From an optimization exercise on the open Yosys and OpenROAD flow, aimed at small area and a short achievable clock period; shortcuts taken in it are not production practice.
Where RTL was checked, it was by simulation tests only, not by an equivalence proof against the original.
Some runs may be left out. An edit can pass the tests and still lose a function that they never use.
The RTL of runs 3 and 7 to 9 was laid out without a check of its function.

===== design/flow/run.sh =====
#!/bin/bash
# synth_recipe.tcl (not shown) runs the flow's synth.tcl, then flattens the netlist and writes it again
# the make line also repeats each setting of config.mk as NAME=value (left out here)
make -C /OpenROAD-flow-scripts/flow DESIGN_CONFIG=/design/flow/config.mk WORK_HOME=/design/flow/orfs CLKGATE_MAP_FILE= SYNTH_SCRIPT=/design/flow/synth_recipe.tcl finish

===== design/flow/config.mk =====
export PLATFORM = sky130hd
export DESIGN_NAME = adc_mul
export DESIGN_NICKNAME = adc_mul
export VERILOG_FILES = /design/flow/design.v
export SDC_FILE = /design/flow/constraint.sdc
export NUM_CORES = 4
export LEC_CHECK = 0
export CAP_MARGIN = 20
export CORE_MARGIN = 2
export CORE_UTILIZATION = 40
export SLEW_MARGIN = 20

===== design/flow/constraint.sdc =====
create_clock -name core_clock -period 95.0 [get_ports {clk_i}]
set_input_delay 19.0000 -clock core_clock [delete_from_list [all_inputs] [get_ports {clk_i}]]
set_output_delay 19.0000 -clock core_clock [all_outputs]
set_load 0.01 [all_outputs]

===== design/flow/design.v =====
module adc_mul                   
(
    input  logic         clk_i,                                                
    input  logic         rst_i,                                                
    input  logic [11:0]  x_i,                                                  
    input  logic [11:0]  y_i,                                                  
    input  logic [11:0]  z_i,                                                  
    output logic [11:0]  fp_o                                                  
); 
    logic [31:0]    x_fp;                                                        
    logic [31:0]    y_fp;                                                        
    logic [31:0]    z_fp;                                                        
    logic [31:0]    mul_o_fp;                                                    
    logic [31:0]    div_o_fp;                                                    
    logic [31:0]    x_ffp;                                                       
    fixed_to_float converter1 (	
								.clk_i	    (clk_i) ,
								.rst_i	    (rst_i) ,
                                .fixed_in   (x_i)  ,
                                .float_out  (x_fp)  
                               );    
    fixed_to_float converter2 (
	 							.clk_i	    (clk_i) ,
								.rst_i	    (rst_i) ,
                                .fixed_in   (y_i)   ,
                                .float_out  (y_fp)  
                              );
    fixed_to_float converter3 (
	 							.clk_i      (clk_i) ,
								.rst_i		(rst_i) ,
                                .fixed_in   (z_i)   ,
                                .float_out  (z_fp)  
                              );
    qdiv_f div1 (
		.clk_i		    (clk_i)		    ,
		.rst_i			(rst_i)		    ,
        .a_i            (y_fp)          ,
        .b_i            (z_fp)          ,
        .result_o       (div_o_fp)
    );
    always_ff @( posedge clk_i or posedge rst_i ) begin 
        if(rst_i)begin
            x_ffp <= '0;
        end
        else  begin
            x_ffp <= x_fp;
        end
    end    
    qmul_f mul1 (
		.clk_i 	    	(clk_i)			,
		.rst_i   		(rst_i)		    ,
        .a_i            (x_ffp)         ,
        .b_i            (div_o_fp)      ,
        .result_o       (mul_o_fp)
    );
    float_to_fixed converter4 (	
								.clk_i 		    (clk_i)		     ,
								.rst_i			(rst_i)			 ,
                                .float_input    (mul_o_fp)       ,
                                .fixed_out      (fp_o)
                              );
endmodule
module fixed_to_float ( 
                            input  logic        clk_i       ,
                            input  logic        rst_i       ,
                            input  logic [11:0] fixed_in    ,                                    
                            output logic [31:0] float_out                                        
                      );
    logic [7:0]  exponent;                                                                       
    logic [22:0] mantissa;                                                                       
    logic [11:0] temp_fixed;                                                                     
    logic [4:0]  leading_zeros;                                                                  
    always_comb begin
        temp_fixed = 12'b0;         
        leading_zeros = 5'b0;
        exponent = 8'b0;
        mantissa = 23'b0;
        if (fixed_in == 12'b0) begin
            leading_zeros = 5'd12;                                                                 
        end else begin
    if (fixed_in[11:6] != 6'b000000) begin
        if (fixed_in[11:9] != 3'b000)
            leading_zeros = (fixed_in[11]) ? 5'd0 : (fixed_in[10]) ? 5'd1 : 5'd2;
        else
            leading_zeros = (fixed_in[8]) ? 5'd3 : (fixed_in[7]) ? 5'd4 : 5'd5;
    end else begin
        if (fixed_in[5:3] != 3'b000)
            leading_zeros = (fixed_in[5]) ? 5'd6 : (fixed_in[4]) ? 5'd7 : 5'd8;
        else
            leading_zeros = (fixed_in[2]) ? 5'd9 : (fixed_in[1]) ? 5'd10 : 5'd11;
    end
        end
        if (fixed_in != 0) begin
            exponent = 8'd127 + (5'd11 - leading_zeros);
            temp_fixed = fixed_in << leading_zeros;                                            
            mantissa = temp_fixed[10:0] << 23'd12;    
        end
    end
    always_ff @( posedge clk_i or posedge rst_i ) begin 
        if  (rst_i) begin
            float_out <= 32'b0;
        end
        else  begin
            float_out <=  {1'b0, exponent, mantissa};                                                   
        end
    end
endmodule
 module qdiv_f #(
    parameter I = 9,
    parameter F = 23,
    parameter bias = 8'd127
)
(
    input  logic             clk_i,
    input  logic             rst_i,
    input  logic [(I+F-1):0] a_i,                                                
    input  logic [(I+F-1):0] b_i,                                                
    output logic [(I+F-1):0] result_o                                            
);
    logic                 sign_a;
    logic   [(I-2):0]     exp_a;
    logic   [(F-1):0]     mant_a;
    logic   [F:0]         mant_a_extended;
    logic                 sign_b;
    logic   [(I-2):0]     exp_b;
    logic   [(F-1):0]     mant_b;
    logic   [F:0]         mant_b_extended;
    logic                 result_sign;
    logic   [(I-2):0]     exp_diff;
    logic   [(2*F)+1:0]   mant_quotient;                                         
    logic   [(F-1):0]     result_mant;
    logic   [(I-2):0]     result_exp;
    logic   [(I+F-1):0]   result;
    logic   [(I+F-1):0] zero_result, infinity_result, NaN;
    assign zero_result     = {result_sign, 31'b0};                               
    assign infinity_result = {result_sign, 8'b11111111, 23'b0};                  
    assign NaN             = 32'h7FC00000;                                       
    assign sign_a          = a_i[(I+F-1)];
    assign exp_a           = a_i[(I+F-2):F];
    assign mant_a          = a_i[(F-1):0];
    assign mant_a_extended = (exp_a == 0) ? {1'b0, mant_a} : {1'b1, mant_a};
    assign sign_b          = b_i[(I+F-1)];
    assign exp_b           = b_i[(I+F-2):F];
    assign mant_b          = b_i[(F-1):0];
    assign mant_b_extended = (exp_b == 0) ? {1'b0, mant_b} : {1'b1, mant_b};
    assign result_sign = sign_a ^ sign_b;
    always_comb begin
        exp_diff = '0;
        mant_quotient = '0;                                        
        result_mant = '0;
        result_exp = '0;
        if (exp_a == 0 && mant_a == 0 && exp_b == 0 && mant_b == 0) begin
            result = NaN;
        end else if (exp_a == 0 && mant_a == 0) begin
            result = zero_result;
        end else if (exp_b == 0 && mant_b == 0) begin
            result = infinity_result;
        end else if (exp_a == 8'b11111111 || exp_b == 8'b11111111) begin
            if (exp_a == 8'b11111111 && exp_b == 8'b11111111) begin
                result = NaN;                                                    
            end else begin
                result = infinity_result;                                        
            end
        end else begin
            exp_diff = exp_a - exp_b + bias;
            mant_quotient = {mant_a_extended, {(F+1){1'b0}}} / mant_b_extended;    
            if (mant_quotient[F+1]) begin
                result_mant = mant_quotient[F:1];                                
                result_exp = exp_diff;                                           
            end else begin
                result_mant = mant_quotient[F-1:0];                              
                result_exp = exp_diff - 8'd1;                                    
            end
            if (result_exp >= 8'b11111111) begin         
                result = infinity_result;                                        
            end else if (result_exp <= 0) begin     
                result = zero_result;                                            
            end else begin
                result = {result_sign, result_exp, result_mant};                 
            end
        end
    end
    always_ff @( posedge clk_i or posedge rst_i ) begin 
        if (rst_i) begin
            result_o    <=   '0;            
        end
        else begin
            result_o    <=   result;
        end
    end
endmodule
module qmul_f #(
    parameter I     = 9,                                                                                            
    parameter F     = 23,                                                                                           
    parameter bias  = 8'd127                                                                                           
)(
    input  logic             clk_i,                                                                                 
    input  logic             rst_i,
    input  logic [(I+F-1):0] a_i,                                                                                   
    input  logic [(I+F-1):0] b_i,                                                                                   
    output logic [(I+F-1):0] result_o                                                                               
);
    logic sign_a;
    logic [(I-2):0] exp_a;
    logic [(F-1):0] mant_a;
    logic [F:0]     mant_a_extended;
    logic sign_b;
    logic [(I-2):0] exp_b;
    logic [(F-1):0] mant_b;
    logic [F:0]     mant_b_extended;
    logic               result_sign;
    logic [(I-2):0]     exp_sum;                                                                                     
    logic [(F*2)+1:0]   mant_product;                                                                                
    logic [(F-1):0]     result_mant;
    logic [(I-2):0]     result_exp;
    logic [(I+F-1):0]   result;
    logic [(I+F-1):0] zero_result, infinity_result, NaN;
    assign zero_result     = {1'b0, {(I+F-1){1'b0}}};                                                                
    assign infinity_result = {1'b0, 8'b11111111, {F{1'b0}}};                                                        
    assign NaN             = {1'b0, 8'b11111111, 23'b10000000};                                                      
    assign sign_a          = a_i[(I+F-1)];
    assign exp_a           = a_i[(I+F-2):F];
    assign mant_a          = a_i[(F-1):0];
    assign mant_a_extended = (exp_a == 0) ? {1'b0, mant_a} : {1'b1, mant_a};                                         
    assign sign_b          = b_i[(I+F-1)];
    assign exp_b           = b_i[(I+F-2):F];
    assign mant_b          = b_i[(F-1):0];
    assign mant_b_extended = (exp_b == 0) ? {1'b0, mant_b} : {1'b1, mant_b};                                         
    assign result_sign = sign_a ^ sign_b;
    always_comb begin
        exp_sum = '0;
        mant_product = '0;
        result_mant = '0;
        result_exp = '0;
        if ((exp_a == 0 && mant_a == 0) || (exp_b == 0 && mant_b == 0)) begin
            result = zero_result;                                                                                    
        end 
        else if ((exp_a == 8'b11111111 && mant_a == 0) || (exp_b == 8'b11111111 && mant_b == 0)) begin
            result = infinity_result;                                                                                
        end 
        else if ((exp_a == 8'b11111111 && mant_a != 0) || (exp_b == 8'b11111111 && mant_b != 0)) begin
            result = NaN;                                                                                            
        end 
        else begin
            exp_sum = exp_a + exp_b - bias;
            mant_product = mant_a_extended * mant_b_extended;
            if (mant_product[(2*F) + 1]) begin
                result_mant = mant_product[(2*F):(F+1)];                                                               
                result_exp = exp_sum + 8'd1;                                                                            
            end 
            else begin
                result_mant = mant_product[(2*F)-1:F];                                                               
                result_exp = exp_sum;                                                                                
            end
            if (result_exp >= 8'b11111111) begin
                result = infinity_result;                                                                            
            end 
            else if (result_exp <= 0) begin
                result = zero_result;                                                                                
            end 
            else begin
                result = {result_sign, result_exp, result_mant};                                                     
            end
        end
    end
    always_ff @( posedge clk_i or posedge rst_i ) begin
        if (rst_i) 
            result_o    <=   '0;
        else
            result_o    <=   result;
    end 
endmodule
module float_to_fixed
(
    input   logic        clk_i,
    input   logic        rst_i,
    input   logic [31:0] float_input,                                                                         
    output  logic [11:0] fixed_out                                                                            
);
    logic        sign;
    logic [7:0]  exponent;
    logic [23:0] mantissa;
    logic [23:0] temp_fixed;                                                                                  
    logic [7:0]  exponent_bias;                                                                               
    logic [8:0]  actual_exponent;
    logic [11:0] fixed_output;
    always_comb begin
        actual_exponent = 9'b0;
        exponent_bias = 8'd127;
        sign        = float_input[31];                                                                      
        exponent    = float_input[30:23];
        mantissa    = {1'b1, float_input[22:0]};                                                              
        temp_fixed  = 24'b0;
        if (exponent < exponent_bias) begin
            fixed_output = 12'b0;
        end else if (exponent == 8'hFF) begin
            fixed_output = (float_input[22:0] == 23'b0) ? 12'b111111111111 : 12'b000000000000;                        
        end else begin
            actual_exponent = exponent - exponent_bias;
            if (actual_exponent < 0 && sign == 1'b1 ) begin                                                                   
                fixed_output = 12'b0;                                                                        
            end else if (actual_exponent >= 12) begin                                                        
                fixed_output    = 12'b111111111111;                                                             
            end else begin                                                                                   
                temp_fixed = mantissa >> (9'd23 - actual_exponent);                                          
                fixed_output = temp_fixed[11:0];                                                             
            end
        end
    end
    always_ff @( posedge clk_i or posedge rst_i ) begin
        if (rst_i) begin
            fixed_out     <=   12'b0;
        end
        else begin
            fixed_out     <=   fixed_output;
        end        
    end
endmodule

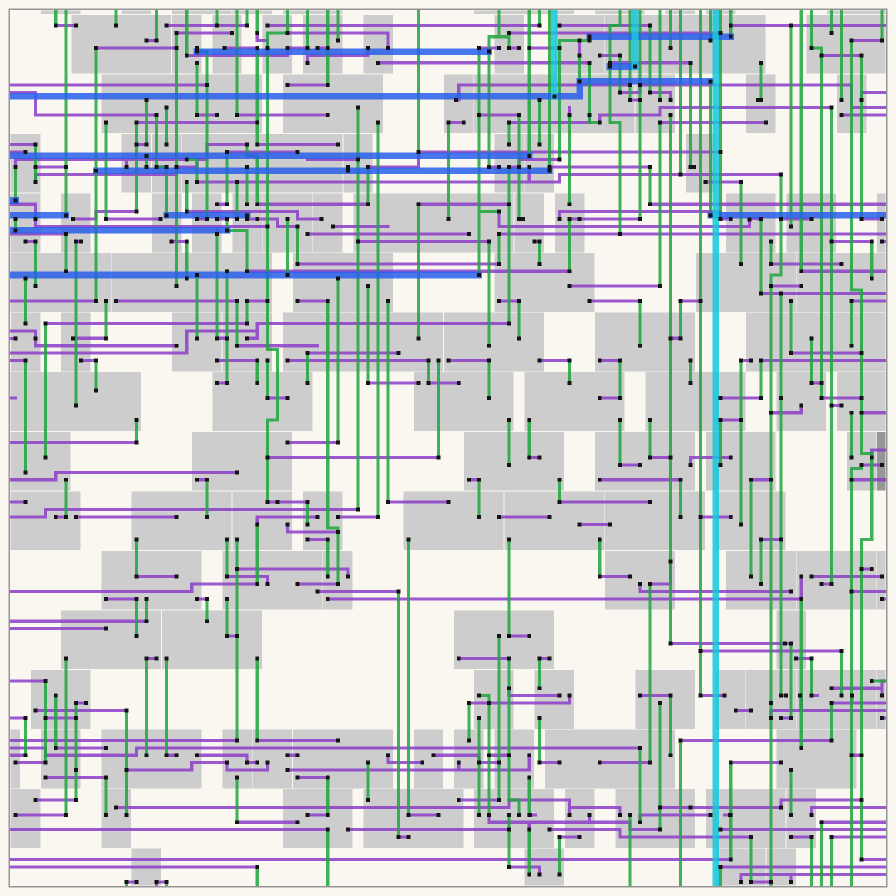
run_1/detail.png
Region (247, 69) to (287, 109) um. Cells in grey, sequential cells in the stronger grey; small squares are vias.
legend:
  metal 2:
    colour: green
  metal 1:
    colour: purple
  metal 4:
    colour: cyan
  metal 3:
    colour: blue
cells with their middle in the window: 110
most frequent: ha_1 (28), nand2_1 (15), inv_1 (12)
sequential cells in the window: 0

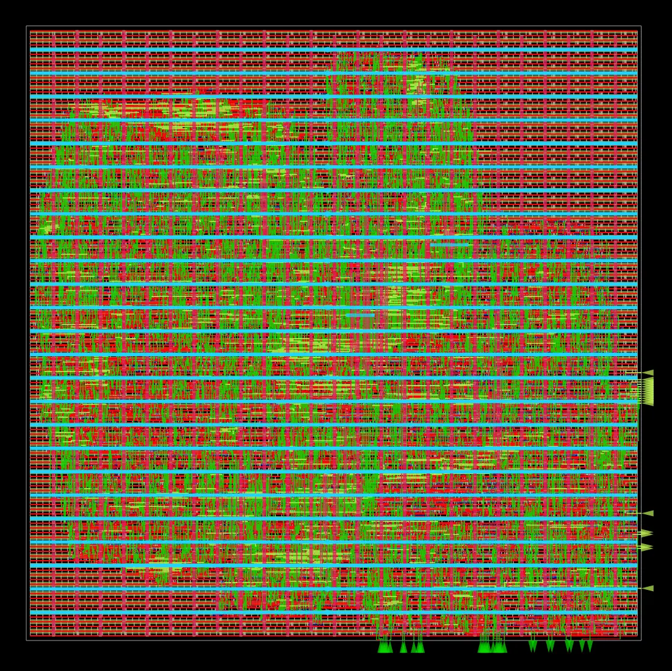
run_1/layout.png
utilization after layout: 45.4%
die width: 357 um
final non-filler cell total: 8,337
Final Cell Area: 0.0561 mm^2

==> qor.txt, run 1 <==
FINISH
----------------------------------------------------------------------------------
NumNets Final                                                                7,492
Comb_multi_in                                                                5,686
Highest-count cells in the layout ignoring fill and taps              570 x sky130_fd_sc_hd__nor2_1, 560 x sky130_fd_sc_hd__nand2_1, 503 x sky130_fd_sc_hd__ha_1
Commonest non-fill, non-tap cell in the layout                        sky130_fd_sc_hd__nor2_1
Combined area of the multi-input logic cells                           0.0449 mm^2
Storage cell area                                                     0.00366 mm^2
Largest registers                                                     div1.result_o x31, mul1.result_o x31
Diode count                                                                      0
Buffers, non-clock                                                             433
Fraction of final layout cells sized beyond drive strength 1                 18.3%
Clock network area share                                                    0.953%
Fraction of area in registers                                                6.52%
Seq Cell Count                                                                 146
Signed area change from the synthesized netlist to the final layout          12.8%
Final-layout clock buffer total                                                 20
Total of fill cells in the finished design                                  12,508

SYNTHESIS
----------------------------------------------------------------------------------
Cell types with the largest area share after synthesis                sky130_fd_sc_hd__ha_1 14%, sky130_fd_sc_hd__fa_1 9.0%, sky130_fd_sc_hd__dfrtp_1 7.3%
Count of flip-flops with a built-in enable after synthesis                       0
Most frequent cell after synthesis                                    sky130_fd_sc_hd__nor2_1
Fraction of the mapped netlist area in simple logic gates                    27.1%
Count of mapped cells out of synthesis                                       6,465
Top cells by instance count after synthesis                           592 x sky130_fd_sc_hd__nor2_1, 567 x sky130_fd_sc_hd__nand2_1, 542 x sky130_fd_sc_hd__ha_1, 410 x sky130_fd_sc_hd__a21oi_1, 401 x sky130_fd_sc_hd__inv_1
Synthesized flop and latch total                                               146
Register area share after synthesis                                          7.35%
Netlist Area Pre-Place                                                 0.0497 mm^2
Mux share of post-synthesis cell area                                        4.50%
Compound-gate portion of the synthesized area                                26.1%
XOR/XNOR share of the synthesized area                                       6.32%
Commonest register cell after synthesis                               sky130_fd_sc_hd__dfrtp_1
Adder and majority gate portion of the synthesized area                      22.6%
Proportion of netlist area held by the largest area contributor              13.6%
Synthesis warning total                                                          5

CLOCK TREE
----------------------------------------------------------------------------------
Root buf cell                                                         sky130_fd_sc_hd__clkbuf_16
Clock tree buffer depth                                                          2
CTS buffer count                                                                17
Hold buffer count at CTS                                                         0
H-Tree Depth                                                                     4
Clock tree from TritonCTS                                                      yes
Number of buffers inserted to repair setup after CTS                            10
Number of clock sinks                                                          146
Source-to-sink clock delay at the later pin of the worst-skew pair         0.46 ns
Clock-pin transition on the worst setup and hold timing paths              0.09 ns

DRT
----------------------------------------------------------------------------------
Violation count after the first detailed-routing iteration                   3,875
Number of nets with antenna violations after routing                             0
Routed WL per cell                                                         19.9 um
Met1 Routed Length                                                       73,100 um
Post-DR vias/cell                                                             6.02
WL met3                                                                    8540 um
Met2 wire len                                                            78,800 um
Detailed-route DRC error count                                                   0
Wire length reported by the detailed router                             166,000 um

CRITICAL PATH
----------------------------------------------------------------------------------
Number of logic stages on the critical path including buffering                502
Max stage delay cell, worst path                                      sky130_fd_sc_hd__or4_4
Kind of capture point of the worst setup path                             register
Top fanout value on the critical path                                           17
Classification of the worst setup path                                register to register
Req. time, crit path                                                      95.36 ns
Endpoint of the worst register-to-register path                       div1.result_o[0]$_DFF_PP0_
Number of cells on the worst reg-to-reg path                                   502
Cell seen most often among critical-path stages                       sky130_fd_sc_hd__o21a_1
Startpoint class of the critical path                                     register
Arrival @ worst endpoint                                                  90.48 ns
CP bufs+invs                                                                    22

STA
----------------------------------------------------------------------------------
Final worst slack                                                          4.87 ns
Max Clock Skew                                                           0.0262 ns
Worst Max-Slew Pin Slew                                                    1.17 ns
Sum Neg Setup Slack                                                           0 ns
FMAX                                                                      11.1 MHz
Final Setup Violations                                                           0
Fin. max-slew vios                                                               0
Smallest hold slack                                                       0.345 ns

FLOORPLANNING
----------------------------------------------------------------------------------
Standard-cell row count                                                        129
Number of tap instances                                                      1,637
Die footprint                                                           0.127 mm^2
Count of pins on the block boundary                                             50

GRT
----------------------------------------------------------------------------------
First-pass GRT wire length                                              259,000 um
Busiest layer in global routing                                               met2
Number of antenna violations at the first check in global routing                3
Sum of overflow across all layers after global routing                           0
Via count of the first global-routing pass                                  47,570
Largest net degree at the start of global routing                               81
GRT Resource Usage Total                                                     24.8%

PLACED DESIGN
----------------------------------------------------------------------------------
Number of placed cells counting well taps                                    8,112
Number of port buffers                                                          49
Pre-CTS WS                                                                -1.85 ns
Post-place instance area                                               0.0526 mm^2
Half-perimeter wire length of the detailed placement result             127,000 um

MIN PATH
----------------------------------------------------------------------------------
Worst min-delay path category                                         register to register
Worst Hold Path EP                                                    x_ffp[18]$_DFF_PP0_
Startpoint of the most critical hold path                             converter1.float_out[18]$_DFF_PP0_

RUN
----------------------------------------------------------------------------------
Max-cap viol count                                                               0

RUN STATUS
----------------------------------------------------------------------------------
Status                                                    timing/DRC/antenna clean

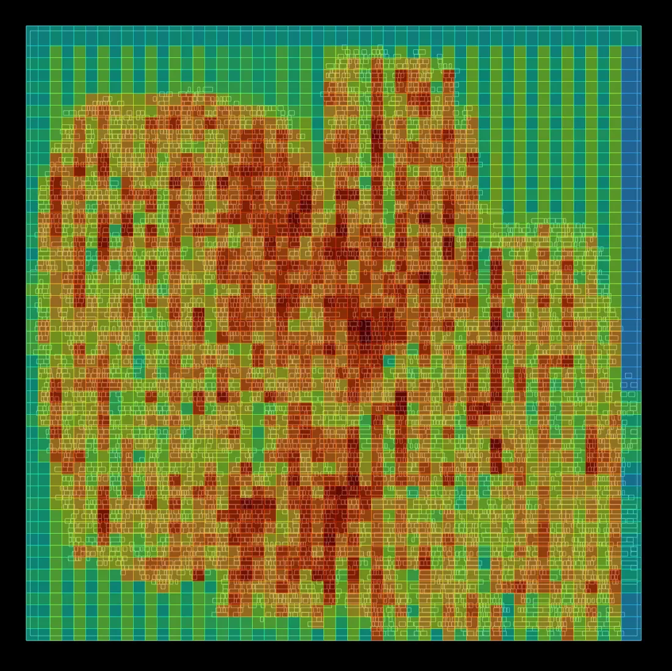
run_1/congestion.png
met2 track demand over resource in global routing: 42.5%
GR Util met1: 32.9%
GRT met3 Usage: 2.08%

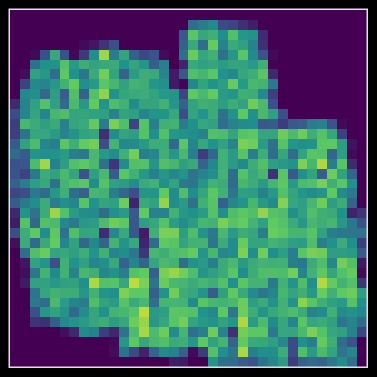
run_1/cell_density.png
(1 px per um) 36 x 36 tiles, from dark purple (low) to yellow (high), 0 to 100% covered.
mean over tiles: 43%
nearly empty tiles: 20%
tiles over 75% full: 6.4%
fullest tile: 90%
emptiest ninth of the die: north-east
Initial Util: 40.3%
core region area: 0.123 mm^2

run_1/placement_by_type.png
(1 px per um) Fill, decap, tap and diode cells in grey.
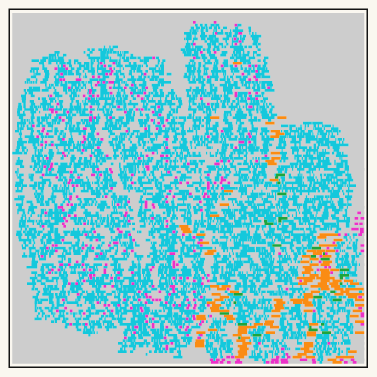

## Run 2: files that changed since run 1, shown whole
==> design/flow/design.v <==
module adc_mul
(
    input  logic         clk_i,
    input  logic         rst_i,
    input  logic [11:0]  x_i,
    input  logic [11:0]  y_i,
    input  logic [11:0]  z_i,
    output logic [11:0]  fp_o
);
    localparam int C2 = 10;    
    localparam int C3 = 20;    
    function automatic logic [3:0] lzc12(input logic [11:0] v);
        lzc12 = 4'd12;
        for (int i = 0; i < 12; i++)
            if (v[i]) lzc12 = 4'(11 - i);
    endfunction
    function automatic logic [29:0] srow(input logic [13:0] s, input logic [13:0] c,
                                         input logic [10:0] z);
        logic [3:0]  e;
        logic        qp, qn;
        logic [13:0] a, s2, c2, so, co;
        e  = s[13:10] + c[13:10];
        qp = ~e[3];
        qn = e[3] & ~(&e);
        a  = {qp, qp, qn, ({11{qp}} & ~z) | ({11{qn}} & z)};
        s2 = {s[12:0], 1'b0};
        c2 = {c[12:0], 1'b0};
        so = s2 ^ c2 ^ a;
        co = {(s2[12:0] & c2[12:0]) | (s2[12:0] & a[12:0]) | (c2[12:0] & a[12:0]), qp};
        srow = {qp, qn, so, co};
    endfunction
    logic [11:0] x1, y1, z1;
    always_ff @(posedge clk_i) begin
        x1 <= x_i;
        y1 <= y_i;
        z1 <= z_i;
    end
    logic [2:0] vld;
    always_ff @(posedge clk_i or posedge rst_i) begin
        if (rst_i) vld <= '0;
        else       vld <= {vld[1:0], 1'b1};
    end
    logic [3:0]  lzy, lzz;
    logic [11:0] ny, nz;
    logic [4:0]  s1;             
    always_comb begin
        lzy = lzc12(y1);
        lzz = lzc12(z1);
        ny  = y1 << lzy[3:0];
        nz  = z1 << lzz[3:0];
        if (y1 == 12'd0)      s1 = 5'd31;     
        else if (z1 == 12'd0) s1 = 5'd0;      
        else                  s1 = 5'(5'd12 + lzy - lzz);
    end
    logic [10:0] zf1;
    assign zf1 = nz[10:0];
    logic [13:0] ws [1:25];
    logic [13:0] wc [1:25];
    logic [24:0] dp, dn;         
    logic [13:0] yy1, zz1;
    assign yy1   = {2'b00, 1'b1, ny[10:0]};
    assign zz1   = ~{2'b00, 1'b1, zf1};
    assign ws[1] = yy1 ^ zz1;
    assign wc[1] = {yy1[12:0] & zz1[12:0], 1'b1};
    assign dp[24] = 1'b1;
    assign dn[24] = 1'b0;
    generate
        for (genvar j = 2; j <= C2; j++) begin : g_a
            logic [29:0] o;
            assign o = srow(ws[j-1], wc[j-1], zf1);
            assign {dp[25-j], dn[25-j], ws[j], wc[j]} = o;
        end
    endgenerate
    logic [11:0] x2;
    logic [13:0] s2r, c2r;
    logic [10:0] z2;
    logic [4:0]  sh2;
    logic [24:25-C2] p2, n2;
    always_ff @(posedge clk_i) begin
        x2  <= x1;
        s2r <= ws[C2];
        c2r <= wc[C2];
        z2  <= zf1;
        sh2 <= s1;
        p2  <= dp[24:25-C2];
        n2  <= dn[24:25-C2];
    end
    logic [13:0] wsb [C2:25];
    logic [13:0] wcb [C2:25];
    logic [24:0] dpb, dnb;
    assign wsb[C2] = s2r;
    assign wcb[C2] = c2r;
    generate
        for (genvar j = C2 + 1; j <= C3; j++) begin : g_b
            logic [29:0] o;
            assign o = srow(wsb[j-1], wcb[j-1], z2);
            assign {dpb[25-j], dnb[25-j], wsb[j], wcb[j]} = o;
        end
    endgenerate
    logic [11:0] x3;
    logic [13:0] s3r, c3r;
    logic [10:0] z3;
    logic [4:0]  sh3;
    logic [24:25-C3] p3, n3;
    always_ff @(posedge clk_i) begin
        x3  <= x2;
        s3r <= wsb[C3];
        c3r <= wcb[C3];
        z3  <= z2;
        sh3 <= sh2;
        p3  <= {p2, dpb[24-C2:25-C3]};
        n3  <= {n2, dnb[24-C2:25-C3]};
    end
    logic [13:0] wsc [C3:25];
    logic [13:0] wcc [C3:25];
    logic [24:0] pp, nn;
    assign wsc[C3] = s3r;
    assign wcc[C3] = c3r;
    assign pp[24:25-C3] = p3;
    assign nn[24:25-C3] = n3;
    generate
        for (genvar j = C3 + 1; j <= 25; j++) begin : g_c
            logic [29:0] o;
            assign o = srow(wsc[j-1], wcc[j-1], z3);
            assign {pp[25-j], nn[25-j], wsc[j], wcc[j]} = o;
        end
    endgenerate
    logic [13:0] wf;
    logic [24:0] q, qt;
    logic [36:0] p;
    logic [11:0] res;
    always_comb begin
        wf  = wsc[25] + wcc[25];
        q   = pp + ~nn + {24'd0, ~wf[13]};
        qt  = {q[24:1], q[0] & ~q[24]};
        p   = x3 * qt;
        res = ((p >> (6'd24 + 6'(sh3))) != 0) ? 12'hFFF : 12'(p >> (6'd12 + 6'(sh3)));
    end
    always_ff @(posedge clk_i or posedge rst_i) begin
        if (rst_i)       fp_o <= '0;
        else if (vld[2]) fp_o <= res;
        else             fp_o <= '0;
    end
endmodule
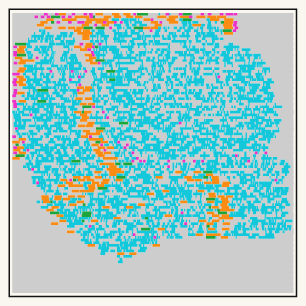
run_2/placement_by_type.png
(1 px per um) Fill, decap, tap and diode cells in grey.
legend:
  clock drivers and dummy loads:
    colour: green
    cells: 48
  other buffers and delay cells:
    colour: magenta
    cells: 108
  flops:
    colour: orange
    cells: 215
  combinational and other logic:
    colour: cyan
    cells: 3,284
utilization after layout: 43.3%
core region area: 0.0787 mm^2
Final Cell Area: 0.0341 mm^2
standard-cell row count: 103

==> run 2 against run 1 <==
Highest routed layer is now met4. Clock skew is 0.0050 ns lower. Critical endpoint is now s3r[4]$_DFF_P_. Maximum frequency increased to 3.3 times the previous value. Critical path type unchanged. Critical path depth decreased by 403. Core utilization is 2.1 points lower. Register-to-register slack better by 63 ns. First-iteration DRC count is 57% lower. Hold slack got worse by 0.029 ns.
==> qor.txt, run 2 <==
RUN STATUS
----------------------------------------------------------------------------------
Status                                                    timing/DRC/antenna clean

FLOORPLANNING
----------------------------------------------------------------------------------
Initial Util                                                                 40.3%   +0.074 points
Count of pins on the block boundary                                             50   unchanged
Die footprint                                                          0.0817 mm^2   -36%
Die width                                                                   286 um   -20%
Number of tap instances                                                      1,050   -36%

SYNTHESIS
----------------------------------------------------------------------------------
Count of flip-flops with a built-in enable after synthesis                       0   unchanged
Count of mapped cells out of synthesis                                       3,723   -42%
XOR/XNOR share of the synthesized area                                       4.16%   -2.2 points
Commonest register cell after synthesis                               sky130_fd_sc_hd__dfxtp_1
Adder and majority gate portion of the synthesized area                      39.7%   +17 points
Most frequent cell after synthesis                                    sky130_fd_sc_hd__inv_1
Mux share of post-synthesis cell area                                        4.16%   -0.34 points
Top cells by instance count after synthesis                           558 x sky130_fd_sc_hd__inv_1, 495 x sky130_fd_sc_hd__fa_1, 472 x sky130_fd_sc_hd__nand2_1, 226 x sky130_fd_sc_hd__a21oi_1, 221 x sky130_fd_sc_hd__nor2_1
Compound-gate portion of the synthesized area                                14.0%   -12 points
Register area share after synthesis                                          13.8%   +6.4 points
Synthesized flop and latch total                                               215   +47%
Netlist Area Pre-Place                                                 0.0318 mm^2   -36%
Cell type with the largest total area after synthesis                 sky130_fd_sc_hd__fa_1
Synthesis warning total                                                          7   +2
Fraction of the mapped netlist area in simple logic gates                    14.9%   -12 points
Cell types with the largest area share after synthesis                sky130_fd_sc_hd__fa_1 31%, sky130_fd_sc_hd__dfxtp_1 13%, sky130_fd_sc_hd__ha_1 8.5%
Proportion of netlist area held by the largest area contributor              31.2%   +18 points
Post-synthesis area per instance                                         8.53 um^2

CRITICAL PATH
----------------------------------------------------------------------------------
Req. time, crit path                                                      95.47 ns   +0.11 ns
Max stage delay on crit path                                               0.81 ns
Arrival @ worst endpoint                                                  27.82 ns   -62.66 ns
Kind of capture point of the worst setup path                             register
Endpoint of the worst register-to-register path                       s3r[4]$_DFF_P_
Classification of the worst setup path                                register to register
CP bufs+invs                                                                    18   -18%
Number of cells on the worst reg-to-reg path                                    99   -80%
Top fanout value on the critical path                                           15   -2
Startpoint class of the critical path                                     register
Number of logic stages on the critical path including buffering                 99   -80%

STA
----------------------------------------------------------------------------------
Smallest hold slack                                                       0.317 ns   -0.0286 ns
FMAX                                                                      36.6 MHz   +230%
Final worst slack                                                         67.65 ns   +62.78 ns
Fin. max-slew vios                                                               0   unchanged
Final Setup Violations                                                           0   unchanged
Max Clock Skew                                                           0.0212 ns   -0.00501 ns
Worst Max-Slew Pin Slew                                                    1.13 ns   -0.0396 ns
Sum Neg Setup Slack                                                           0 ns   unchanged

DRT
----------------------------------------------------------------------------------
WL met3                                                                    3220 um   -62%
Detailed-route DRC error count                                                   0   unchanged
Post-DR vias/cell                                                             5.30   -12%
Met1 Routed Length                                                       36,300 um   -50%
Routed WL per cell                                                         16.7 um   -16%
Violation count after the first detailed-routing iteration                   1,658   -57%
Met2 wire len                                                            37,700 um   -52%
Number of nets with antenna violations after routing                             0   unchanged

FINISH
----------------------------------------------------------------------------------
Final non-filler cell total                                                  4,705   -44%
Commonest non-fill, non-tap cell in the layout                        sky130_fd_sc_hd__inv_1
Largest registers                                                     n3 x19, p3 x19
Comb_multi_in                                                                2,721   -52%
Clock network area share                                                     2.69%   +1.7 points
Cell class ranked first by area                                       multi-input gates
Seq Cell Count                                                                 215   +47%
Combined area of the multi-input logic cells                           0.0245 mm^2   -45%
Multi-input logic portion of the cell area                                   71.7%
Buffers, non-clock                                                             108   -75%
Diode count                                                                      0   unchanged
Fraction of area in registers                                                12.8%   +6.3 points
Highest-count cells in the layout ignoring fill and taps              558 x sky130_fd_sc_hd__inv_1, 495 x sky130_fd_sc_hd__fa_1, 472 x sky130_fd_sc_hd__nand2_1
Storage cell area                                                     0.00438 mm^2   +20%
Fraction of final layout cells sized beyond drive strength 1                 4.27%   -14 points
Total of fill cells in the finished design                                   7,810   -38%
Final-layout clock buffer total                                                 34   +70%
Signed area change from the synthesized netlist to the final layout          7.45%
NumNets Final                                                                4,383   -41%

GRT
----------------------------------------------------------------------------------
Met2 track demand over resource in global routing                            33.3%   -9.3 points
Busiest layer in global routing                                               met2
Sum of overflow across all layers after global routing                           0   unchanged
GRT met3 Usage                                                               1.89%   -0.19 points
Number of antenna violations at the first check in global routing                0   -3
Largest net degree at the start of global routing                               44   -46%
Via count of the first global-routing pass                                  25,298   -47%
GRT Resource Usage Total                                                     19.6%   -5.2 points
First-pass GRT wire length                                              132,000 um   -49%

PLACED DESIGN
----------------------------------------------------------------------------------
Number of placed cells counting well taps                                    4,657   -43%
Half-perimeter wire length of the detailed placement result              64,300 um   -49%
Number of port buffers                                                          49   unchanged
Post-place instance area                                               0.0332 mm^2   -37%
Pre-CTS WS                                                                67.42 ns   +69.27 ns

MIN PATH
----------------------------------------------------------------------------------
Startpoint of the most critical hold path                             n2[2]$_DFF_P_
Worst Hold Path EP                                                    n3[12]$_DFF_P_
Worst hold path cell count                                                       0
Worst min-delay path category                                         register to register

CLOCK TREE
----------------------------------------------------------------------------------
Root buf cell                                                         sky130_fd_sc_hd__clkbuf_16
Number of clock sinks                                                          215   +47%
Hold buffer count at CTS                                                         0   unchanged
CTS buffer count                                                                26   +9
Number of buffers inserted to repair setup after CTS                             0   -10
Clock-pin transition on the worst setup and hold timing paths              0.07 ns   -0.02 ns
Clock tree from TritonCTS                                                      yes
H-Tree Depth                                                                     1   -3
Source-to-sink clock delay at the later pin of the worst-skew pair         0.58 ns   +0.12 ns
Clock tree buffer depth                                                          3   +1

RUN
----------------------------------------------------------------------------------
Max-cap viol count                                                               0   unchanged

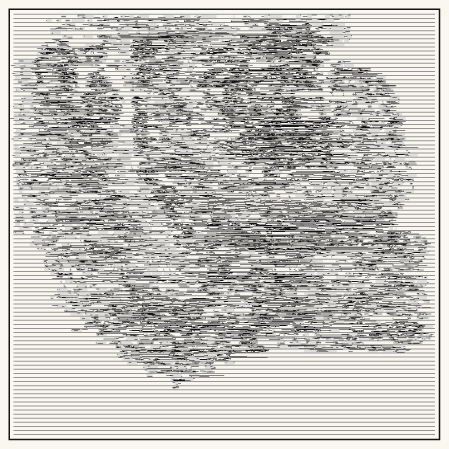
run_2/layer_met1.png
(1.5 px per um) Supply wires on this layer in grey.
nets with wire on the layer: 4,051
wire length on this layer: 36.3 mm
total number of vias: 24,944
GR Util met1: 27.2%
wire length reported by the detailed router: 78,700 um

run_2/cell_density.png
(1 px per um) 29 x 29 tiles, from dark purple (low) to yellow (high), 0 to 100% covered.
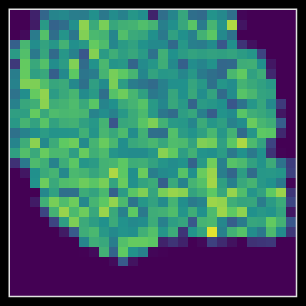

## Run 3: large edit since run 2, in outline
design/flow/design.v: 144 -> 1114 lines; modules unchanged: 0
  adc_mul: edited, 144 -> 114 lines
  adc_norm: new, 16 lines
  adc_nrm12: new, 11 lines
  srt_row: new, 27 lines
  srt_sel: new, 9 lines
  srt_cy3: new, 6 lines
  srt_ne3: new, 3 lines
  srt_bit: new, 6 lines
  srt_bith: new, 6 lines
  adc_sign: new, 17 lines
  adc_conv: new, 24 lines
  adc_shift: new, 9 lines
  mul12x25: new, 858 lines
  adc_fa: new, 4 lines
  adc_ha: new, 4 lines
==> module adc_fa as of run 3 <==
module adc_fa (input logic a, input logic b, input logic c, output logic s, output logic co);
    assign s  = a ^ b ^ c;
    assign co = (a & b) | (a & c) | (b & c);
endmodule
==> module adc_mul as of run 3 <==
module adc_mul
(
    input  logic         clk_i,
    input  logic         rst_i,
    input  logic [11:0]  x_i,
    input  logic [11:0]  y_i,
    input  logic [11:0]  z_i,
    output logic [11:0]  fp_o
);
    localparam int C2 = 10;    
    localparam int C3 = 20;    
    logic [11:0] x1, y1, z1;
    always_ff @(posedge clk_i) begin
        x1 <= x_i;
        y1 <= y_i;
        z1 <= z_i;
    end
    logic [2:0] vld;
    always_ff @(posedge clk_i or posedge rst_i) begin
        if (rst_i) vld <= '0;
        else       vld <= {vld[1:0], 1'b1};
    end
    logic [10:0] ny1, nz1;
    logic [4:0]  sh1;
    logic        ge1;
    adc_norm u_norm (.y(y1), .z(z1), .ny(ny1), .nz(nz1), .sh(sh1), .ge(ge1));
    logic [13:0] ws [1:25];
    logic [13:0] wc [1:25];
    logic [13:0] yy1, zz1;
    assign yy1   = {3'b001, ny1};
    assign zz1   = ~{3'b001, nz1};
    assign ws[1] = yy1 ^ zz1;
    assign wc[1] = {yy1[12:0] & zz1[12:0], 1'b1};
    logic [10:0] zt [1:3];
    logic [10:0] zb [1:3];
    assign zt[1] = nz1;
    assign zb[1] = ~nz1;
    logic [24:0] dp, dn;
    assign dp[24] = 1'b1;
    assign dn[24] = 1'b0;
    logic [13:0] rs [1:25];
    logic [13:0] rc [1:25];
    generate
        for (genvar j = 2; j <= 25; j++) begin : g_row
            localparam int ST = (j <= C2) ? 1 : (j <= C3) ? 2 : 3;
            srt_row #(.FIRST(j == 2)) u_row (
                .s(rs[j-1]), .c(rc[j-1]), .z(zt[ST]), .zb(zb[ST]),
                .qp(dp[25-j]), .qn(dn[25-j]), .so(ws[j]),
                .co({wc[j][13:2], wc[j][0]}));
            assign wc[j][1] = 1'b0;
        end
        for (genvar k = 1; k <= 25; k++) begin : g_in
            if (k != C2 && k != C3) begin : g_w
                assign rs[k] = ws[k];
                assign rc[k] = wc[k];
            end
        end
    endgenerate
    logic [11:0] x2;
    logic [13:0] s2r, c2r;
    logic [10:0] z2;
    logic [4:0]  sh2;
    logic        ge2;
    logic [24:25-C2] p2, n2;
    always_ff @(posedge clk_i) begin
        x2  <= x1;
        s2r <= ws[C2];
        c2r <= wc[C2];
        z2  <= nz1;
        sh2 <= sh1;
        ge2 <= ge1;
        p2  <= dp[24:25-C2];
        n2  <= dn[24:25-C2];
    end
    assign rs[C2] = s2r;
    assign rc[C2] = c2r;
    assign zt[2]  = z2;
    assign zb[2]  = ~z2;
    logic [11:0] x3;
    logic [13:0] s3r, c3r;
    logic [10:0] z3;
    logic [4:0]  sh3;
    logic        ge3;
    logic [24:25-C3] p3, n3;
    always_ff @(posedge clk_i) begin
        x3  <= x2;
        s3r <= ws[C3];
        c3r <= wc[C3];
        z3  <= z2;
        sh3 <= sh2;
        ge3 <= ge2;
        p3  <= {p2, dp[24-C2:25-C3]};
        n3  <= {n2, dn[24-C2:25-C3]};
    end
    assign rs[C3] = s3r;
    assign rc[C3] = c3r;
    assign zt[3]  = z3;
    assign zb[3]  = ~z3;
    logic [24:0] pp, nn, q;
    logic        neg;
    logic [36:0] p;
    logic [11:0] res;
    assign pp = {p3, dp[24-C3:0]};
    assign nn = {n3, dn[24-C3:0]};
    adc_sign  u_sign (.s(ws[25]), .c(wc[25]), .neg(neg));
    adc_conv #(.K(25 - C3)) u_conv (.p(pp[23:0]), .n(nn[23:0]), .neg(neg), .ge(ge3), .q(q));
    mul12x25  u_mul  (.x(x3), .q(q), .p(p));
    adc_shift u_shf  (.p(p[36:12]), .sh(sh3), .res(res));
    always_ff @(posedge clk_i or posedge rst_i) begin
        if (rst_i)       fp_o <= '0;
        else if (vld[2]) fp_o <= res;
        else             fp_o <= '0;
    end
endmodule
==> module adc_sign as of run 3 <==
module adc_sign (input logic [13:0] s, input logic [13:0] c, output logic neg);
    logic [12:0] g, t;
    logic [3:0]  g4, t4;
    logic        cy;
    assign g = s[12:0] & c[12:0];
    assign t = s[12:0] | c[12:0];
    always_comb begin
        for (int k = 0; k < 3; k++) begin
            g4[k] = g[4*k+3] | (t[4*k+3] & (g[4*k+2] | (t[4*k+2] & (g[4*k+1] | (t[4*k+1] & g[4*k])))));
            t4[k] = &t[4*k +: 4];
        end
        g4[3] = g[12];
        t4[3] = t[12];
        cy = g4[3] | (t4[3] & (g4[2] | (t4[2] & (g4[1] | (t4[1] & g4[0])))));
    end
    assign neg = s[13] ^ c[13] ^ cy;
endmodule
==> module srt_bith as of run 3 <==
module srt_bith (input logic s, input logic z, input logic zb,
                 input logic qp, input logic qn, output logic so, output logic co);
    logic a;
    assign a = (qp & zb) | (qn & z);
    adc_ha u_ha (.a(s), .b(a), .s(so), .co(co));
endmodule
==> module srt_sel as of run 3 <==
module srt_sel (input logic [3:0] s, input logic [3:0] c, output logic qp, output logic qn);
    logic c3, x3, lo, e3;
    srt_cy3 u_cy (.s(s[2:0]), .c(c[2:0]), .cy(c3));
    srt_ne3 u_ne (.s(s[2:0]), .c(c[2:0]), .ne(lo));
    assign x3 = s[3] ^ c[3];
    assign e3 = x3 ^ c3;
    assign qp = ~e3;
    assign qn = e3 & ~(x3 & lo);
endmodule
==> module adc_ha as of run 3 <==
module adc_ha (input logic a, input logic b, output logic s, output logic co);
    assign s  = a ^ b;
    assign co = a & b;
endmodule
==> module srt_cy3 as of run 3 <==
module srt_cy3 (input logic [2:0] s, input logic [2:0] c, output logic cy);
    logic [2:0] g, t;
    assign g  = s & c;
    assign t  = s | c;
    assign cy = g[2] | (t[2] & (g[1] | (t[1] & g[0])));
endmodule
==> module adc_conv as of run 3 <==
module adc_conv #(parameter int K = 5)
    (input logic [23:0] p, input logic [23:0] n, input logic neg,
     input logic ge, output logic [24:0] q);
    logic [23:0] t;
    logic [24:0] cy, gg, tt;
    assign t = ~(p | n);
    always_comb begin
        cy[0] = ~neg;
        for (int i = 0; i < K; i++)
            cy[i+1] = p[i] | (t[i] & cy[i]);
        gg[K] = 1'b0;
        tt[K] = 1'b1;
        for (int i = K; i < 24; i++) begin
            gg[i+1] = p[i] | (t[i] & gg[i]);
            tt[i+1] = t[i] & tt[i];
            cy[i+1] = gg[i+1] | (tt[i+1] & cy[K]);
        end
        for (int i = 0; i < K; i++) begin
            gg[i] = 1'b0;
            tt[i] = 1'b0;
        end
    end
    assign q = {cy[24], t[23:1] ^ cy[23:1], (t[0] ^ cy[0]) & ~ge};
endmodule
==> module srt_bit as of run 3 <==
module srt_bit (input logic s, input logic c, input logic z, input logic zb,
                input logic qp, input logic qn, output logic so, output logic co);
    logic a;
    assign a = (qp & zb) | (qn & z);
    adc_fa u_fa (.a(s), .b(c), .c(a), .s(so), .co(co));
endmodule
==> module adc_shift as of run 3 <==
module adc_shift (input logic [36:12] p, input logic [4:0] sh, output logic [11:0] res);
    logic [55:0] t;
    logic        ovf;
    always_comb begin
        t   = {31'd0, p} >> sh;
        ovf = t[24:12] != 13'd0;
        res = ovf ? 12'hFFF : t[11:0];
    end
endmodule
==> module srt_row as of run 3 <==
module srt_row #(parameter bit FIRST = 0)
    (input  logic [13:0] s, input logic [13:0] c,
     input  logic [10:0] z, input logic [10:0] zb,
     output logic qp, output logic qn,
     output logic [13:0] so, output logic [12:0] co);
    srt_sel u_sel (.s(s[13:10]), .c(c[13:10]), .qp(qp), .qn(qn));
    logic [13:0] cw;
    assign co = {cw[13:2], cw[0]};
    assign so[0] = (qp & zb[0]) | (qn & z[0]);
    assign cw[0] = qp;
    srt_bit u_b1 (.s(s[0]), .c(c[0]), .z(z[1]), .zb(zb[1]), .qp(qp), .qn(qn),
                  .so(so[1]), .co(cw[2]));
    if (FIRST) begin : g_first
        srt_bit u_b2 (.s(s[1]), .c(c[1]), .z(z[2]), .zb(zb[2]), .qp(qp), .qn(qn),
                      .so(so[2]), .co(cw[3]));
    end else begin : g_next
        srt_bith u_b2 (.s(s[1]), .z(z[2]), .zb(zb[2]), .qp(qp), .qn(qn),
                       .so(so[2]), .co(cw[3]));
    end
    for (genvar i = 3; i <= 10; i++) begin : g_b
        srt_bit u_b (.s(s[i-1]), .c(c[i-1]), .z(z[i]), .zb(zb[i]), .qp(qp), .qn(qn),
                     .so(so[i]), .co(cw[i+1]));
    end
    adc_fa u_b11 (.a(s[10]), .b(c[10]), .c(qn), .s(so[11]), .co(cw[12]));
    adc_fa u_b12 (.a(s[11]), .b(c[11]), .c(qp), .s(so[12]), .co(cw[13]));
    assign so[13] = s[12] ^ c[12] ^ qp;
endmodule
==> module adc_nrm12 as of run 3 <==
module adc_nrm12 (input logic [11:0] v, output logic [11:0] n, output logic [3:0] lz);
    logic [11:0] a, b, c;
    assign lz[3] = v[11:4] == 8'd0;
    assign a     = lz[3] ? {v[3:0], 8'd0} : v;
    assign lz[2] = a[11:8] == 4'd0;
    assign b     = lz[2] ? {a[7:0], 4'd0} : a;
    assign lz[1] = b[11:10] == 2'd0;
    assign c     = lz[1] ? {b[9:0], 2'd0} : b;
    assign lz[0] = ~c[11];
    assign n     = lz[0] ? {c[10:0], 1'b0} : c;
endmodule
==> module adc_norm as of run 3 <==
module adc_norm (input logic [11:0] y, input logic [11:0] z,
                 output logic [10:0] ny, output logic [10:0] nz,
                 output logic [4:0] sh, output logic ge);
    logic [3:0]  lzy, lzz;
    logic [11:0] ty, tz;
    adc_nrm12 u_y (.v(y), .n(ty), .lz(lzy));
    adc_nrm12 u_z (.v(z), .n(tz), .lz(lzz));
    assign ny = ty[10:0];
    assign nz = tz[10:0];
    assign ge = ny >= nz;
    always_comb begin
        if (y == 12'd0)      sh = 5'd31;     
        else if (z == 12'd0) sh = 5'd0;      
        else                 sh = 5'(5'd12 + lzy - lzz);
    end
endmodule
==> module srt_ne3 as of run 3 <==
module srt_ne3 (input logic [2:0] s, input logic [2:0] c, output logic ne);
    assign ne = &(s ^ c);
endmodule
--- a/design/flow/config.mk
+++ b/design/flow/config.mk
@@ -10,2 +10,4 @@
 export CORE_UTILIZATION = 40
 export SLEW_MARGIN = 20
+export SYNTH_HIERARCHICAL = 1
+export SYNTH_MINIMUM_KEEP_SIZE = 0
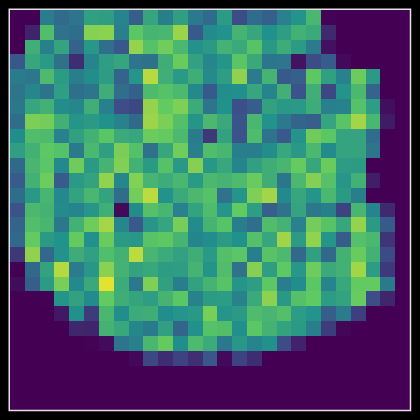
run_3/cell_density.png
(1.5 px per um) 27 x 27 tiles, from dark purple (low) to yellow (high), 0 to 100% covered.
fullest tile: 96%
tiles over 75% full: 9.1%
mean over tiles: 40%
nearly empty tiles: 25%
core region area: 0.0685 mm^2
Initial Util: 40.3%

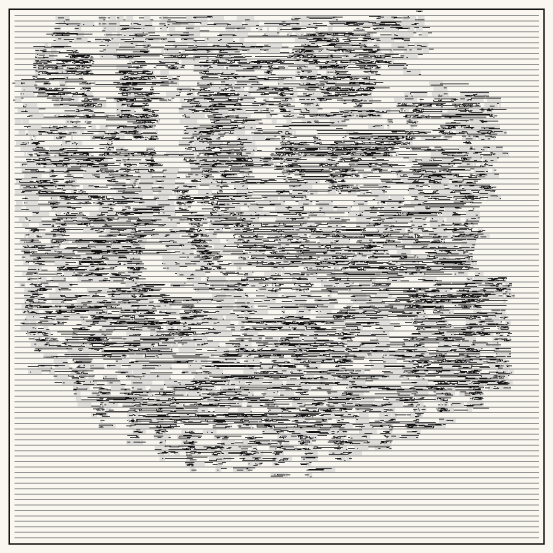
run_3/layer_met1.png
(2 px per um) Supply wires on this layer in grey.
nets with wire on the layer: 2,918
share of all routed wire: 44%
longest straight run: 44.2 um
main direction: horizontal
wire length reported by the detailed router: 63,400 um
GR Util met1: 24.7%
total number of vias: 19,614

==> run 3 against run 2 <==
First-iteration DRC count is 32% lower. Worst setup slack better by 6.4 ns. Flip-flop and latch count is 4 higher. Register-to-register slack better by 6.4 ns. Non-clock buffer count is 13 lower. Routed wire length is 19% lower.
==> qor.txt, run 3 <==
CRITICAL PATH
----------------------------------------------------------------------------------
Kind of cell adding the most delay to the critical path                adder cells
Worst setup startpoint                                                c3r[11]$_DFF_P_
CP bufs+invs                                                                     2   -16
Number of cells on the worst reg-to-reg path                                    73   -26%
Arrival @ worst endpoint                                                  21.40 ns   -6.42 ns
Classification of the worst setup path                                register to register
Startpoint class of the critical path                                     register
Req. time, crit path                                                      95.41 ns   -0.06 ns
Kind of capture point of the worst setup path                             register
Startpoint of the most critical register-to-register path             c3r[11]$_DFF_P_
Max stage delay on crit path                                               0.81 ns   about the same
Top fanout value on the critical path                                           13   -2
Max stage delay cell, worst path                                      sky130_fd_sc_hd__xor2_1
Endpoint of the worst register-to-register path                       fp_o[3]$_DFF_PP0_
Number of logic stages on the critical path including buffering                 73   -26%
Capturing instance or port of the critical path                       fp_o[3]$_DFF_PP0_
Cell seen most often among critical-path stages                       sky130_fd_sc_hd__fa_1
Setup slack on the worst flop-to-flop path                                74.01 ns

STA
----------------------------------------------------------------------------------
Final Setup Violations                                                           0   unchanged
Fin. max-slew vios                                                               0   unchanged
Max Clock Skew                                                           0.0102 ns   -0.0109 ns
Slew HR                                                                      25.9%
Worst Max-Slew Pin Slew                                                    1.11 ns   -0.0237 ns
FMAX                                                                      47.6 MHz   +30%
Smallest hold slack                                                       0.320 ns   +0.00313 ns
Final worst slack                                                         74.01 ns   +6.36 ns
RSZ-0062 raised after global routing                                         false
Sum Neg Setup Slack                                                           0 ns   unchanged
Post-route clock period utilization                                          22.1%
Post-route minimum period                                                 20.99 ns
Count of endpoints failing hold in the final timing report                       0

SYNTHESIS
----------------------------------------------------------------------------------
Synthesis warning total                                                         23   +16
Netlist Area Pre-Place                                                 0.0276 mm^2   -13%
Count of mapped cells out of synthesis                                       2,503   -33%
Post-synthesis area per instance                                         11.0 um^2   +29%

FINISH
----------------------------------------------------------------------------------
Combined area of the multi-input logic cells                           0.0224 mm^2   -8.6%
Buffer share of cell area                                                    2.81%
Commonest non-fill, non-tap cell in the layout                        sky130_fd_sc_hd__fa_1
NumNets Final                                                                3,167   -28%
Cell class ranked first by area                                       multi-input gates
Buffers, non-clock                                                              95   -12%
Layout inverter count without the clock tree                                    80
Highest-count cells in the layout ignoring fill and taps              507 x sky130_fd_sc_hd__fa_1, 355 x sky130_fd_sc_hd__nand2_1, 240 x sky130_fd_sc_hd__a22o_1
Fraction of final layout cells sized beyond drive strength 1                 10.6%   +6.3 points
Utilization after layout                                                     43.5%   +0.16 points
Fraction of area in registers                                                15.0%   +2.2 points
Multi-input logic portion of the cell area                                   75.1%   +3.4 points
Clock network area share                                                     2.43%   -0.26 points
Signed area change from the synthesized netlist to the final layout          7.99%
Seq Cell Count                                                                 219   +1.9%
Final-layout clock buffer total                                                 29   -15%
Storage cell area                                                     0.00447 mm^2   +2.0%
Total of fill cells in the finished design                                   6,433   -18%
Comb_multi_in                                                                2,110   -22%
Final Cell Area                                                        0.0298 mm^2   -13%
Final non-filler cell total                                                  3,425   -27%
Largest registers                                                     n3 x19, p3 x19
Diode count                                                                      0   unchanged

GRT
----------------------------------------------------------------------------------
Busiest layer in global routing                                               met2
First-pass GRT wire length                                              109,000 um   -17%
Number of antenna violations at the first check in global routing                0   unchanged
Largest net degree at the start of global routing                               34   -23%
GRT Resource Usage Total                                                     18.3%   -1.3 points
GRT met3 Usage                                                               2.24%   +0.35 points
Sum of overflow across all layers after global routing                           0   unchanged
Met2 track demand over resource in global routing                            31.6%   -1.7 points
Via count of the first global-routing pass                                  21,505   -15%

CLOCK TREE
----------------------------------------------------------------------------------
Clock tree from TritonCTS                                                      yes
H-Tree Depth                                                                     1   unchanged
Number of clock sinks                                                          219   +1.9%
Number of buffers inserted to repair setup after CTS                             0   unchanged
Clock-pin transition on the worst setup and hold timing paths              0.06 ns   about the same
Clock tree buffer depth                                                          3   unchanged
CTS buffer count                                                                23   -12%
Hold buffer count at CTS                                                         0   unchanged
Root buf cell                                                         sky130_fd_sc_hd__clkbuf_16
Post-cts sizing count                                                            0
Source-to-sink clock delay at the later pin of the worst-skew pair         0.52 ns   -0.06 ns

DRT
----------------------------------------------------------------------------------
Iteration count of the initial detailed-routing pass                             5
WL met3                                                                    3110 um   -3.5%
Met1 Routed Length                                                       27,900 um   -23%
Routed WL per cell                                                         18.5 um   +11%
Violation count after the first detailed-routing iteration                   1,130   -32%
Highest metal layer with signal wires                                         met4
Detailed-route DRC error count                                                   0   unchanged
Number of nets with antenna violations after routing                             0   unchanged
Met2 wire len                                                            31,300 um   -17%
Post-DR vias/cell                                                             5.73   +8.0%

PLACED DESIGN
----------------------------------------------------------------------------------
RD Place Congestion                                                          0.878
Pre-CTS WS                                                                73.99 ns   +6.57 ns
Half-perimeter wire length of the detailed placement result              51,700 um   -20%
Number of port buffers                                                          49   unchanged
Number of placed cells counting well taps                                    3,386   -27%
Post-place instance area                                               0.0290 mm^2   -13%

MIN PATH
----------------------------------------------------------------------------------
Worst hold path cell count                                                       0   unchanged
Startpoint of the most critical hold path                             p2[2]$_DFF_P_
Worst Hold Path EP                                                    p3[12]$_DFF_P_
Worst min-delay path category                                         register to register

FLOORPLANNING
----------------------------------------------------------------------------------
Die footprint                                                          0.0711 mm^2   -13%
Standard-cell row count                                                         96   -6.8%
Overall die height                                                          267 um
Die width                                                                   267 um   -6.7%
Number of tap instances                                                        882   -16%
Count of pins on the block boundary                                             50   unchanged

RUN STATUS
----------------------------------------------------------------------------------
Status                                                    timing/DRC/antenna clean

RUN
----------------------------------------------------------------------------------
Max-cap viol count                                                               0   unchanged

run_3/detail.png
Region (180, 47) to (220, 87) um. Cells in grey, sequential cells in the stronger grey; small squares are vias.
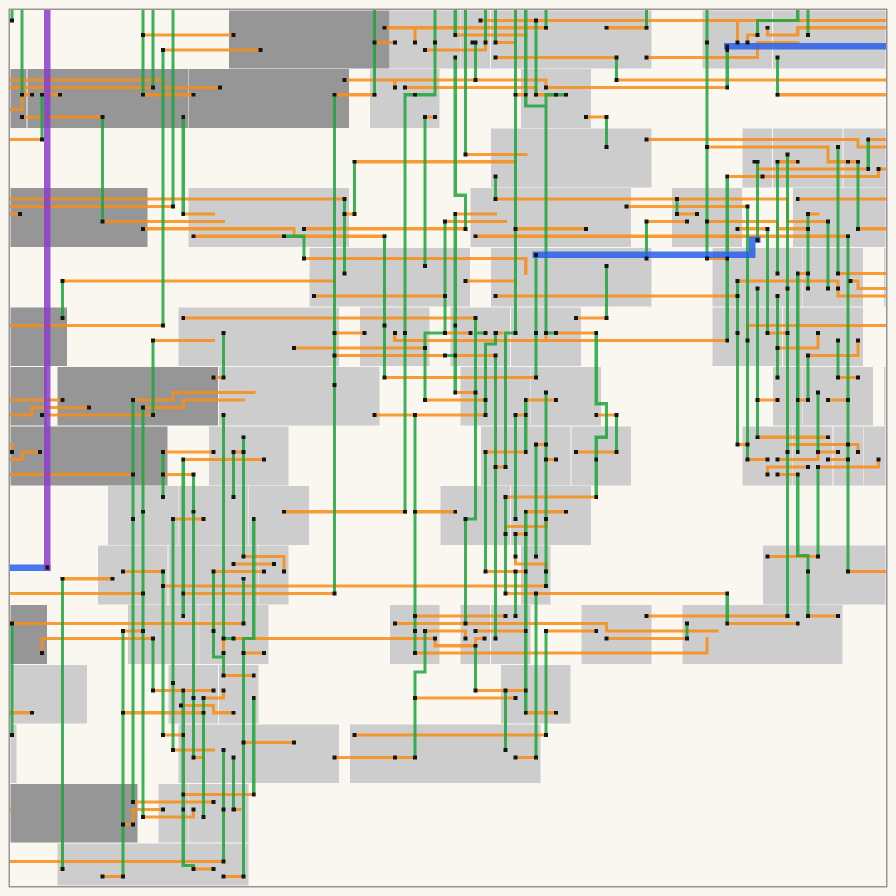

## Run 4: what changed since run 3
--- a/design/flow/design.v
+++ b/design/flow/design.v
@@ -146,3 +146,6 @@
      output logic [13:0] so, output logic [12:0] co);
-    srt_sel u_sel (.s(s[13:10]), .c(c[13:10]), .qp(qp), .qn(qn));
+    logic e3, nz3, qp1, qn1;
+    srt_sel u_sel (.s(s[13:10]), .c(c[13:10]), .e3(e3), .nz(nz3));
+    srt_drv u_d0 (.e3(e3), .nz(nz3), .qp(qp), .qn(qn));
+    srt_drv u_d1 (.e3(e3), .nz(nz3), .qp(qp1), .qn(qn1));
     logic [13:0] cw;
@@ -161,11 +164,12 @@
     for (genvar i = 3; i <= 10; i++) begin : g_b
-        srt_bit u_b (.s(s[i-1]), .c(c[i-1]), .z(z[i]), .zb(zb[i]), .qp(qp), .qn(qn),
+        srt_bit u_b (.s(s[i-1]), .c(c[i-1]), .z(z[i]), .zb(zb[i]),
+                     .qp(i < 7 ? qp : qp1), .qn(i < 7 ? qn : qn1),
                      .so(so[i]), .co(cw[i+1]));
     end
-    adc_fa u_b11 (.a(s[10]), .b(c[10]), .c(qn), .s(so[11]), .co(cw[12]));
-    adc_fa u_b12 (.a(s[11]), .b(c[11]), .c(qp), .s(so[12]), .co(cw[13]));
-    assign so[13] = s[12] ^ c[12] ^ qp;
+    adc_fa u_b11 (.a(s[10]), .b(c[10]), .c(qn1), .s(so[11]), .co(cw[12]));
+    adc_fa u_b12 (.a(s[11]), .b(c[11]), .c(qp1), .s(so[12]), .co(cw[13]));
+    assign so[13] = s[12] ^ c[12] ^ qp1;
 endmodule
-module srt_sel (input logic [3:0] s, input logic [3:0] c, output logic qp, output logic qn);
-    logic c3, x3, lo, e3;
+module srt_sel (input logic [3:0] s, input logic [3:0] c, output logic e3, output logic nz);
+    logic c3, x3, lo;
     srt_cy3 u_cy (.s(s[2:0]), .c(c[2:0]), .cy(c3));
@@ -174,4 +178,7 @@
     assign e3 = x3 ^ c3;
+    assign nz = ~(x3 & lo);
+endmodule
+module srt_drv (input logic e3, input logic nz, output logic qp, output logic qn);
     assign qp = ~e3;
-    assign qn = e3 & ~(x3 & lo);
+    assign qn = e3 & nz;
 endmodule
@@ -219,9 +226,15 @@
     logic [23:0] t;
-    logic [24:0] cy, gg, tt;
+    logic [K:0]  c0, c1;
+    logic [24:0] gg, tt, h;
+    logic        ck;
     assign t = ~(p | n);
     always_comb begin
-        cy[0] = ~neg;
-        for (int i = 0; i < K; i++)
-            cy[i+1] = p[i] | (t[i] & cy[i]);
-        gg[K] = 1'b0;
+        c0[0] = 1'b0;           
+        c1[0] = 1'b1;           
+        for (int i = 0; i < K; i++) begin
+            c0[i+1] = p[i] | (t[i] & c0[i]);
+            c1[i+1] = p[i] | (t[i] & c1[i]);
+        end
+        gg = '0;
+        tt = '0;
         tt[K] = 1'b1;
@@ -230,10 +243,18 @@
             tt[i+1] = t[i] & tt[i];
-            cy[i+1] = gg[i+1] | (tt[i+1] & cy[K]);
-        end
-        for (int i = 0; i < K; i++) begin
-            gg[i] = 1'b0;
-            tt[i] = 1'b0;
         end
     end
-    assign q = {cy[24], t[23:1] ^ cy[23:1], (t[0] ^ cy[0]) & ~ge};
+    assign ck = neg ? c0[K] : c1[K];
+    always_comb begin
+        h = '0;
+        for (int i = 0; i < K; i++)
+            h[i] = neg ? c0[i] : c1[i];
+        for (int i = K; i <= 24; i++)
+            h[i] = gg[i] | (tt[i] & ck);
+    end
+    logic [24:0] d;
+    adc_xor25 u_x (.a({1'b0, t}), .b(h), .y(d));
+    assign q = {d[24:1], d[0] & ~ge};
+endmodule
+module adc_xor25 (input logic [24:0] a, input logic [24:0] b, output logic [24:0] y);
+    assign y = a ^ b;
 endmodule
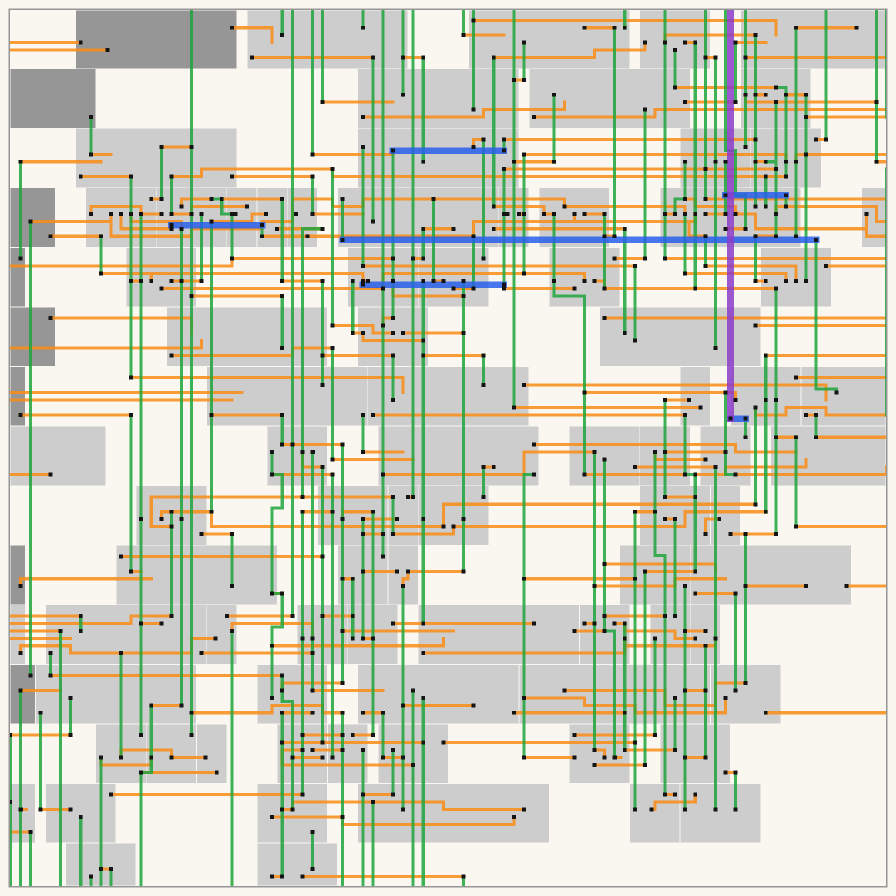
run_4/detail.png
Region (181, 47) to (221, 87) um. Cells in grey, sequential cells in the stronger grey; small squares are vias.
legend:
  metal 3:
    colour: blue
  metal 2:
    colour: green
  metal 1:
    colour: orange
  metal 4:
    colour: purple
sequential cells in the window: 2
cells with their middle in the window: 81
most frequent: fa_1 (21), a22o_1 (18), xnor2_1 (11)
netlist names of flops here include: `c3r` (1), `s3r` (1)

==> run 4 against run 3 <==
Non-clock buffer count down 25. Hold slack better by 0.0046 ns. First-iteration DRC count is 1.1% lower. Flip-flop and latch count did not move. Still clean. Design area grew 1.1%. Synthesized area up 1.0%. Register-to-register slack gained 1.5 ns. Highest routed layer unchanged. Maximum frequency is 2.8% higher. Largest cell class unchanged. Critical endpoint is now fp_o[6]. Cell count up 3.5%. Core utilization grew 0.25 points.
==> qor.txt, run 4 <==
RUN STATUS
----------------------------------------------------------------------------------
Status                                                    timing/DRC/antenna clean

STA
----------------------------------------------------------------------------------
Count of endpoints failing hold in the final timing report                       0   unchanged
Final Setup Violations                                                           0   unchanged
Sum Neg Setup Slack                                                           0 ns   unchanged
Final worst slack                                                         74.58 ns   +0.570 ns
RSZ-0062 raised after global routing                                         false
Fin. max-slew vios                                                               0   unchanged
FMAX                                                                      49.0 MHz   +2.8%
Post-route minimum period                                                 20.42 ns   -0.570 ns
Smallest hold slack                                                       0.324 ns   +0.00463 ns

FINISH
----------------------------------------------------------------------------------
Cell class ranked first by area                                       multi-input gates
Buffer share of cell area                                                    2.15%   -0.65 points
Commonest non-fill, non-tap cell in the layout                        sky130_fd_sc_hd__fa_1
Fraction of final layout cells sized beyond drive strength 1                 7.57%   -3.0 points
Final-layout clock buffer total                                                 35   +21%
Signed area change from the synthesized netlist to the final layout          8.08%   about the same
Largest registers                                                     n3 x19, p3 x19
Seq Cell Count                                                                 219   unchanged
Final non-filler cell total                                                  3,546   +3.5%
Highest-count cells in the layout ignoring fill and taps              507 x sky130_fd_sc_hd__fa_1, 355 x sky130_fd_sc_hd__nand2_1, 264 x sky130_fd_sc_hd__a22o_1
Storage cell area                                                     0.00447 mm^2   unchanged
Comb_multi_in                                                                2,142   +1.5%
Total of fill cells in the finished design                                   6,446   +0.20%

SYNTHESIS
----------------------------------------------------------------------------------
Count of mapped cells out of synthesis                                       2,593   +3.6%
Post-synthesis area per instance                                         10.7 um^2   -2.5%
Netlist Area Pre-Place                                                 0.0279 mm^2   +1.0%

FLOORPLANNING
----------------------------------------------------------------------------------
Initial Util                                                                 40.5%   +0.20 points
Die footprint                                                          0.0718 mm^2   +1.0%
Overall die height                                                          268 um   +0.51%
Count of pins on the block boundary                                             50   unchanged
Die width                                                                   268 um   +0.51%
Number of tap instances                                                        931   +5.6%

GRT
----------------------------------------------------------------------------------
First-pass GRT wire length                                              110,000 um   +0.97%
Largest net degree at the start of global routing                               34   unchanged
GRT Resource Usage Total                                                     18.4%   +0.075 points
Sum of overflow across all layers after global routing                           0   unchanged
GRT met3 Usage                                                               1.77%   -0.47 points
GR Util met1                                                                 24.8%   +0.098 points
Busiest layer in global routing                                               met2
Met2 track demand over resource in global routing                            32.5%   +0.89 points

CRITICAL PATH
----------------------------------------------------------------------------------
Classification of the worst setup path                                register to output port
Worst setup startpoint                                                fp_o[6]$_DFF_PP0_
Number of cells on the worst reg-to-reg path                                    63   -14%
Kind of capture point of the worst setup path                          output port
Max stage delay cell, worst path                                      sky130_fd_sc_hd__clkdlybuf4s50_1
CP bufs+invs                                                                     1   -1
Startpoint of the most critical register-to-register path             s3r[11]$_DFF_P_
Endpoint of the worst register-to-register path                       fp_o[8]$_DFF_PP0_
Arrival @ worst endpoint                                                   1.42 ns   -19.98 ns
Kind of cell adding the most delay to the critical path               buffers and inverters
Capturing instance or port of the critical path                            fp_o[6]
Top fanout value on the critical path                                            1   -12

DRT
----------------------------------------------------------------------------------
Detailed-route DRC error count                                                   0   unchanged
Iteration count of the initial detailed-routing pass                             8   +3
Violation count after the first detailed-routing iteration                   1,118   -1.1%
WL met3                                                                    2380 um   -23%
Number of nets with antenna violations after routing                             0   unchanged
Met2 wire len                                                            32,400 um   +3.5%
Routed WL per cell                                                         18.1 um   -2.4%
Met1 Routed Length                                                       28,200 um   +1.1%
Wire length reported by the detailed router                              64,000 um   +1.0%
Highest metal layer with signal wires                                         met4

MIN PATH
----------------------------------------------------------------------------------
Startpoint of the most critical hold path                             p2[6]$_DFF_P_
Worst Hold Path EP                                                    p3[16]$_DFF_P_
Worst min-delay path category                                         register to register
Worst hold path cell count                                                       0   unchanged

RUN
----------------------------------------------------------------------------------
Max-cap viol count                                                               0   unchanged

CLOCK TREE
----------------------------------------------------------------------------------
Number of clock sinks                                                          219   unchanged
Post-cts sizing count                                                            0   unchanged
Clock-pin transition on the worst setup and hold timing paths              0.06 ns   about the same
Hold buffer count at CTS                                                         0   unchanged
H-Tree Depth                                                                     1   unchanged
Clock tree from TritonCTS                                                      yes
CTS buffer count                                                                25   +8.7%
Number of buffers inserted to repair setup after CTS                             0   unchanged

PLACED DESIGN
----------------------------------------------------------------------------------
Post-place instance area                                               0.0292 mm^2   +0.66%
Number of placed cells counting well taps                                    3,500   +3.4%
RD Place Congestion                                                          0.855   -2.5%
Pre-CTS WS                                                                75.14 ns   +1.15 ns

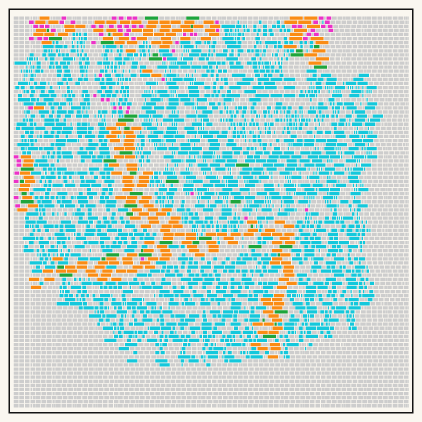
run_4/placement_by_type.png
(1.5 px per um) Fill, decap, tap and diode cells in grey.
legend:
  flops:
    colour: orange
    cells: 219
  other buffers and delay cells:
    colour: magenta
    cells: 70
  combinational and other logic:
    colour: cyan
    cells: 2,280
  clock drivers and dummy loads:
    colour: green
    cells: 46
standard-cell row count: 96
Final Cell Area: 0.0301 mm^2
core region area: 0.0688 mm^2
utilization after layout: 43.8%
fraction of area in registers: 14.8%

run_4/congestion.png
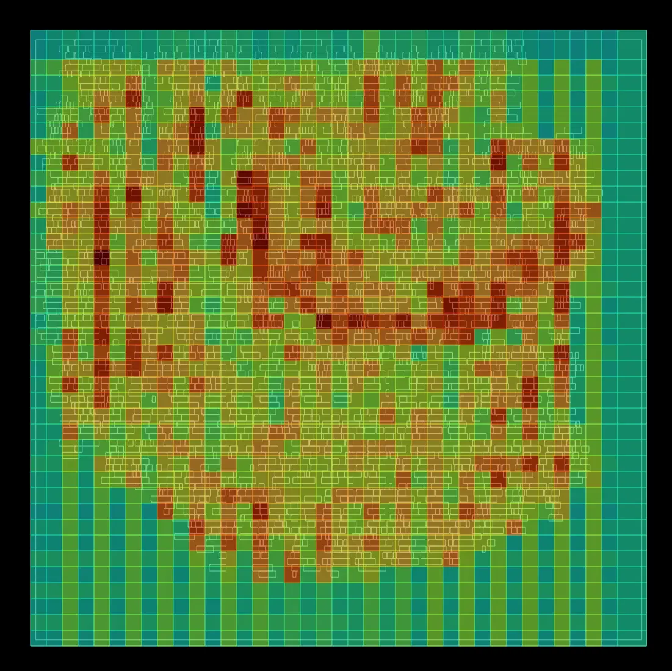

--- run 5: outline of the changes from run 4 ---
design/flow/design.v: 1135 -> 1123 lines; modules unchanged: 11
  adc_mul: edited, 114 -> 109 lines
  adc_norm: edited, 16 -> 16 lines
  adc_conv: edited, 35 -> 32 lines
  adc_xor23: new, 3 lines
  adc_shift: edited, 9 -> 22 lines
  mul12x24: new, 841 lines
  removed: adc_xor25, mul12x25
==> module adc_shift as of run 5 <==
module adc_shift (input logic [35:12] p, input logic [4:0] sh, input logic vld,
                  output logic [11:0] res);
    logic [26:0] a;      
    logic [18:0] b;      
    logic [14:0] c;      
    logic [12:0] d;      
    logic [11:0] e;      
    logic [11:0] o;      
    logic        ovf;
    always_comb begin
        for (int k = 0; k < 27; k++)
            a[k] = sh[4] ? ((k + 16 <= 23) ? p[28 + k] : 1'b0) : ((k <= 23) ? p[12 + k] : 1'b0);
        for (int k = 0; k < 19; k++) b[k] = sh[3] ? a[k + 8] : a[k];
        for (int k = 0; k < 15; k++) c[k] = sh[2] ? b[k + 4] : b[k];
        for (int k = 0; k < 13; k++) d[k] = sh[1] ? c[k + 2] : c[k];
        for (int k = 0; k < 12; k++) e[k] = sh[0] ? d[k + 1] : d[k];
        o[11] = p[35];
        for (int k = 10; k >= 0; k--) o[k] = o[k + 1] | p[24 + k];
        ovf = ((sh <= 5'd11) && o[sh[3:0]]) || (sh == 5'd30);
        res = (e | {12{ovf}}) & {12{vld}};
    end
endmodule
==> module adc_xor23 as of run 5 <==
module adc_xor23 (input logic [22:0] a, input logic [22:0] b, output logic [22:0] y);
    assign y = a ^ b;
endmodule
==> module adc_conv as of run 5 <==
module adc_conv #(parameter int K = 5)
    (input logic [22:0] p, input logic [22:0] n, input logic neg,
     output logic [22:0] m);
    logic [22:0] t, gg, tt, h;
    logic [K:0]  c0, c1;
    logic        ck;
    assign t = ~(p | n);
    always_comb begin
        c0[0] = 1'b0;           
        c1[0] = 1'b1;           
        for (int i = 0; i < K; i++) begin
            c0[i+1] = p[i] | (t[i] & c0[i]);
            c1[i+1] = p[i] | (t[i] & c1[i]);
        end
        gg = '0;
        tt = '0;
        tt[K] = 1'b1;
        for (int i = K; i < 22; i++) begin
            gg[i+1] = p[i] | (t[i] & gg[i]);
            tt[i+1] = t[i] & tt[i];
        end
    end
    assign ck = neg ? c0[K] : c1[K];
    always_comb begin
        h = '0;
        for (int i = 0; i < K; i++)
            h[i] = neg ? c0[i] : c1[i];
        for (int i = K; i < 23; i++)
            h[i] = gg[i] | (tt[i] & ck);
    end
    adc_xor23 u_x (.a(t), .b(h), .y(m));
endmodule
==> module adc_norm as of run 5 <==
module adc_norm (input logic [11:0] x, input logic [11:0] y, input logic [11:0] z,
                 output logic [10:0] ny, output logic [10:0] nz,
                 output logic [4:0] sh, output logic ge);
    logic [3:0]  lzy, lzz;
    logic [11:0] ty, tz;
    adc_nrm12 u_y (.v(y), .n(ty), .lz(lzy));
    adc_nrm12 u_z (.v(z), .n(tz), .lz(lzz));
    assign ny = ty[10:0];
    assign nz = tz[10:0];
    assign ge = ny >= nz;
    always_comb begin
        if (x == 12'd0 || y == 12'd0) sh = 5'd31;
        else if (z == 12'd0)           sh = 5'd30;
        else                           sh = 5'(5'd12 + lzy - lzz - {4'd0, ge});
    end
endmodule
==> module adc_mul as of run 5 <==
module adc_mul
(
    input  logic         clk_i,
    input  logic         rst_i,
    input  logic [11:0]  x_i,
    input  logic [11:0]  y_i,
    input  logic [11:0]  z_i,
    output logic [11:0]  fp_o
);
    localparam int C2 = 9;     
    localparam int C3 = 19;    
    logic [11:0] x1, y1, z1;
    always_ff @(posedge clk_i) begin
        x1 <= x_i;
        y1 <= y_i;
        z1 <= z_i;
    end
    logic [2:0] vld;
    always_ff @(posedge clk_i or posedge rst_i) begin
        if (rst_i) vld <= '0;
        else       vld <= {vld[1:0], 1'b1};
    end
    logic [10:0] ny1, nz1;
    logic [4:0]  sh1;
    logic        ge1;
    adc_norm u_norm (.x(x1), .y(y1), .z(z1), .ny(ny1), .nz(nz1), .sh(sh1), .ge(ge1));
    logic [13:0] ws [1:24];
    logic [13:0] wc [1:24];
    logic [13:0] yy1, zz1;
    assign yy1   = ge1 ? {3'b001, ny1} : {2'b01, ny1, 1'b0};
    assign zz1   = ~{3'b001, nz1};
    assign ws[1] = yy1 ^ zz1;
    assign wc[1] = {yy1[12:0] & zz1[12:0], 1'b1};
    logic [10:0] zt [1:3];
    logic [10:0] zb [1:3];
    assign zt[1] = nz1;
    assign zb[1] = ~nz1;
    logic [22:0] dp, dn;
    logic [13:0] rs [1:24];
    logic [13:0] rc [1:24];
    generate
        for (genvar j = 2; j <= 24; j++) begin : g_row
            localparam int ST = (j <= C2) ? 1 : (j <= C3) ? 2 : 3;
            srt_row #(.FIRST(j == 2)) u_row (
                .s(rs[j-1]), .c(rc[j-1]), .z(zt[ST]), .zb(zb[ST]),
                .qp(dp[24-j]), .qn(dn[24-j]), .so(ws[j]),
                .co({wc[j][13:2], wc[j][0]}));
            assign wc[j][1] = 1'b0;
        end
        for (genvar k = 1; k <= 24; k++) begin : g_in
            if (k != C2 && k != C3) begin : g_w
                assign rs[k] = ws[k];
                assign rc[k] = wc[k];
            end
        end
    endgenerate
    logic [11:0] x2;
    logic [13:0] s2r;
    logic [13:1] c2r;
    logic [10:0] z2;
    logic [4:0]  sh2;
    logic [22:24-C2] p2, n2;
    always_ff @(posedge clk_i) begin
        x2  <= x1;
        s2r <= ws[C2];
        c2r <= wc[C2][13:1];
        z2  <= nz1;
        sh2 <= sh1;
        p2  <= dp[22:24-C2];
        n2  <= dn[22:24-C2];
    end
    assign rs[C2] = s2r;
    assign rc[C2] = {c2r, p2[24-C2]};     
    assign zt[2]  = z2;
    assign zb[2]  = ~z2;
    logic [11:0] x3;
    logic [13:0] s3r;
    logic [13:1] c3r;
    logic [10:0] z3;
    logic [4:0]  sh3;
    logic [22:24-C3] p3, n3;
    always_ff @(posedge clk_i) begin
        x3  <= x2;
        s3r <= ws[C3];
        c3r <= wc[C3][13:1];
        z3  <= z2;
        sh3 <= sh2;
        p3  <= {p2, dp[23-C2:24-C3]};
        n3  <= {n2, dn[23-C2:24-C3]};
    end
    assign rs[C3] = s3r;
    assign rc[C3] = {c3r, p3[24-C3]};
    assign zt[3]  = z3;
    assign zb[3]  = ~z3;
    logic [22:0] pp, nn, m;
    logic        neg;
    logic [35:12] p;
    logic [11:0] res;
    assign pp = {p3, dp[23-C3:0]};
    assign nn = {n3, dn[23-C3:0]};
    adc_sign  u_sign (.s(ws[24]), .c(wc[24]), .neg(neg));
    adc_conv #(.K(24 - C3)) u_conv (.p(pp), .n(nn), .neg(neg), .m(m));
    mul12x24  u_mul  (.x(x3), .m(m), .p(p));
    adc_shift u_shf  (.p(p), .sh(sh3), .vld(vld[2]), .res(res));
    always_ff @(posedge clk_i or posedge rst_i) begin
        if (rst_i)       fp_o <= '0;
        else             fp_o <= res;
    end
endmodule
==> design/flow/flow/run.sh (new file) <==
#!/bin/bash
# The standard layout (standard.sh), with the input and output ports
# buffered by sky130_fd_sc_hd__buf_2 cells instead of the cell buffer_ports picks
# by default. Everything else, synthesis included, is the standard flow.
set -euo pipefail
export BUFFER_PORTS_ARGS="-buffer_cell sky130_fd_sc_hd__buf_2"
bash standard.sh > standard.log 2>&1
==> design/flow/standard.sh (new file) <==
#!/bin/bash
# synth_recipe.tcl (not shown) runs the flow's synth.tcl, then flattens the netlist and writes it again
# the make line also repeats each setting of config.mk as NAME=value (left out here)
make -C /OpenROAD-flow-scripts/flow DESIGN_CONFIG=/design/flow/config.mk WORK_HOME=/design/flow/orfs CLKGATE_MAP_FILE= SYNTH_SCRIPT=/design/flow/synth_recipe.tcl "${@:-finish}"
--- a/design/flow/config.mk
+++ b/design/flow/config.mk
@@ -9,4 +9,5 @@
 export CORE_MARGIN = 2
 export CORE_UTILIZATION = 40
+export CTS_BUF_LIST = sky130_fd_sc_hd__clkbuf_8
 export SLEW_MARGIN = 20
 export SYNTH_HIERARCHICAL = 1
removed: design/flow/run.sh
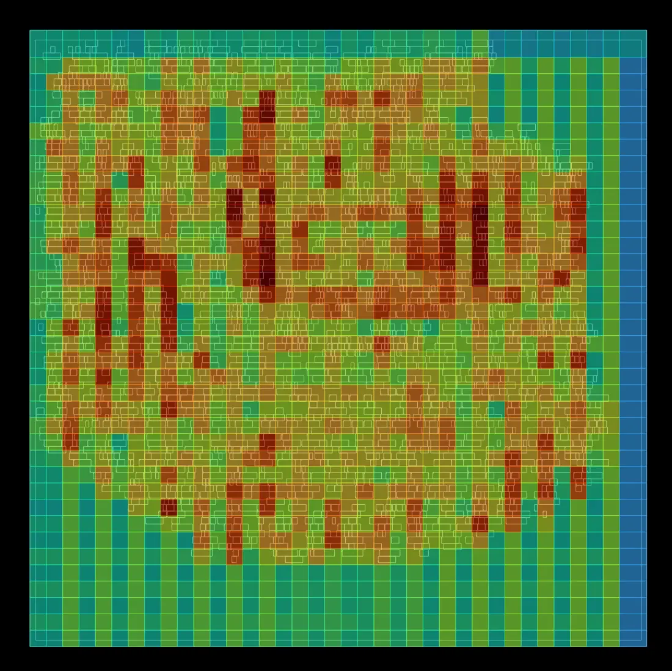
run_5/congestion.png
GR Util met1: 24.3%
met2 track demand over resource in global routing: 32.1%
utilization after layout: 43.6%

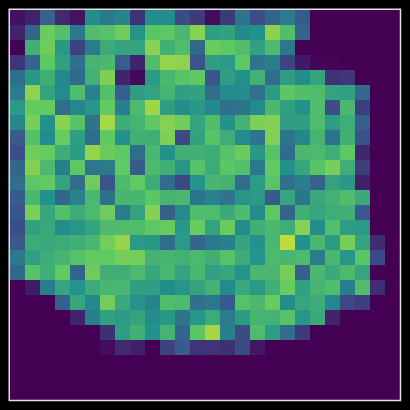
run_5/cell_density.png
(1.5 px per um) 26 x 26 tiles, from dark purple (low) to yellow (high), 0 to 100% covered.
nearly empty tiles: 26%
tiles over 75% full: 9.0%
mean over tiles: 40%
core region area: 0.0646 mm^2
Initial Util: 40.5%

==> run 5 against run 4 <==
Still clean on timing, DRC and antenna. Critical path depth unchanged. Sequential share of layout area up 0.46 points. Via count down 6.4%. Hold slack worse by 0.0020 ns.
==> qor.txt, run 5 <==
CRITICAL PATH
----------------------------------------------------------------------------------
Classification of the worst setup path                                register to output port
Startpoint of the most critical register-to-register path             s3r[11]$_DFF_P_
Kind of cell adding the most delay to the critical path                 flip-flops
Top fanout value on the critical path                                            1   unchanged
Endpoint of the worst register-to-register path                       fp_o[0]$_DFF_PP0_
Max stage delay cell, worst path                                      sky130_fd_sc_hd__dfrtp_1
Kind of capture point of the worst setup path                          output port
Number of cells on the worst reg-to-reg path                                    64   +1.6%
Capturing instance or port of the critical path                            fp_o[7]

DRT
----------------------------------------------------------------------------------
Routed WL per cell                                                         18.3 um   +1.5%
Highest metal layer with signal wires                                         met4
Detailed-route DRC error count                                                   0   unchanged
WL met3                                                                    2390 um   +0.38%
Wire length reported by the detailed router                              61,100 um   -4.6%
Iteration count of the initial detailed-routing pass                             5   -3
Met2 wire len                                                            30,600 um   -5.6%
Number of nets with antenna violations after routing                             0   unchanged
Violation count after the first detailed-routing iteration                     998   -11%

PLACED DESIGN
----------------------------------------------------------------------------------
Number of placed cells counting well taps                                    3,270   -6.6%
RD Place Congestion                                                          0.869   +1.6%

GRT
----------------------------------------------------------------------------------
Sum of overflow across all layers after global routing                           0   unchanged
Busiest layer in global routing                                               met2
First-pass GRT wire length                                              103,000 um   -6.7%
GRT Resource Usage Total                                                     18.4%   about the same
Largest net degree at the start of global routing                               31   -8.8%

CLOCK TREE
----------------------------------------------------------------------------------
Clock-pin transition on the worst setup and hold timing paths              0.06 ns   about the same
Clock tree from TritonCTS                                                      yes
CTS buffer count                                                                36   +44%
Hold buffer count at CTS                                                         0   unchanged
Number of clock sinks                                                          211   -3.7%

RUN STATUS
----------------------------------------------------------------------------------
Status                                                    timing/DRC/antenna clean

FINISH
----------------------------------------------------------------------------------
Highest-count cells in the layout ignoring fill and taps              499 x sky130_fd_sc_hd__fa_1, 330 x sky130_fd_sc_hd__nand2_1, 253 x sky130_fd_sc_hd__a22o_1
Seq Cell Count                                                                 211   -3.7%
Buffer share of cell area                                                    1.77%   -0.38 points
Final non-filler cell total                                                  3,333   -6.0%
Storage cell area                                                     0.00430 mm^2   -3.7%
Comb_multi_in                                                                1,960   -8.5%
Signed area change from the synthesized netlist to the final layout          7.42%
Commonest non-fill, non-tap cell in the layout                        sky130_fd_sc_hd__fa_1
Fraction of final layout cells sized beyond drive strength 1                 9.57%   +2.0 points
Total of fill cells in the finished design                                   6,059   -6.0%
Fraction of area in registers                                                15.3%   +0.46 points

FLOORPLANNING
----------------------------------------------------------------------------------
Die width                                                                   260 um   -3.0%
Count of pins on the block boundary                                             50   unchanged
Overall die height                                                          260 um   -3.0%
Standard-cell row count                                                         93   -3.1%

STA
----------------------------------------------------------------------------------
Post-route minimum period                                                 20.05 ns   -0.366 ns
RSZ-0062 raised after global routing                                         false
FMAX                                                                      49.9 MHz   +1.8%
Sum Neg Setup Slack                                                           0 ns   unchanged

SYNTHESIS
----------------------------------------------------------------------------------
Netlist Area Pre-Place                                                 0.0262 mm^2   -6.0%

MIN PATH
----------------------------------------------------------------------------------
Worst Hold Path EP                                                    x3[8]$_DFF_P_
Startpoint of the most critical hold path                             x2[8]$_DFF_P_

run_5/detail.png
Region (175, 45) to (215, 85) um. Cells in grey, sequential cells in the stronger grey; small squares are vias.
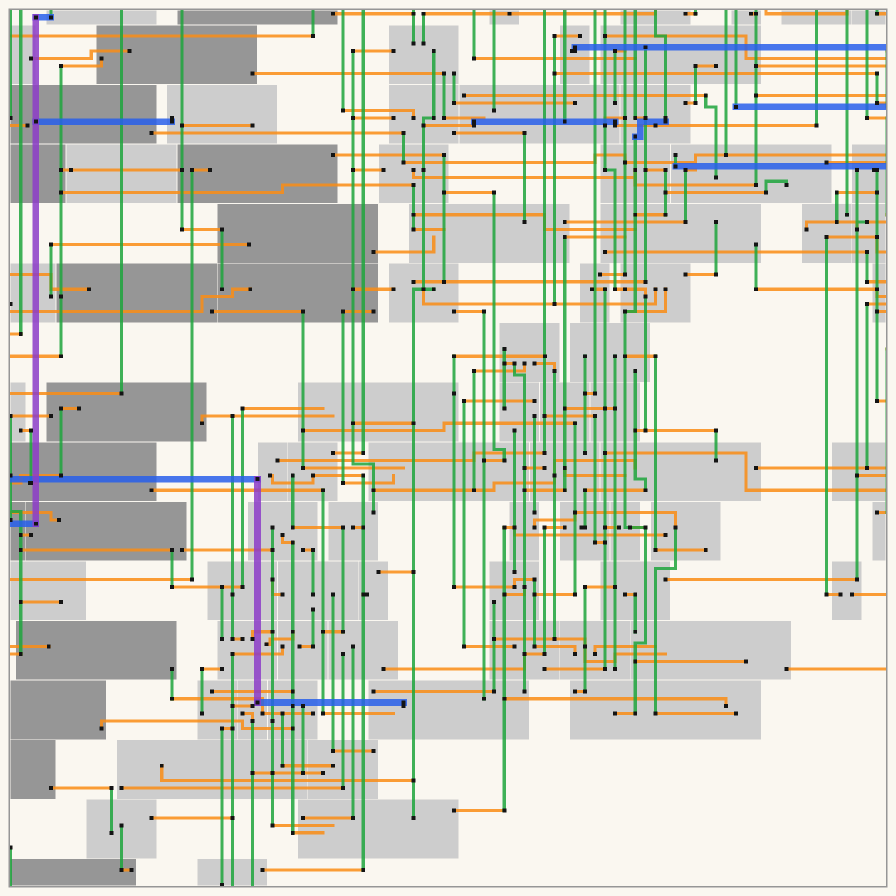

## Run 6: what changed since run 5
==> design/flow/run.sh (new file) <==
#!/bin/bash
# synth_recipe.tcl (not shown) runs the flow's synth.tcl, then flattens the netlist and writes it again
# the make line also repeats each setting of config.mk as NAME=value (left out here)
make -C /OpenROAD-flow-scripts/flow DESIGN_CONFIG=/design/flow/config.mk WORK_HOME=/design/flow/orfs CLKGATE_MAP_FILE= SYNTH_SCRIPT=/design/flow/synth_recipe.tcl finish
removed: design/flow/flow/run.sh
removed: design/flow/standard.sh
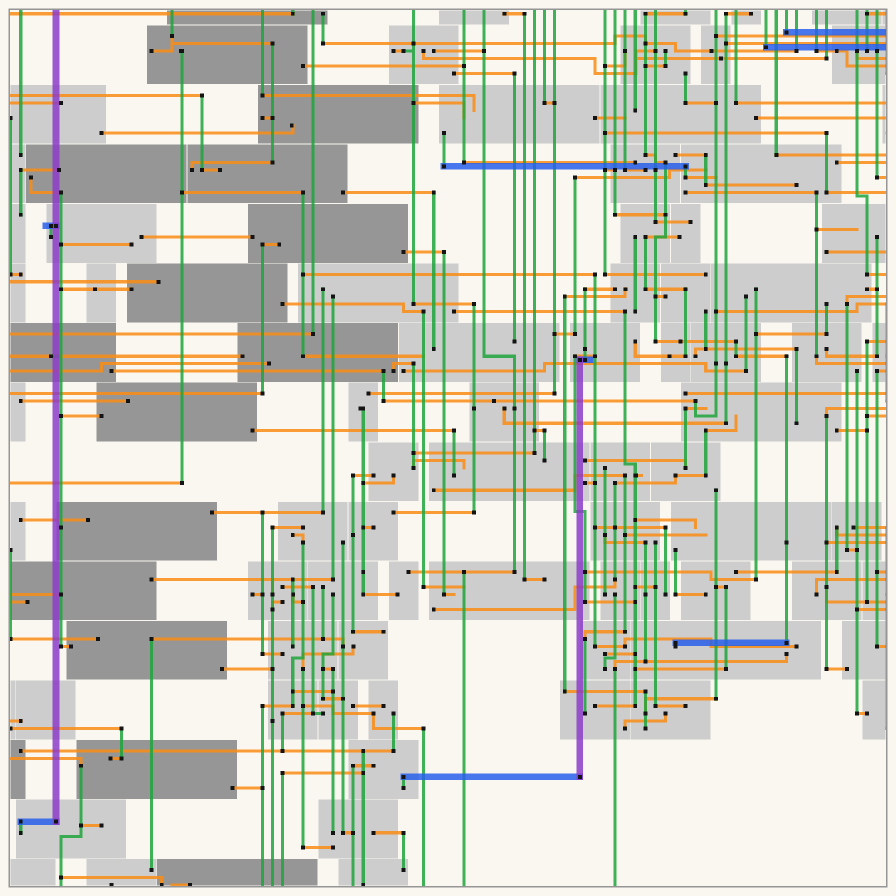
run_6/detail.png
Region (175, 45) to (215, 85) um. Cells in grey, sequential cells in the stronger grey; small squares are vias.
legend:
  metal 1:
    colour: orange
  metal 2:
    colour: green
  metal 4:
    colour: purple
  metal 3:
    colour: blue
most frequent: dfxtp_1 (13), fa_1 (11), xnor2_1 (11)
sequential cells in the window: 13
cells with their middle in the window: 68
netlist names of flops here include: `s3r` (6), `c3r` (5), `z3` (2)

==> run 6 against run 5 <==
Still clean. Core utilization grew 0.31 points. Cell count is essentially flat. Global-route usage about the same. Non-clock buffer count down 5. Synthesized cell count unchanged. First-iteration DRC count grew 0.60%. Via count up 0.34%. Critical path type unchanged. Critical endpoint is now fp_o[11]. Highest routed layer unchanged.
==> qor.txt, run 6 <==
FINISH
----------------------------------------------------------------------------------
Final-layout clock buffer total                                                 40
Fraction of final layout cells sized beyond drive strength 1                 7.44%   -2.1 points
Largest registers                                                     n3 x18, p3 x18
Storage cell area                                                     0.00430 mm^2   unchanged
Commonest non-fill, non-tap cell in the layout                        sky130_fd_sc_hd__fa_1
Combined area of the multi-input logic cells                           0.0209 mm^2
Signed area change from the synthesized netlist to the final layout          8.19%
Cell class ranked first by area                                       multi-input gates
NumNets Final                                                                3,065
Total of fill cells in the finished design                                   6,007   -0.86%
Highest-count cells in the layout ignoring fill and taps              499 x sky130_fd_sc_hd__fa_1, 330 x sky130_fd_sc_hd__nand2_1, 253 x sky130_fd_sc_hd__a22o_1
Comb_multi_in                                                                1,960   unchanged
Diode count                                                                      1
Buffer share of cell area                                                    2.50%   +0.73 points
Final non-filler cell total                                                  3,330   -0.090%
Buffers, non-clock                                                              78
Utilization after layout                                                     43.9%   +0.31 points
Fraction of area in registers                                                15.2%   -0.11 points
Seq Cell Count                                                                 211   unchanged

STA
----------------------------------------------------------------------------------
Smallest hold slack                                                       0.319 ns
RSZ-0062 raised after global routing                                         false
FMAX                                                                      49.0 MHz   -1.7%
Post-route clock period utilization                                          21.5%
Count of endpoints failing hold in the final timing report                       0
Post-route minimum period                                                 20.41 ns   +0.354 ns
Slew HR                                                                      20.1%
Sum Neg Setup Slack                                                           0 ns   unchanged

CRITICAL PATH
----------------------------------------------------------------------------------
Setup slack on the worst flop-to-flop path                                76.14 ns
Top fanout value on the critical path                                            1   unchanged
Req. time, crit path                                                      76.00 ns
Number of cells on the worst reg-to-reg path                                    64   unchanged
Max stage delay cell, worst path                                      sky130_fd_sc_hd__clkdlybuf4s50_1
Arrival @ worst endpoint                                                   1.41 ns
Max stage delay on crit path                                               0.53 ns
Capturing instance or port of the critical path                           fp_o[11]
Kind of cell adding the most delay to the critical path               buffers and inverters
Startpoint class of the critical path                                     register
Kind of capture point of the worst setup path                          output port
Endpoint of the worst register-to-register path                       fp_o[0]$_DFF_PP0_
Startpoint of the most critical register-to-register path             s3r[11]$_DFF_P_
Worst setup startpoint                                                fp_o[11]$_DFF_PP0_
Classification of the worst setup path                                register to output port
CP bufs+invs                                                                     1

FLOORPLANNING
----------------------------------------------------------------------------------
Initial Util                                                                 40.5%   unchanged
Number of tap instances                                                        855
Count of pins on the block boundary                                             50   unchanged
Core region area                                                       0.0646 mm^2   unchanged
Die footprint                                                          0.0675 mm^2
Standard-cell row count                                                         93   unchanged
Overall die height                                                          260 um   unchanged
Die width                                                                   260 um   unchanged

GRT
----------------------------------------------------------------------------------
GRT Resource Usage Total                                                     18.4%   about the same
Largest net degree at the start of global routing                               31   unchanged
First-pass GRT wire length                                              103,000 um   about the same
Busiest layer in global routing                                               met2
Met2 track demand over resource in global routing                            32.0%   -0.096 points
Sum of overflow across all layers after global routing                           0   unchanged
Via count of the first global-routing pass                                  20,230
GRT met3 Usage                                                               2.27%
Number of antenna violations at the first check in global routing                0

CLOCK TREE
----------------------------------------------------------------------------------
Number of clock sinks                                                          211   unchanged
Clock tree buffer depth                                                          3
Clock tree from TritonCTS                                                      yes
CTS buffer count                                                                35   -2.8%
Post-cts sizing count                                                            0
Number of buffers inserted to repair setup after CTS                             0
Root buf cell                                                         sky130_fd_sc_hd__clkbuf_8
Hold buffer count at CTS                                                         0   unchanged
Source-to-sink clock delay at the later pin of the worst-skew pair         0.57 ns
Clock-pin transition on the worst setup and hold timing paths              0.06 ns   about the same
H-Tree Depth                                                                     2

DRT
----------------------------------------------------------------------------------
Highest metal layer with signal wires                                         met4
Detailed-route DRC error count                                                   0   unchanged
Number of nets with antenna violations after routing                             0   unchanged
Violation count after the first detailed-routing iteration                   1,004   +0.60%
WL met3                                                                    2480 um   +3.7%
Routed WL per cell                                                         18.3 um   about the same
Iteration count of the initial detailed-routing pass                             5   unchanged
Met2 wire len                                                            30,800 um   +0.97%

SYNTHESIS
----------------------------------------------------------------------------------
Netlist Area Pre-Place                                                 0.0262 mm^2   unchanged
Synthesis warning total                                                         24
Post-synthesis area per instance                                         10.9 um^2

MIN PATH
----------------------------------------------------------------------------------
Worst min-delay path category                                         register to register
Startpoint of the most critical hold path                             n2[22]$_DFF_P_
Worst Hold Path EP                                                    n3[22]$_DFF_P_

PLACED DESIGN
----------------------------------------------------------------------------------
Number of placed cells counting well taps                                    3,267   -0.092%
Pre-CTS WS                                                                75.15 ns
Number of port buffers                                                          49
Post-place instance area                                               0.0275 mm^2
RD Place Congestion                                                          0.850   -2.2%

RUN STATUS
----------------------------------------------------------------------------------
Status                                                    timing/DRC/antenna clean

RUN
----------------------------------------------------------------------------------
Max-cap viol count                                                               0

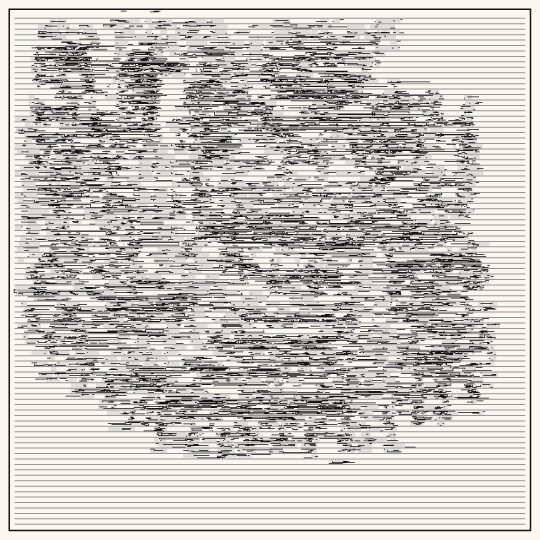
run_6/layer_met1.png
(2 px per um) Supply wires on this layer in grey.
main direction: horizontal
share of all routed wire: 44%
nets with wire on the layer: 2,831
GR Util met1: 24.4%
wire length reported by the detailed router: 61,000 um
total number of vias: 18,634

run_6/cell_density.png
(1.5 px per um) 26 x 26 tiles, from dark purple (low) to yellow (high), 0 to 100% covered.
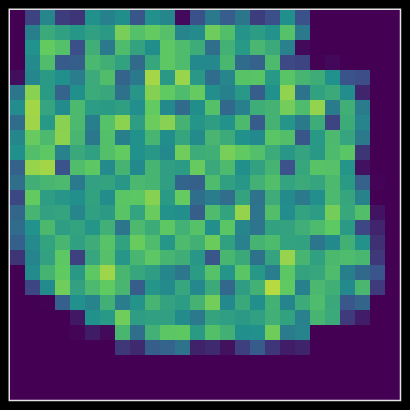

## Run 7: what changed since run 6
--- a/design/flow/design.v
+++ b/design/flow/design.v
@@ -10,3 +10,3 @@
     localparam int C2 = 9;     
-    localparam int C3 = 19;    
+    localparam int C3 = 20;    
     logic [11:0] x1, y1, z1;
@@ -57,4 +57,3 @@
     logic [11:0] x2;
-    logic [13:0] s2r;
-    logic [13:1] c2r;
+    logic [13:0] s2r, c2r;
     logic [10:0] z2;
@@ -65,3 +64,3 @@
         s2r <= ws[C2];
-        c2r <= wc[C2][13:1];
+        c2r <= wc[C2];
         z2  <= nz1;
@@ -72,3 +71,3 @@
     assign rs[C2] = s2r;
-    assign rc[C2] = {c2r, p2[24-C2]};     
+    assign rc[C2] = c2r;
     assign zt[2]  = z2;
@@ -76,4 +75,3 @@
     logic [11:0] x3;
-    logic [13:0] s3r;
-    logic [13:1] c3r;
+    logic [13:0] s3r, c3r;
     logic [10:0] z3;
@@ -84,3 +82,3 @@
         s3r <= ws[C3];
-        c3r <= wc[C3][13:1];
+        c3r <= wc[C3];
         z3  <= z2;
@@ -91,3 +89,3 @@
     assign rs[C3] = s3r;
-    assign rc[C3] = {c3r, p3[24-C3]};
+    assign rc[C3] = c3r;
     assign zt[3]  = z3;
@@ -103,6 +101,7 @@
     mul12x24  u_mul  (.x(x3), .m(m), .p(p));
-    adc_shift u_shf  (.p(p), .sh(sh3), .vld(vld[2]), .res(res));
+    adc_shift u_shf  (.p(p), .sh(sh3), .res(res));
     always_ff @(posedge clk_i or posedge rst_i) begin
         if (rst_i)       fp_o <= '0;
-        else             fp_o <= res;
+        else if (vld[2]) fp_o <= res;
+        else             fp_o <= '0;
     end
@@ -252,4 +251,3 @@
 endmodule
-module adc_shift (input logic [35:12] p, input logic [4:0] sh, input logic vld,
-                  output logic [11:0] res);
+module adc_shift (input logic [35:12] p, input logic [4:0] sh, output logic [11:0] res);
     logic [26:0] a;      
@@ -271,3 +269,3 @@
         ovf = ((sh <= 5'd11) && o[sh[3:0]]) || (sh == 5'd30);
-        res = (e | {12{ovf}}) & {12{vld}};
+        res = e | {12{ovf}};
     end
--- a/design/flow/config.mk
+++ b/design/flow/config.mk
@@ -10,3 +10,2 @@
 export CORE_UTILIZATION = 40
-export CTS_BUF_LIST = sky130_fd_sc_hd__clkbuf_8
 export SLEW_MARGIN = 20
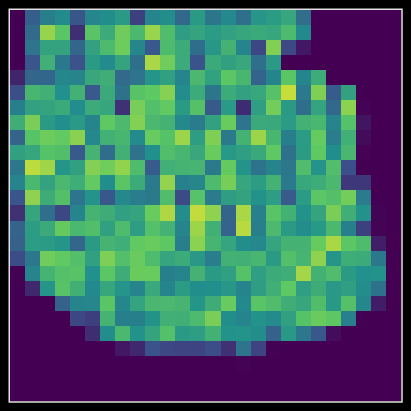
run_7/cell_density.png
(1.5 px per um) 26 x 26 tiles, from dark purple (low) to yellow (high), 0 to 100% covered.
emptiest ninth of the die: south-west
tiles over 75% full: 9.5%
nearly empty tiles: 27%
mean over tiles: 41%
utilization after layout: 43.7%
core region area: 0.0655 mm^2
Initial Util: 40.3%

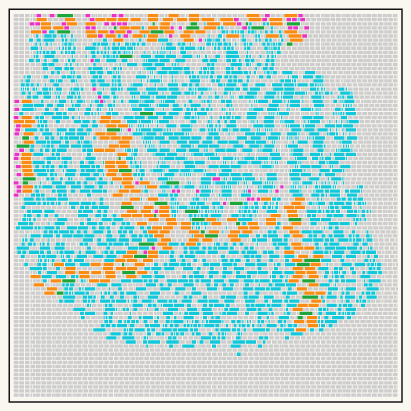
run_7/placement_by_type.png
(1.5 px per um) Fill, decap, tap and diode cells in grey.
legend:
  other buffers and delay cells:
    colour: magenta
    cells: 73
  flops:
    colour: orange
    cells: 215
  clock drivers and dummy loads:
    colour: green
    cells: 43
  combinational and other logic:
    colour: cyan
    cells: 2,156
fraction of area in registers: 15.3%
standard-cell row count: 94
Final Cell Area: 0.0286 mm^2

==> run 7 against run 6 <==
Still clean. Hold slack gained 0.0055 ns. Clock-buffer cell count fell by 10. Synthesized area is 0.72% higher. Maximum frequency barely moved. Die area increased by 0.71%.
==> qor.txt, run 7 <==
FINISH
----------------------------------------------------------------------------------
Comb_multi_in                                                                1,990   +1.5%
Buffer share of cell area                                                    2.37%   -0.13 points
Combined area of the multi-input logic cells                           0.0210 mm^2   +0.52%
Signed area change from the synthesized netlist to the final layout          8.52%
Final-layout clock buffer total                                                 30   -25%
Cell class ranked first by area                                       multi-input gates
Seq Cell Count                                                                 215   +1.9%
Storage cell area                                                     0.00438 mm^2   +1.9%
Commonest non-fill, non-tap cell in the layout                        sky130_fd_sc_hd__fa_1
Largest registers                                                     n3 x19, p3 x19
Diode count                                                                      0   -1
Layout inverter count without the clock tree                                   166
Fraction of final layout cells sized beyond drive strength 1                 6.92%   -0.52 points
Buffers, non-clock                                                              73   -6.4%
Total of fill cells in the finished design                                   6,046   +0.65%
NumNets Final                                                                3,086   +0.69%
Final non-filler cell total                                                  3,351   +0.63%
Highest-count cells in the layout ignoring fill and taps              499 x sky130_fd_sc_hd__fa_1, 328 x sky130_fd_sc_hd__nand2_1, 253 x sky130_fd_sc_hd__a22o_1

DRT
----------------------------------------------------------------------------------
Highest metal layer with signal wires                                         met4
WL met3                                                                    2860 um   +15%
Total number of vias                                                        18,703   +0.37%
Iteration count of the initial detailed-routing pass                             5   unchanged
Violation count after the first detailed-routing iteration                   1,082   +7.8%
Routed WL per cell                                                         18.2 um   -0.75%
Met2 wire len                                                            30,500 um   -1.2%
Detailed-route DRC error count                                                   0   unchanged
Number of nets with antenna violations after routing                             0   unchanged
Wire length reported by the detailed router                              61,000 um   -0.13%

CRITICAL PATH
----------------------------------------------------------------------------------
Startpoint class of the critical path                                     register
Req. time, crit path                                                      76.00 ns   about the same
Capturing instance or port of the critical path                            fp_o[9]
Kind of cell adding the most delay to the critical path               buffers and inverters
Startpoint of the most critical register-to-register path             z2[10]$_DFF_P_
Endpoint of the worst register-to-register path                       s3r[1]$_DFF_P_
Top fanout value on the critical path                                            1   unchanged
Arrival @ worst endpoint                                                   1.39 ns   -0.02 ns
CP bufs+invs                                                                     1   unchanged
Cells along the critical path                                         clkdlybuf4s50_1
Kind of capture point of the worst setup path                          output port
Setup slack on the worst flop-to-flop path                                76.97 ns   +0.83 ns
Worst setup startpoint                                                fp_o[9]$_DFF_PP0_
Max stage delay on crit path                                               0.53 ns   about the same
Max stage delay cell, worst path                                      sky130_fd_sc_hd__clkdlybuf4s50_1
Number of cells on the worst reg-to-reg path                                    63   -1.6%
Classification of the worst setup path                                register to output port

PLACED DESIGN
----------------------------------------------------------------------------------
Number of port buffers                                                          49   unchanged
Number of placed cells counting well taps                                    3,308   +1.3%
Post-place instance area                                               0.0277 mm^2   +0.64%
RD Place Congestion                                                          0.845   -0.58%
Pre-CTS WS                                                                75.15 ns   -0.000500 ns

GRT
----------------------------------------------------------------------------------
First-pass GRT wire length                                              104,000 um   +1.5%
Met2 track demand over resource in global routing                            32.1%   +0.11 points
GRT met3 Usage                                                               1.95%   -0.32 points
Via count of the first global-routing pass                                  20,808   +2.9%
Number of antenna violations at the first check in global routing                0   unchanged
GRT Resource Usage Total                                                     18.4%   -0.058 points
Busiest layer in global routing                                               met2
Largest net degree at the start of global routing                               29   -6.5%
Sum of overflow across all layers after global routing                           0   unchanged
GR Util met1                                                                 24.4%   about the same

CLOCK TREE
----------------------------------------------------------------------------------
Clock tree buffer depth                                                          3   unchanged
Clock tree from TritonCTS                                                      yes
Source-to-sink clock delay at the later pin of the worst-skew pair         0.53 ns   -0.04 ns
Number of clock sinks                                                          215   +1.9%
Number of buffers inserted to repair setup after CTS                             0   unchanged
CTS buffer count                                                                24   -31%
Post-cts sizing count                                                            0   unchanged
H-Tree Depth                                                                     1   -1
Hold buffer count at CTS                                                         0   unchanged
Root buf cell                                                         sky130_fd_sc_hd__clkbuf_16
Clock-pin transition on the worst setup and hold timing paths              0.06 ns   about the same

STA
----------------------------------------------------------------------------------
Smallest hold slack                                                       0.324 ns   +0.00547 ns
Sum Neg Setup Slack                                                           0 ns   unchanged
Count of endpoints failing hold in the final timing report                       0   unchanged
FMAX                                                                      49.0 MHz   about the same
Worst Max-Slew Pin Slew                                                    1.19 ns
Post-route clock period utilization                                          21.5%   about the same
Post-route minimum period                                                 20.39 ns   -0.0167 ns
Slew HR                                                                      20.8%   +0.66 points
Max Clock Skew                                                           0.0127 ns
RSZ-0062 raised after global routing                                         false

SYNTHESIS
----------------------------------------------------------------------------------
Netlist Area Pre-Place                                                 0.0264 mm^2   +0.72%
Post-synthesis area per instance                                         10.8 um^2   -0.92%
Count of mapped cells out of synthesis                                       2,449
Synthesis warning total                                                         24   unchanged

FLOORPLANNING
----------------------------------------------------------------------------------
Die width                                                                   261 um   +0.36%
Die footprint                                                          0.0680 mm^2   +0.71%
Number of tap instances                                                        864   +1.1%
Count of pins on the block boundary                                             50   unchanged
Overall die height                                                          261 um   +0.36%

MIN PATH
----------------------------------------------------------------------------------
Worst Hold Path EP                                                    x3[11]$_DFF_P_
Startpoint of the most critical hold path                             x2[11]$_DFF_P_
Worst min-delay path category                                         register to register

RUN STATUS
----------------------------------------------------------------------------------
Status                                                    timing/DRC/antenna clean

RUN
----------------------------------------------------------------------------------
Max-cap viol count                                                               0   unchanged

run_7/layer_met1.png
(2 px per um) Supply wires on this layer in grey.
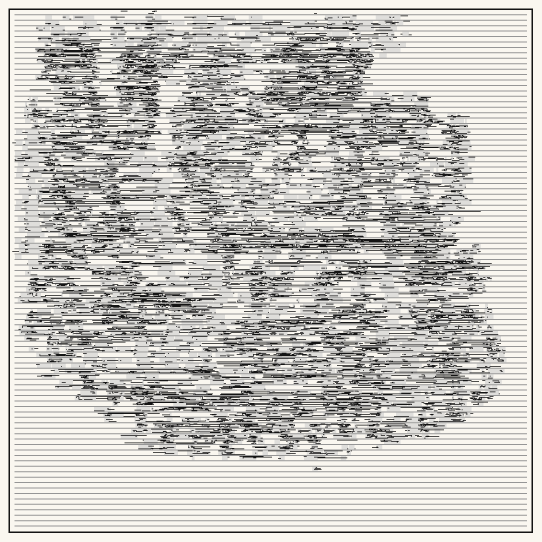

## Run 8: what changed since run 7
--- a/design/flow/config.mk
+++ b/design/flow/config.mk
@@ -10,2 +10,3 @@
 export CORE_UTILIZATION = 40
+export CTS_BUF_LIST = sky130_fd_sc_hd__clkbuf_8
 export SLEW_MARGIN = 20
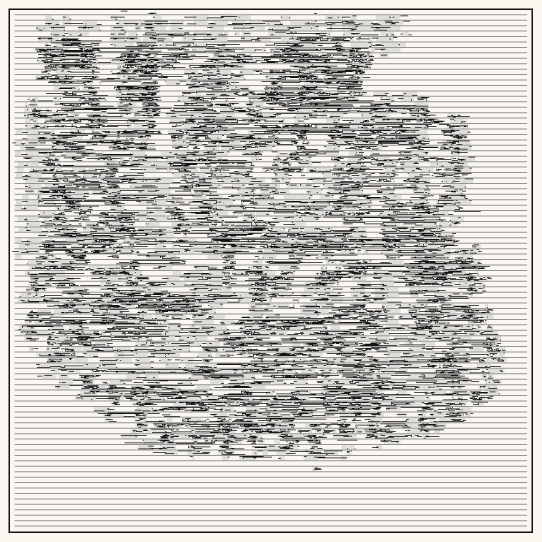
run_8/layer_met1.png
(2 px per um) Supply wires on this layer in grey.
longest straight run: 60.3 um
nets with wire on the layer: 2,853
GR Util met1: 24.3%
total number of vias: 18,783
wire length reported by the detailed router: 61,200 um

==> run 8 against run 7 <==
Worst setup slack worse by 0.00080 ns. Hold slack lost 0.0017 ns. Die area stayed put. Synthesized cell count unchanged. Core utilization fell by 0.16 points. Cell count increased by 0.45%. Global-route usage grew 0.15 points. Clock skew grew 0.013 ns. Routed wire length is 0.35% higher. Still clean. Critical path depth did not move.
==> qor.txt, run 8 <==
CRITICAL PATH
--------------------------------------------------------------------------------
Kind of cell adding the most delay to the critical path             buffers and inverters
Req. time, crit path                                                    76.00 ns   about the same
Setup slack on the worst flop-to-flop path                              76.91 ns   -0.06 ns
Capturing instance or port of the critical path                          fp_o[9]
Max stage delay on crit path                                             0.53 ns   about the same
Startpoint of the most critical register-to-register path           z2[10]$_DFF_P_
Number of cells on the worst reg-to-reg path                                  63   unchanged
CP bufs+invs                                                                   1   unchanged
Kind of capture point of the worst setup path                        output port
Classification of the worst setup path                              register to output port
Endpoint of the worst register-to-register path                     s3r[1]$_DFF_P_

CLOCK TREE
--------------------------------------------------------------------------------
Hold buffer count at CTS                                                       0   unchanged
Number of clock sinks                                                        215   unchanged
Root buf cell                                                       sky130_fd_sc_hd__clkbuf_8
Number of buffers inserted to repair setup after CTS                           0   unchanged
CTS buffer count                                                              36   +50%
Clock tree buffer depth                                                        3   unchanged
Clock-pin transition on the worst setup and hold timing paths            0.06 ns   about the same
Post-cts sizing count                                                          0   unchanged

FINISH
--------------------------------------------------------------------------------
Final Cell Area                                                      0.0285 mm^2   -0.37%
Final-layout clock buffer total                                               43   +43%
NumNets Final                                                              3,098   +0.39%
Fraction of area in registers                                              15.4%   +0.056 points
Highest-count cells in the layout ignoring fill and taps            499 x sky130_fd_sc_hd__fa_1, 328 x sky130_fd_sc_hd__nand2_1, 253 x sky130_fd_sc_hd__a22o_1
Diode count                                                                    0   unchanged
Fraction of final layout cells sized beyond drive strength 1               7.27%   +0.36 points
Buffers, non-clock                                                            73   unchanged
Storage cell area                                                   0.00438 mm^2   unchanged

DRT
--------------------------------------------------------------------------------
Violation count after the first detailed-routing iteration                 1,044   -3.5%
Iteration count of the initial detailed-routing pass                           5   unchanged
Met2 wire len                                                          30,600 um   +0.35%
WL met3                                                                  2950 um   +3.1%
Routed WL per cell                                                       18.2 um   about the same

RUN STATUS
--------------------------------------------------------------------------------
Status                                                  timing/DRC/antenna clean

FLOORPLANNING
--------------------------------------------------------------------------------
Count of pins on the block boundary                                           50   unchanged
Core region area                                                     0.0655 mm^2   unchanged
Number of tap instances                                                      864   unchanged

SYNTHESIS
--------------------------------------------------------------------------------
Count of mapped cells out of synthesis                                     2,449   unchanged
Synthesis warning total                                                       24   unchanged
Post-synthesis area per instance                                       10.8 um^2   unchanged

GRT
--------------------------------------------------------------------------------
Sum of overflow across all layers after global routing                         0   unchanged
First-pass GRT wire length                                            105,000 um   +0.24%
GRT met3 Usage                                                             2.40%   +0.45 points
Number of antenna violations at the first check in global routing              0   unchanged

STA
--------------------------------------------------------------------------------
Sum Neg Setup Slack                                                         0 ns   unchanged
Post-route minimum period                                               20.39 ns   +0.000800 ns
Slew HR                                                                    20.9%   +0.076 points
Post-route clock period utilization                                        21.5%   about the same
Smallest hold slack                                                     0.322 ns   -0.00166 ns
FMAX                                                                    49.0 MHz   about the same
Max Clock Skew                                                         0.0259 ns   +0.0131 ns

PLACED DESIGN
--------------------------------------------------------------------------------
Pre-CTS WS                                                              75.15 ns   unchanged

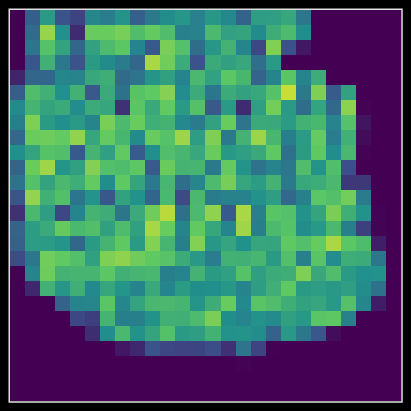
run_8/cell_density.png
(1.5 px per um) 26 x 26 tiles, from dark purple (low) to yellow (high), 0 to 100% covered.
mean over tiles: 40%
emptiest ninth of the die: south-west
tiles over 75% full: 10%
fullest tile: 91%
nearly empty tiles: 27%
utilization after layout: 43.5%

run_8/placement_by_type.png
(1.5 px per um) Fill, decap, tap and diode cells in grey.
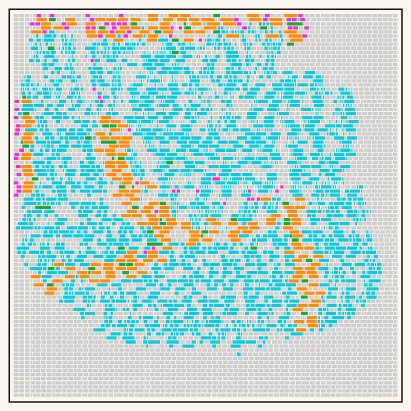

## Run 9: what changed since run 8
--- a/design/flow/config.mk
+++ b/design/flow/config.mk
@@ -10,3 +10,3 @@
 export CORE_UTILIZATION = 40
-export CTS_BUF_LIST = sky130_fd_sc_hd__clkbuf_8
+export CTS_BUF_LIST = sky130_fd_sc_hd__clkbuf_4
 export SLEW_MARGIN = 20
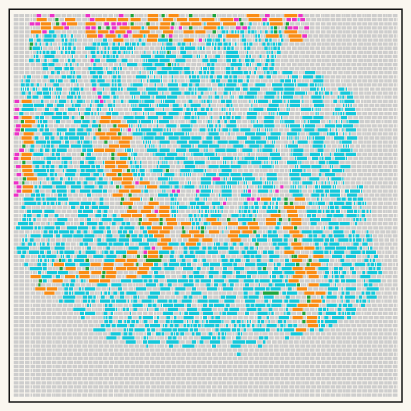
run_9/placement_by_type.png
(1.5 px per um) Fill, decap, tap and diode cells in grey.
legend:
  other buffers and delay cells:
    colour: magenta
    cells: 73
  flops:
    colour: orange
    cells: 215
  clock drivers and dummy loads:
    colour: green
    cells: 97
  combinational and other logic:
    colour: cyan
    cells: 2,156
fraction of area in registers: 15.4%
Final Cell Area: 0.0285 mm^2
utilization after layout: 43.5%

==> run 9 against run 8 <==
Die area unchanged. Critical path depth unchanged. Hold slack got worse by 0.052 ns. Global-route usage about the same. Flip-flop and latch count unchanged. Register-to-register slack about the same. Cell count increased by 1.2%. Design area decreased by 0.13%. First-iteration DRC count decreased by 4.9%.
==> qor.txt, run 9 <==
CLOCK TREE
----------------------------------------------------------------------------------
CTS buffer count                                                                54   +50%
Number of clock sinks                                                          215   unchanged
Post-cts sizing count                                                            0   unchanged
Root buf cell                                                         sky130_fd_sc_hd__clkbuf_4
Number of buffers inserted to repair setup after CTS                             0   unchanged
Hold buffer count at CTS                                                         0   unchanged
Source-to-sink clock delay at the later pin of the worst-skew pair         0.75 ns
Clock-pin transition on the worst setup and hold timing paths              0.06 ns   about the same
H-Tree Depth                                                                     2
Clock tree from TritonCTS                                                      yes
Clock tree buffer depth                                                          3   unchanged

GRT
----------------------------------------------------------------------------------
Via count of the first global-routing pass                                  21,018
Busiest layer in global routing                                               met2
Sum of overflow across all layers after global routing                           0   unchanged
GRT met3 Usage                                                               2.47%   +0.068 points
First-pass GRT wire length                                              105,000 um   about the same
GRT Resource Usage Total                                                     18.5%
GR Util met1                                                                 24.2%   -0.10 points
Met2 track demand over resource in global routing                            32.3%
Largest net degree at the start of global routing                               29
Number of antenna violations at the first check in global routing                2   +2

CRITICAL PATH
----------------------------------------------------------------------------------
Capturing instance or port of the critical path                            fp_o[9]
Classification of the worst setup path                                register to output port
Endpoint of the worst register-to-register path                       s3r[1]$_DFF_P_
Number of logic stages on the critical path including buffering                  1
Cells along the critical path                                         clkdlybuf4s50_1
Req. time, crit path                                                      76.00 ns   about the same
Max stage delay cell, worst path                                      sky130_fd_sc_hd__clkdlybuf4s50_1
Worst setup startpoint                                                fp_o[9]$_DFF_PP0_
Kind of cell adding the most delay to the critical path               buffers and inverters
Top fanout value on the critical path                                            1
Startpoint class of the critical path                                     register
Number of cells on the worst reg-to-reg path                                    63   unchanged
Arrival @ worst endpoint                                                   1.54 ns
Kind of capture point of the worst setup path                          output port
CP bufs+invs                                                                     1   unchanged
Startpoint of the most critical register-to-register path             z2[10]$_DFF_P_
Max stage delay on crit path                                               0.53 ns   about the same
Setup slack on the worst flop-to-flop path                                76.91 ns   about the same

FINISH
----------------------------------------------------------------------------------
NumNets Final                                                                3,116   +0.58%
Cell class ranked first by area                                       multi-input gates
Clock network area share                                                     2.52%
Multi-input logic portion of the cell area                                   73.7%
Final-layout clock buffer total                                                 78   +81%
Signed area change from the synthesized netlist to the final layout          7.98%
Largest registers                                                     n3 x19, p3 x19
Buffer share of cell area                                                    2.38%
Storage cell area                                                     0.00438 mm^2   unchanged
Comb_multi_in                                                                1,990
Layout inverter count without the clock tree                                   166
Buffers, non-clock                                                              73   unchanged
Fraction of final layout cells sized beyond drive strength 1                 8.62%   +1.3 points
Seq Cell Count                                                                 215
Total of fill cells in the finished design                                   6,091
Highest-count cells in the layout ignoring fill and taps              499 x sky130_fd_sc_hd__fa_1, 328 x sky130_fd_sc_hd__nand2_1, 253 x sky130_fd_sc_hd__a22o_1
Commonest non-fill, non-tap cell in the layout                        sky130_fd_sc_hd__fa_1
Diode count                                                                      3   +3
Combined area of the multi-input logic cells                           0.0210 mm^2

PLACED DESIGN
----------------------------------------------------------------------------------
Post-place instance area                                               0.0277 mm^2
Number of port buffers                                                          49
RD Place Congestion                                                          0.845
Number of placed cells counting well taps                                    3,308
Half-perimeter wire length of the detailed placement result              49,300 um
Pre-CTS WS                                                                75.15 ns   unchanged

STA
----------------------------------------------------------------------------------
Fin. max-slew vios                                                               0
FMAX                                                                      48.7 MHz   -0.74%
Final worst slack                                                         74.46 ns
Smallest hold slack                                                       0.270 ns   -0.0522 ns
Post-route minimum period                                                 20.54 ns   +0.151 ns
Max Clock Skew                                                           0.0773 ns   +0.0514 ns
Final Setup Violations                                                           0
Slew HR                                                                      19.2%   -1.7 points
Post-route clock period utilization                                          21.6%   +0.16 points
Worst Max-Slew Pin Slew                                                    1.21 ns
Sum Neg Setup Slack                                                           0 ns   unchanged
Count of endpoints failing hold in the final timing report                       0
RSZ-0062 raised after global routing                                         false

DRT
----------------------------------------------------------------------------------
Violation count after the first detailed-routing iteration                     993   -4.9%
Number of nets with antenna violations after routing                             0
WL met3                                                                    2780 um   -5.5%
Wire length reported by the detailed router                              61,200 um   about the same
Post-DR vias/cell                                                             5.54
Met2 wire len                                                            30,800 um   +0.70%
Iteration count of the initial detailed-routing pass                             5   unchanged
Routed WL per cell                                                         18.0 um   -1.2%
Detailed-route DRC error count                                                   0
Highest metal layer with signal wires                                         met4
Total number of vias                                                        18,877   +0.50%
Met1 Routed Length                                                       26,800 um

RUN STATUS
----------------------------------------------------------------------------------
Status                                                    timing/DRC/antenna clean

MIN PATH
----------------------------------------------------------------------------------
Worst min-delay path category                                         register to register
Worst hold path cell count                                                       0
Startpoint of the most critical hold path                             p2[18]$_DFF_P_
Worst Hold Path EP                                                    p3[18]$_DFF_P_

FLOORPLANNING
----------------------------------------------------------------------------------
Number of tap instances                                                        864   unchanged
Initial Util                                                                 40.3%
Core region area                                                       0.0655 mm^2   unchanged
Count of pins on the block boundary                                             50   unchanged
Die width                                                                   261 um
Standard-cell row count                                                         94

RUN
----------------------------------------------------------------------------------
Max-cap viol count                                                               0

SYNTHESIS
----------------------------------------------------------------------------------
Synthesis warning total                                                         24   unchanged
Netlist Area Pre-Place                                                 0.0264 mm^2
Count of mapped cells out of synthesis                                       2,449   unchanged
Post-synthesis area per instance                                         10.8 um^2   unchanged

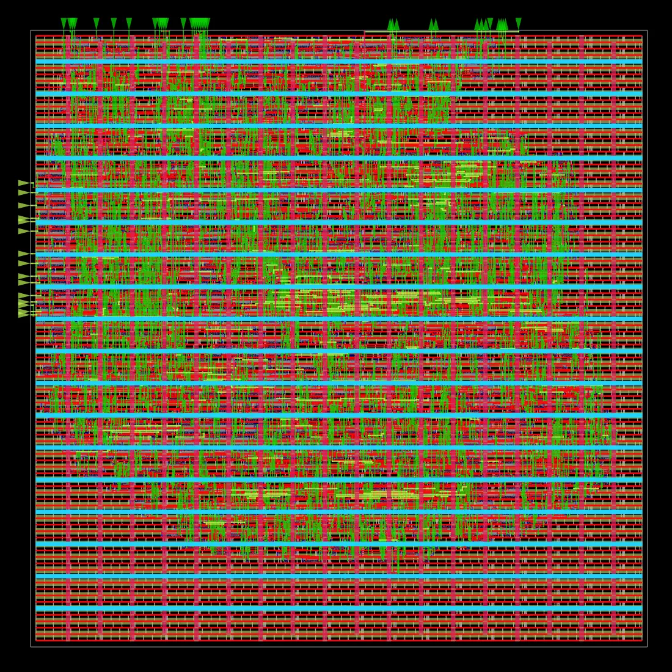
run_9/layout.png
final non-filler cell total: 3,408
die footprint: 0.0680 mm^2
overall die height: 261 um

port drivers added, routing unchanged:
The results above use ideal ports. As a check the final layouts listed here were re-extracted and re-timed, cells and wires unchanged. Step 1 (the two cells are an assumption about what drives the block):
set clk [get_ports {clk_i}]
set_driving_cell -lib_cell sky130_fd_sc_hd__clkbuf_16 $clk
set_driving_cell -lib_cell sky130_fd_sc_hd__buf_2 [delete_from_list [all_inputs] $clk]
Step 2 also shifts input and output timing later by t, the mid clock arrival at the registers, as if the neighbouring blocks saw the same clock. Slacks: no drivers / after step 1 / after step 2; pairs: no drivers / after step 1.
run	t, ns	setup WS [ns]	cell pins on the clock port's net
run 1	0.502	4.874 / 4.874 / 4.874	1
run 2	0.629	67.653 / 67.653 / 67.653	1
run 3	0.571	74.013 / 74.013 / 74.013	1
run 4	0.601	74.583 / 74.525 / 75.125	1
run 5	0.611	74.948 / 74.888 / 75.499	1
run 6	0.615	74.594 / 74.533 / 75.148	1
run 7	0.583	74.611 / 74.551 / 75.134	1
run 8	0.597	74.610 / 74.556 / 75.152	1
run 9	0.758	74.459 / 74.408 / 75.166	1
After both steps every run listed still meets setup and hold.
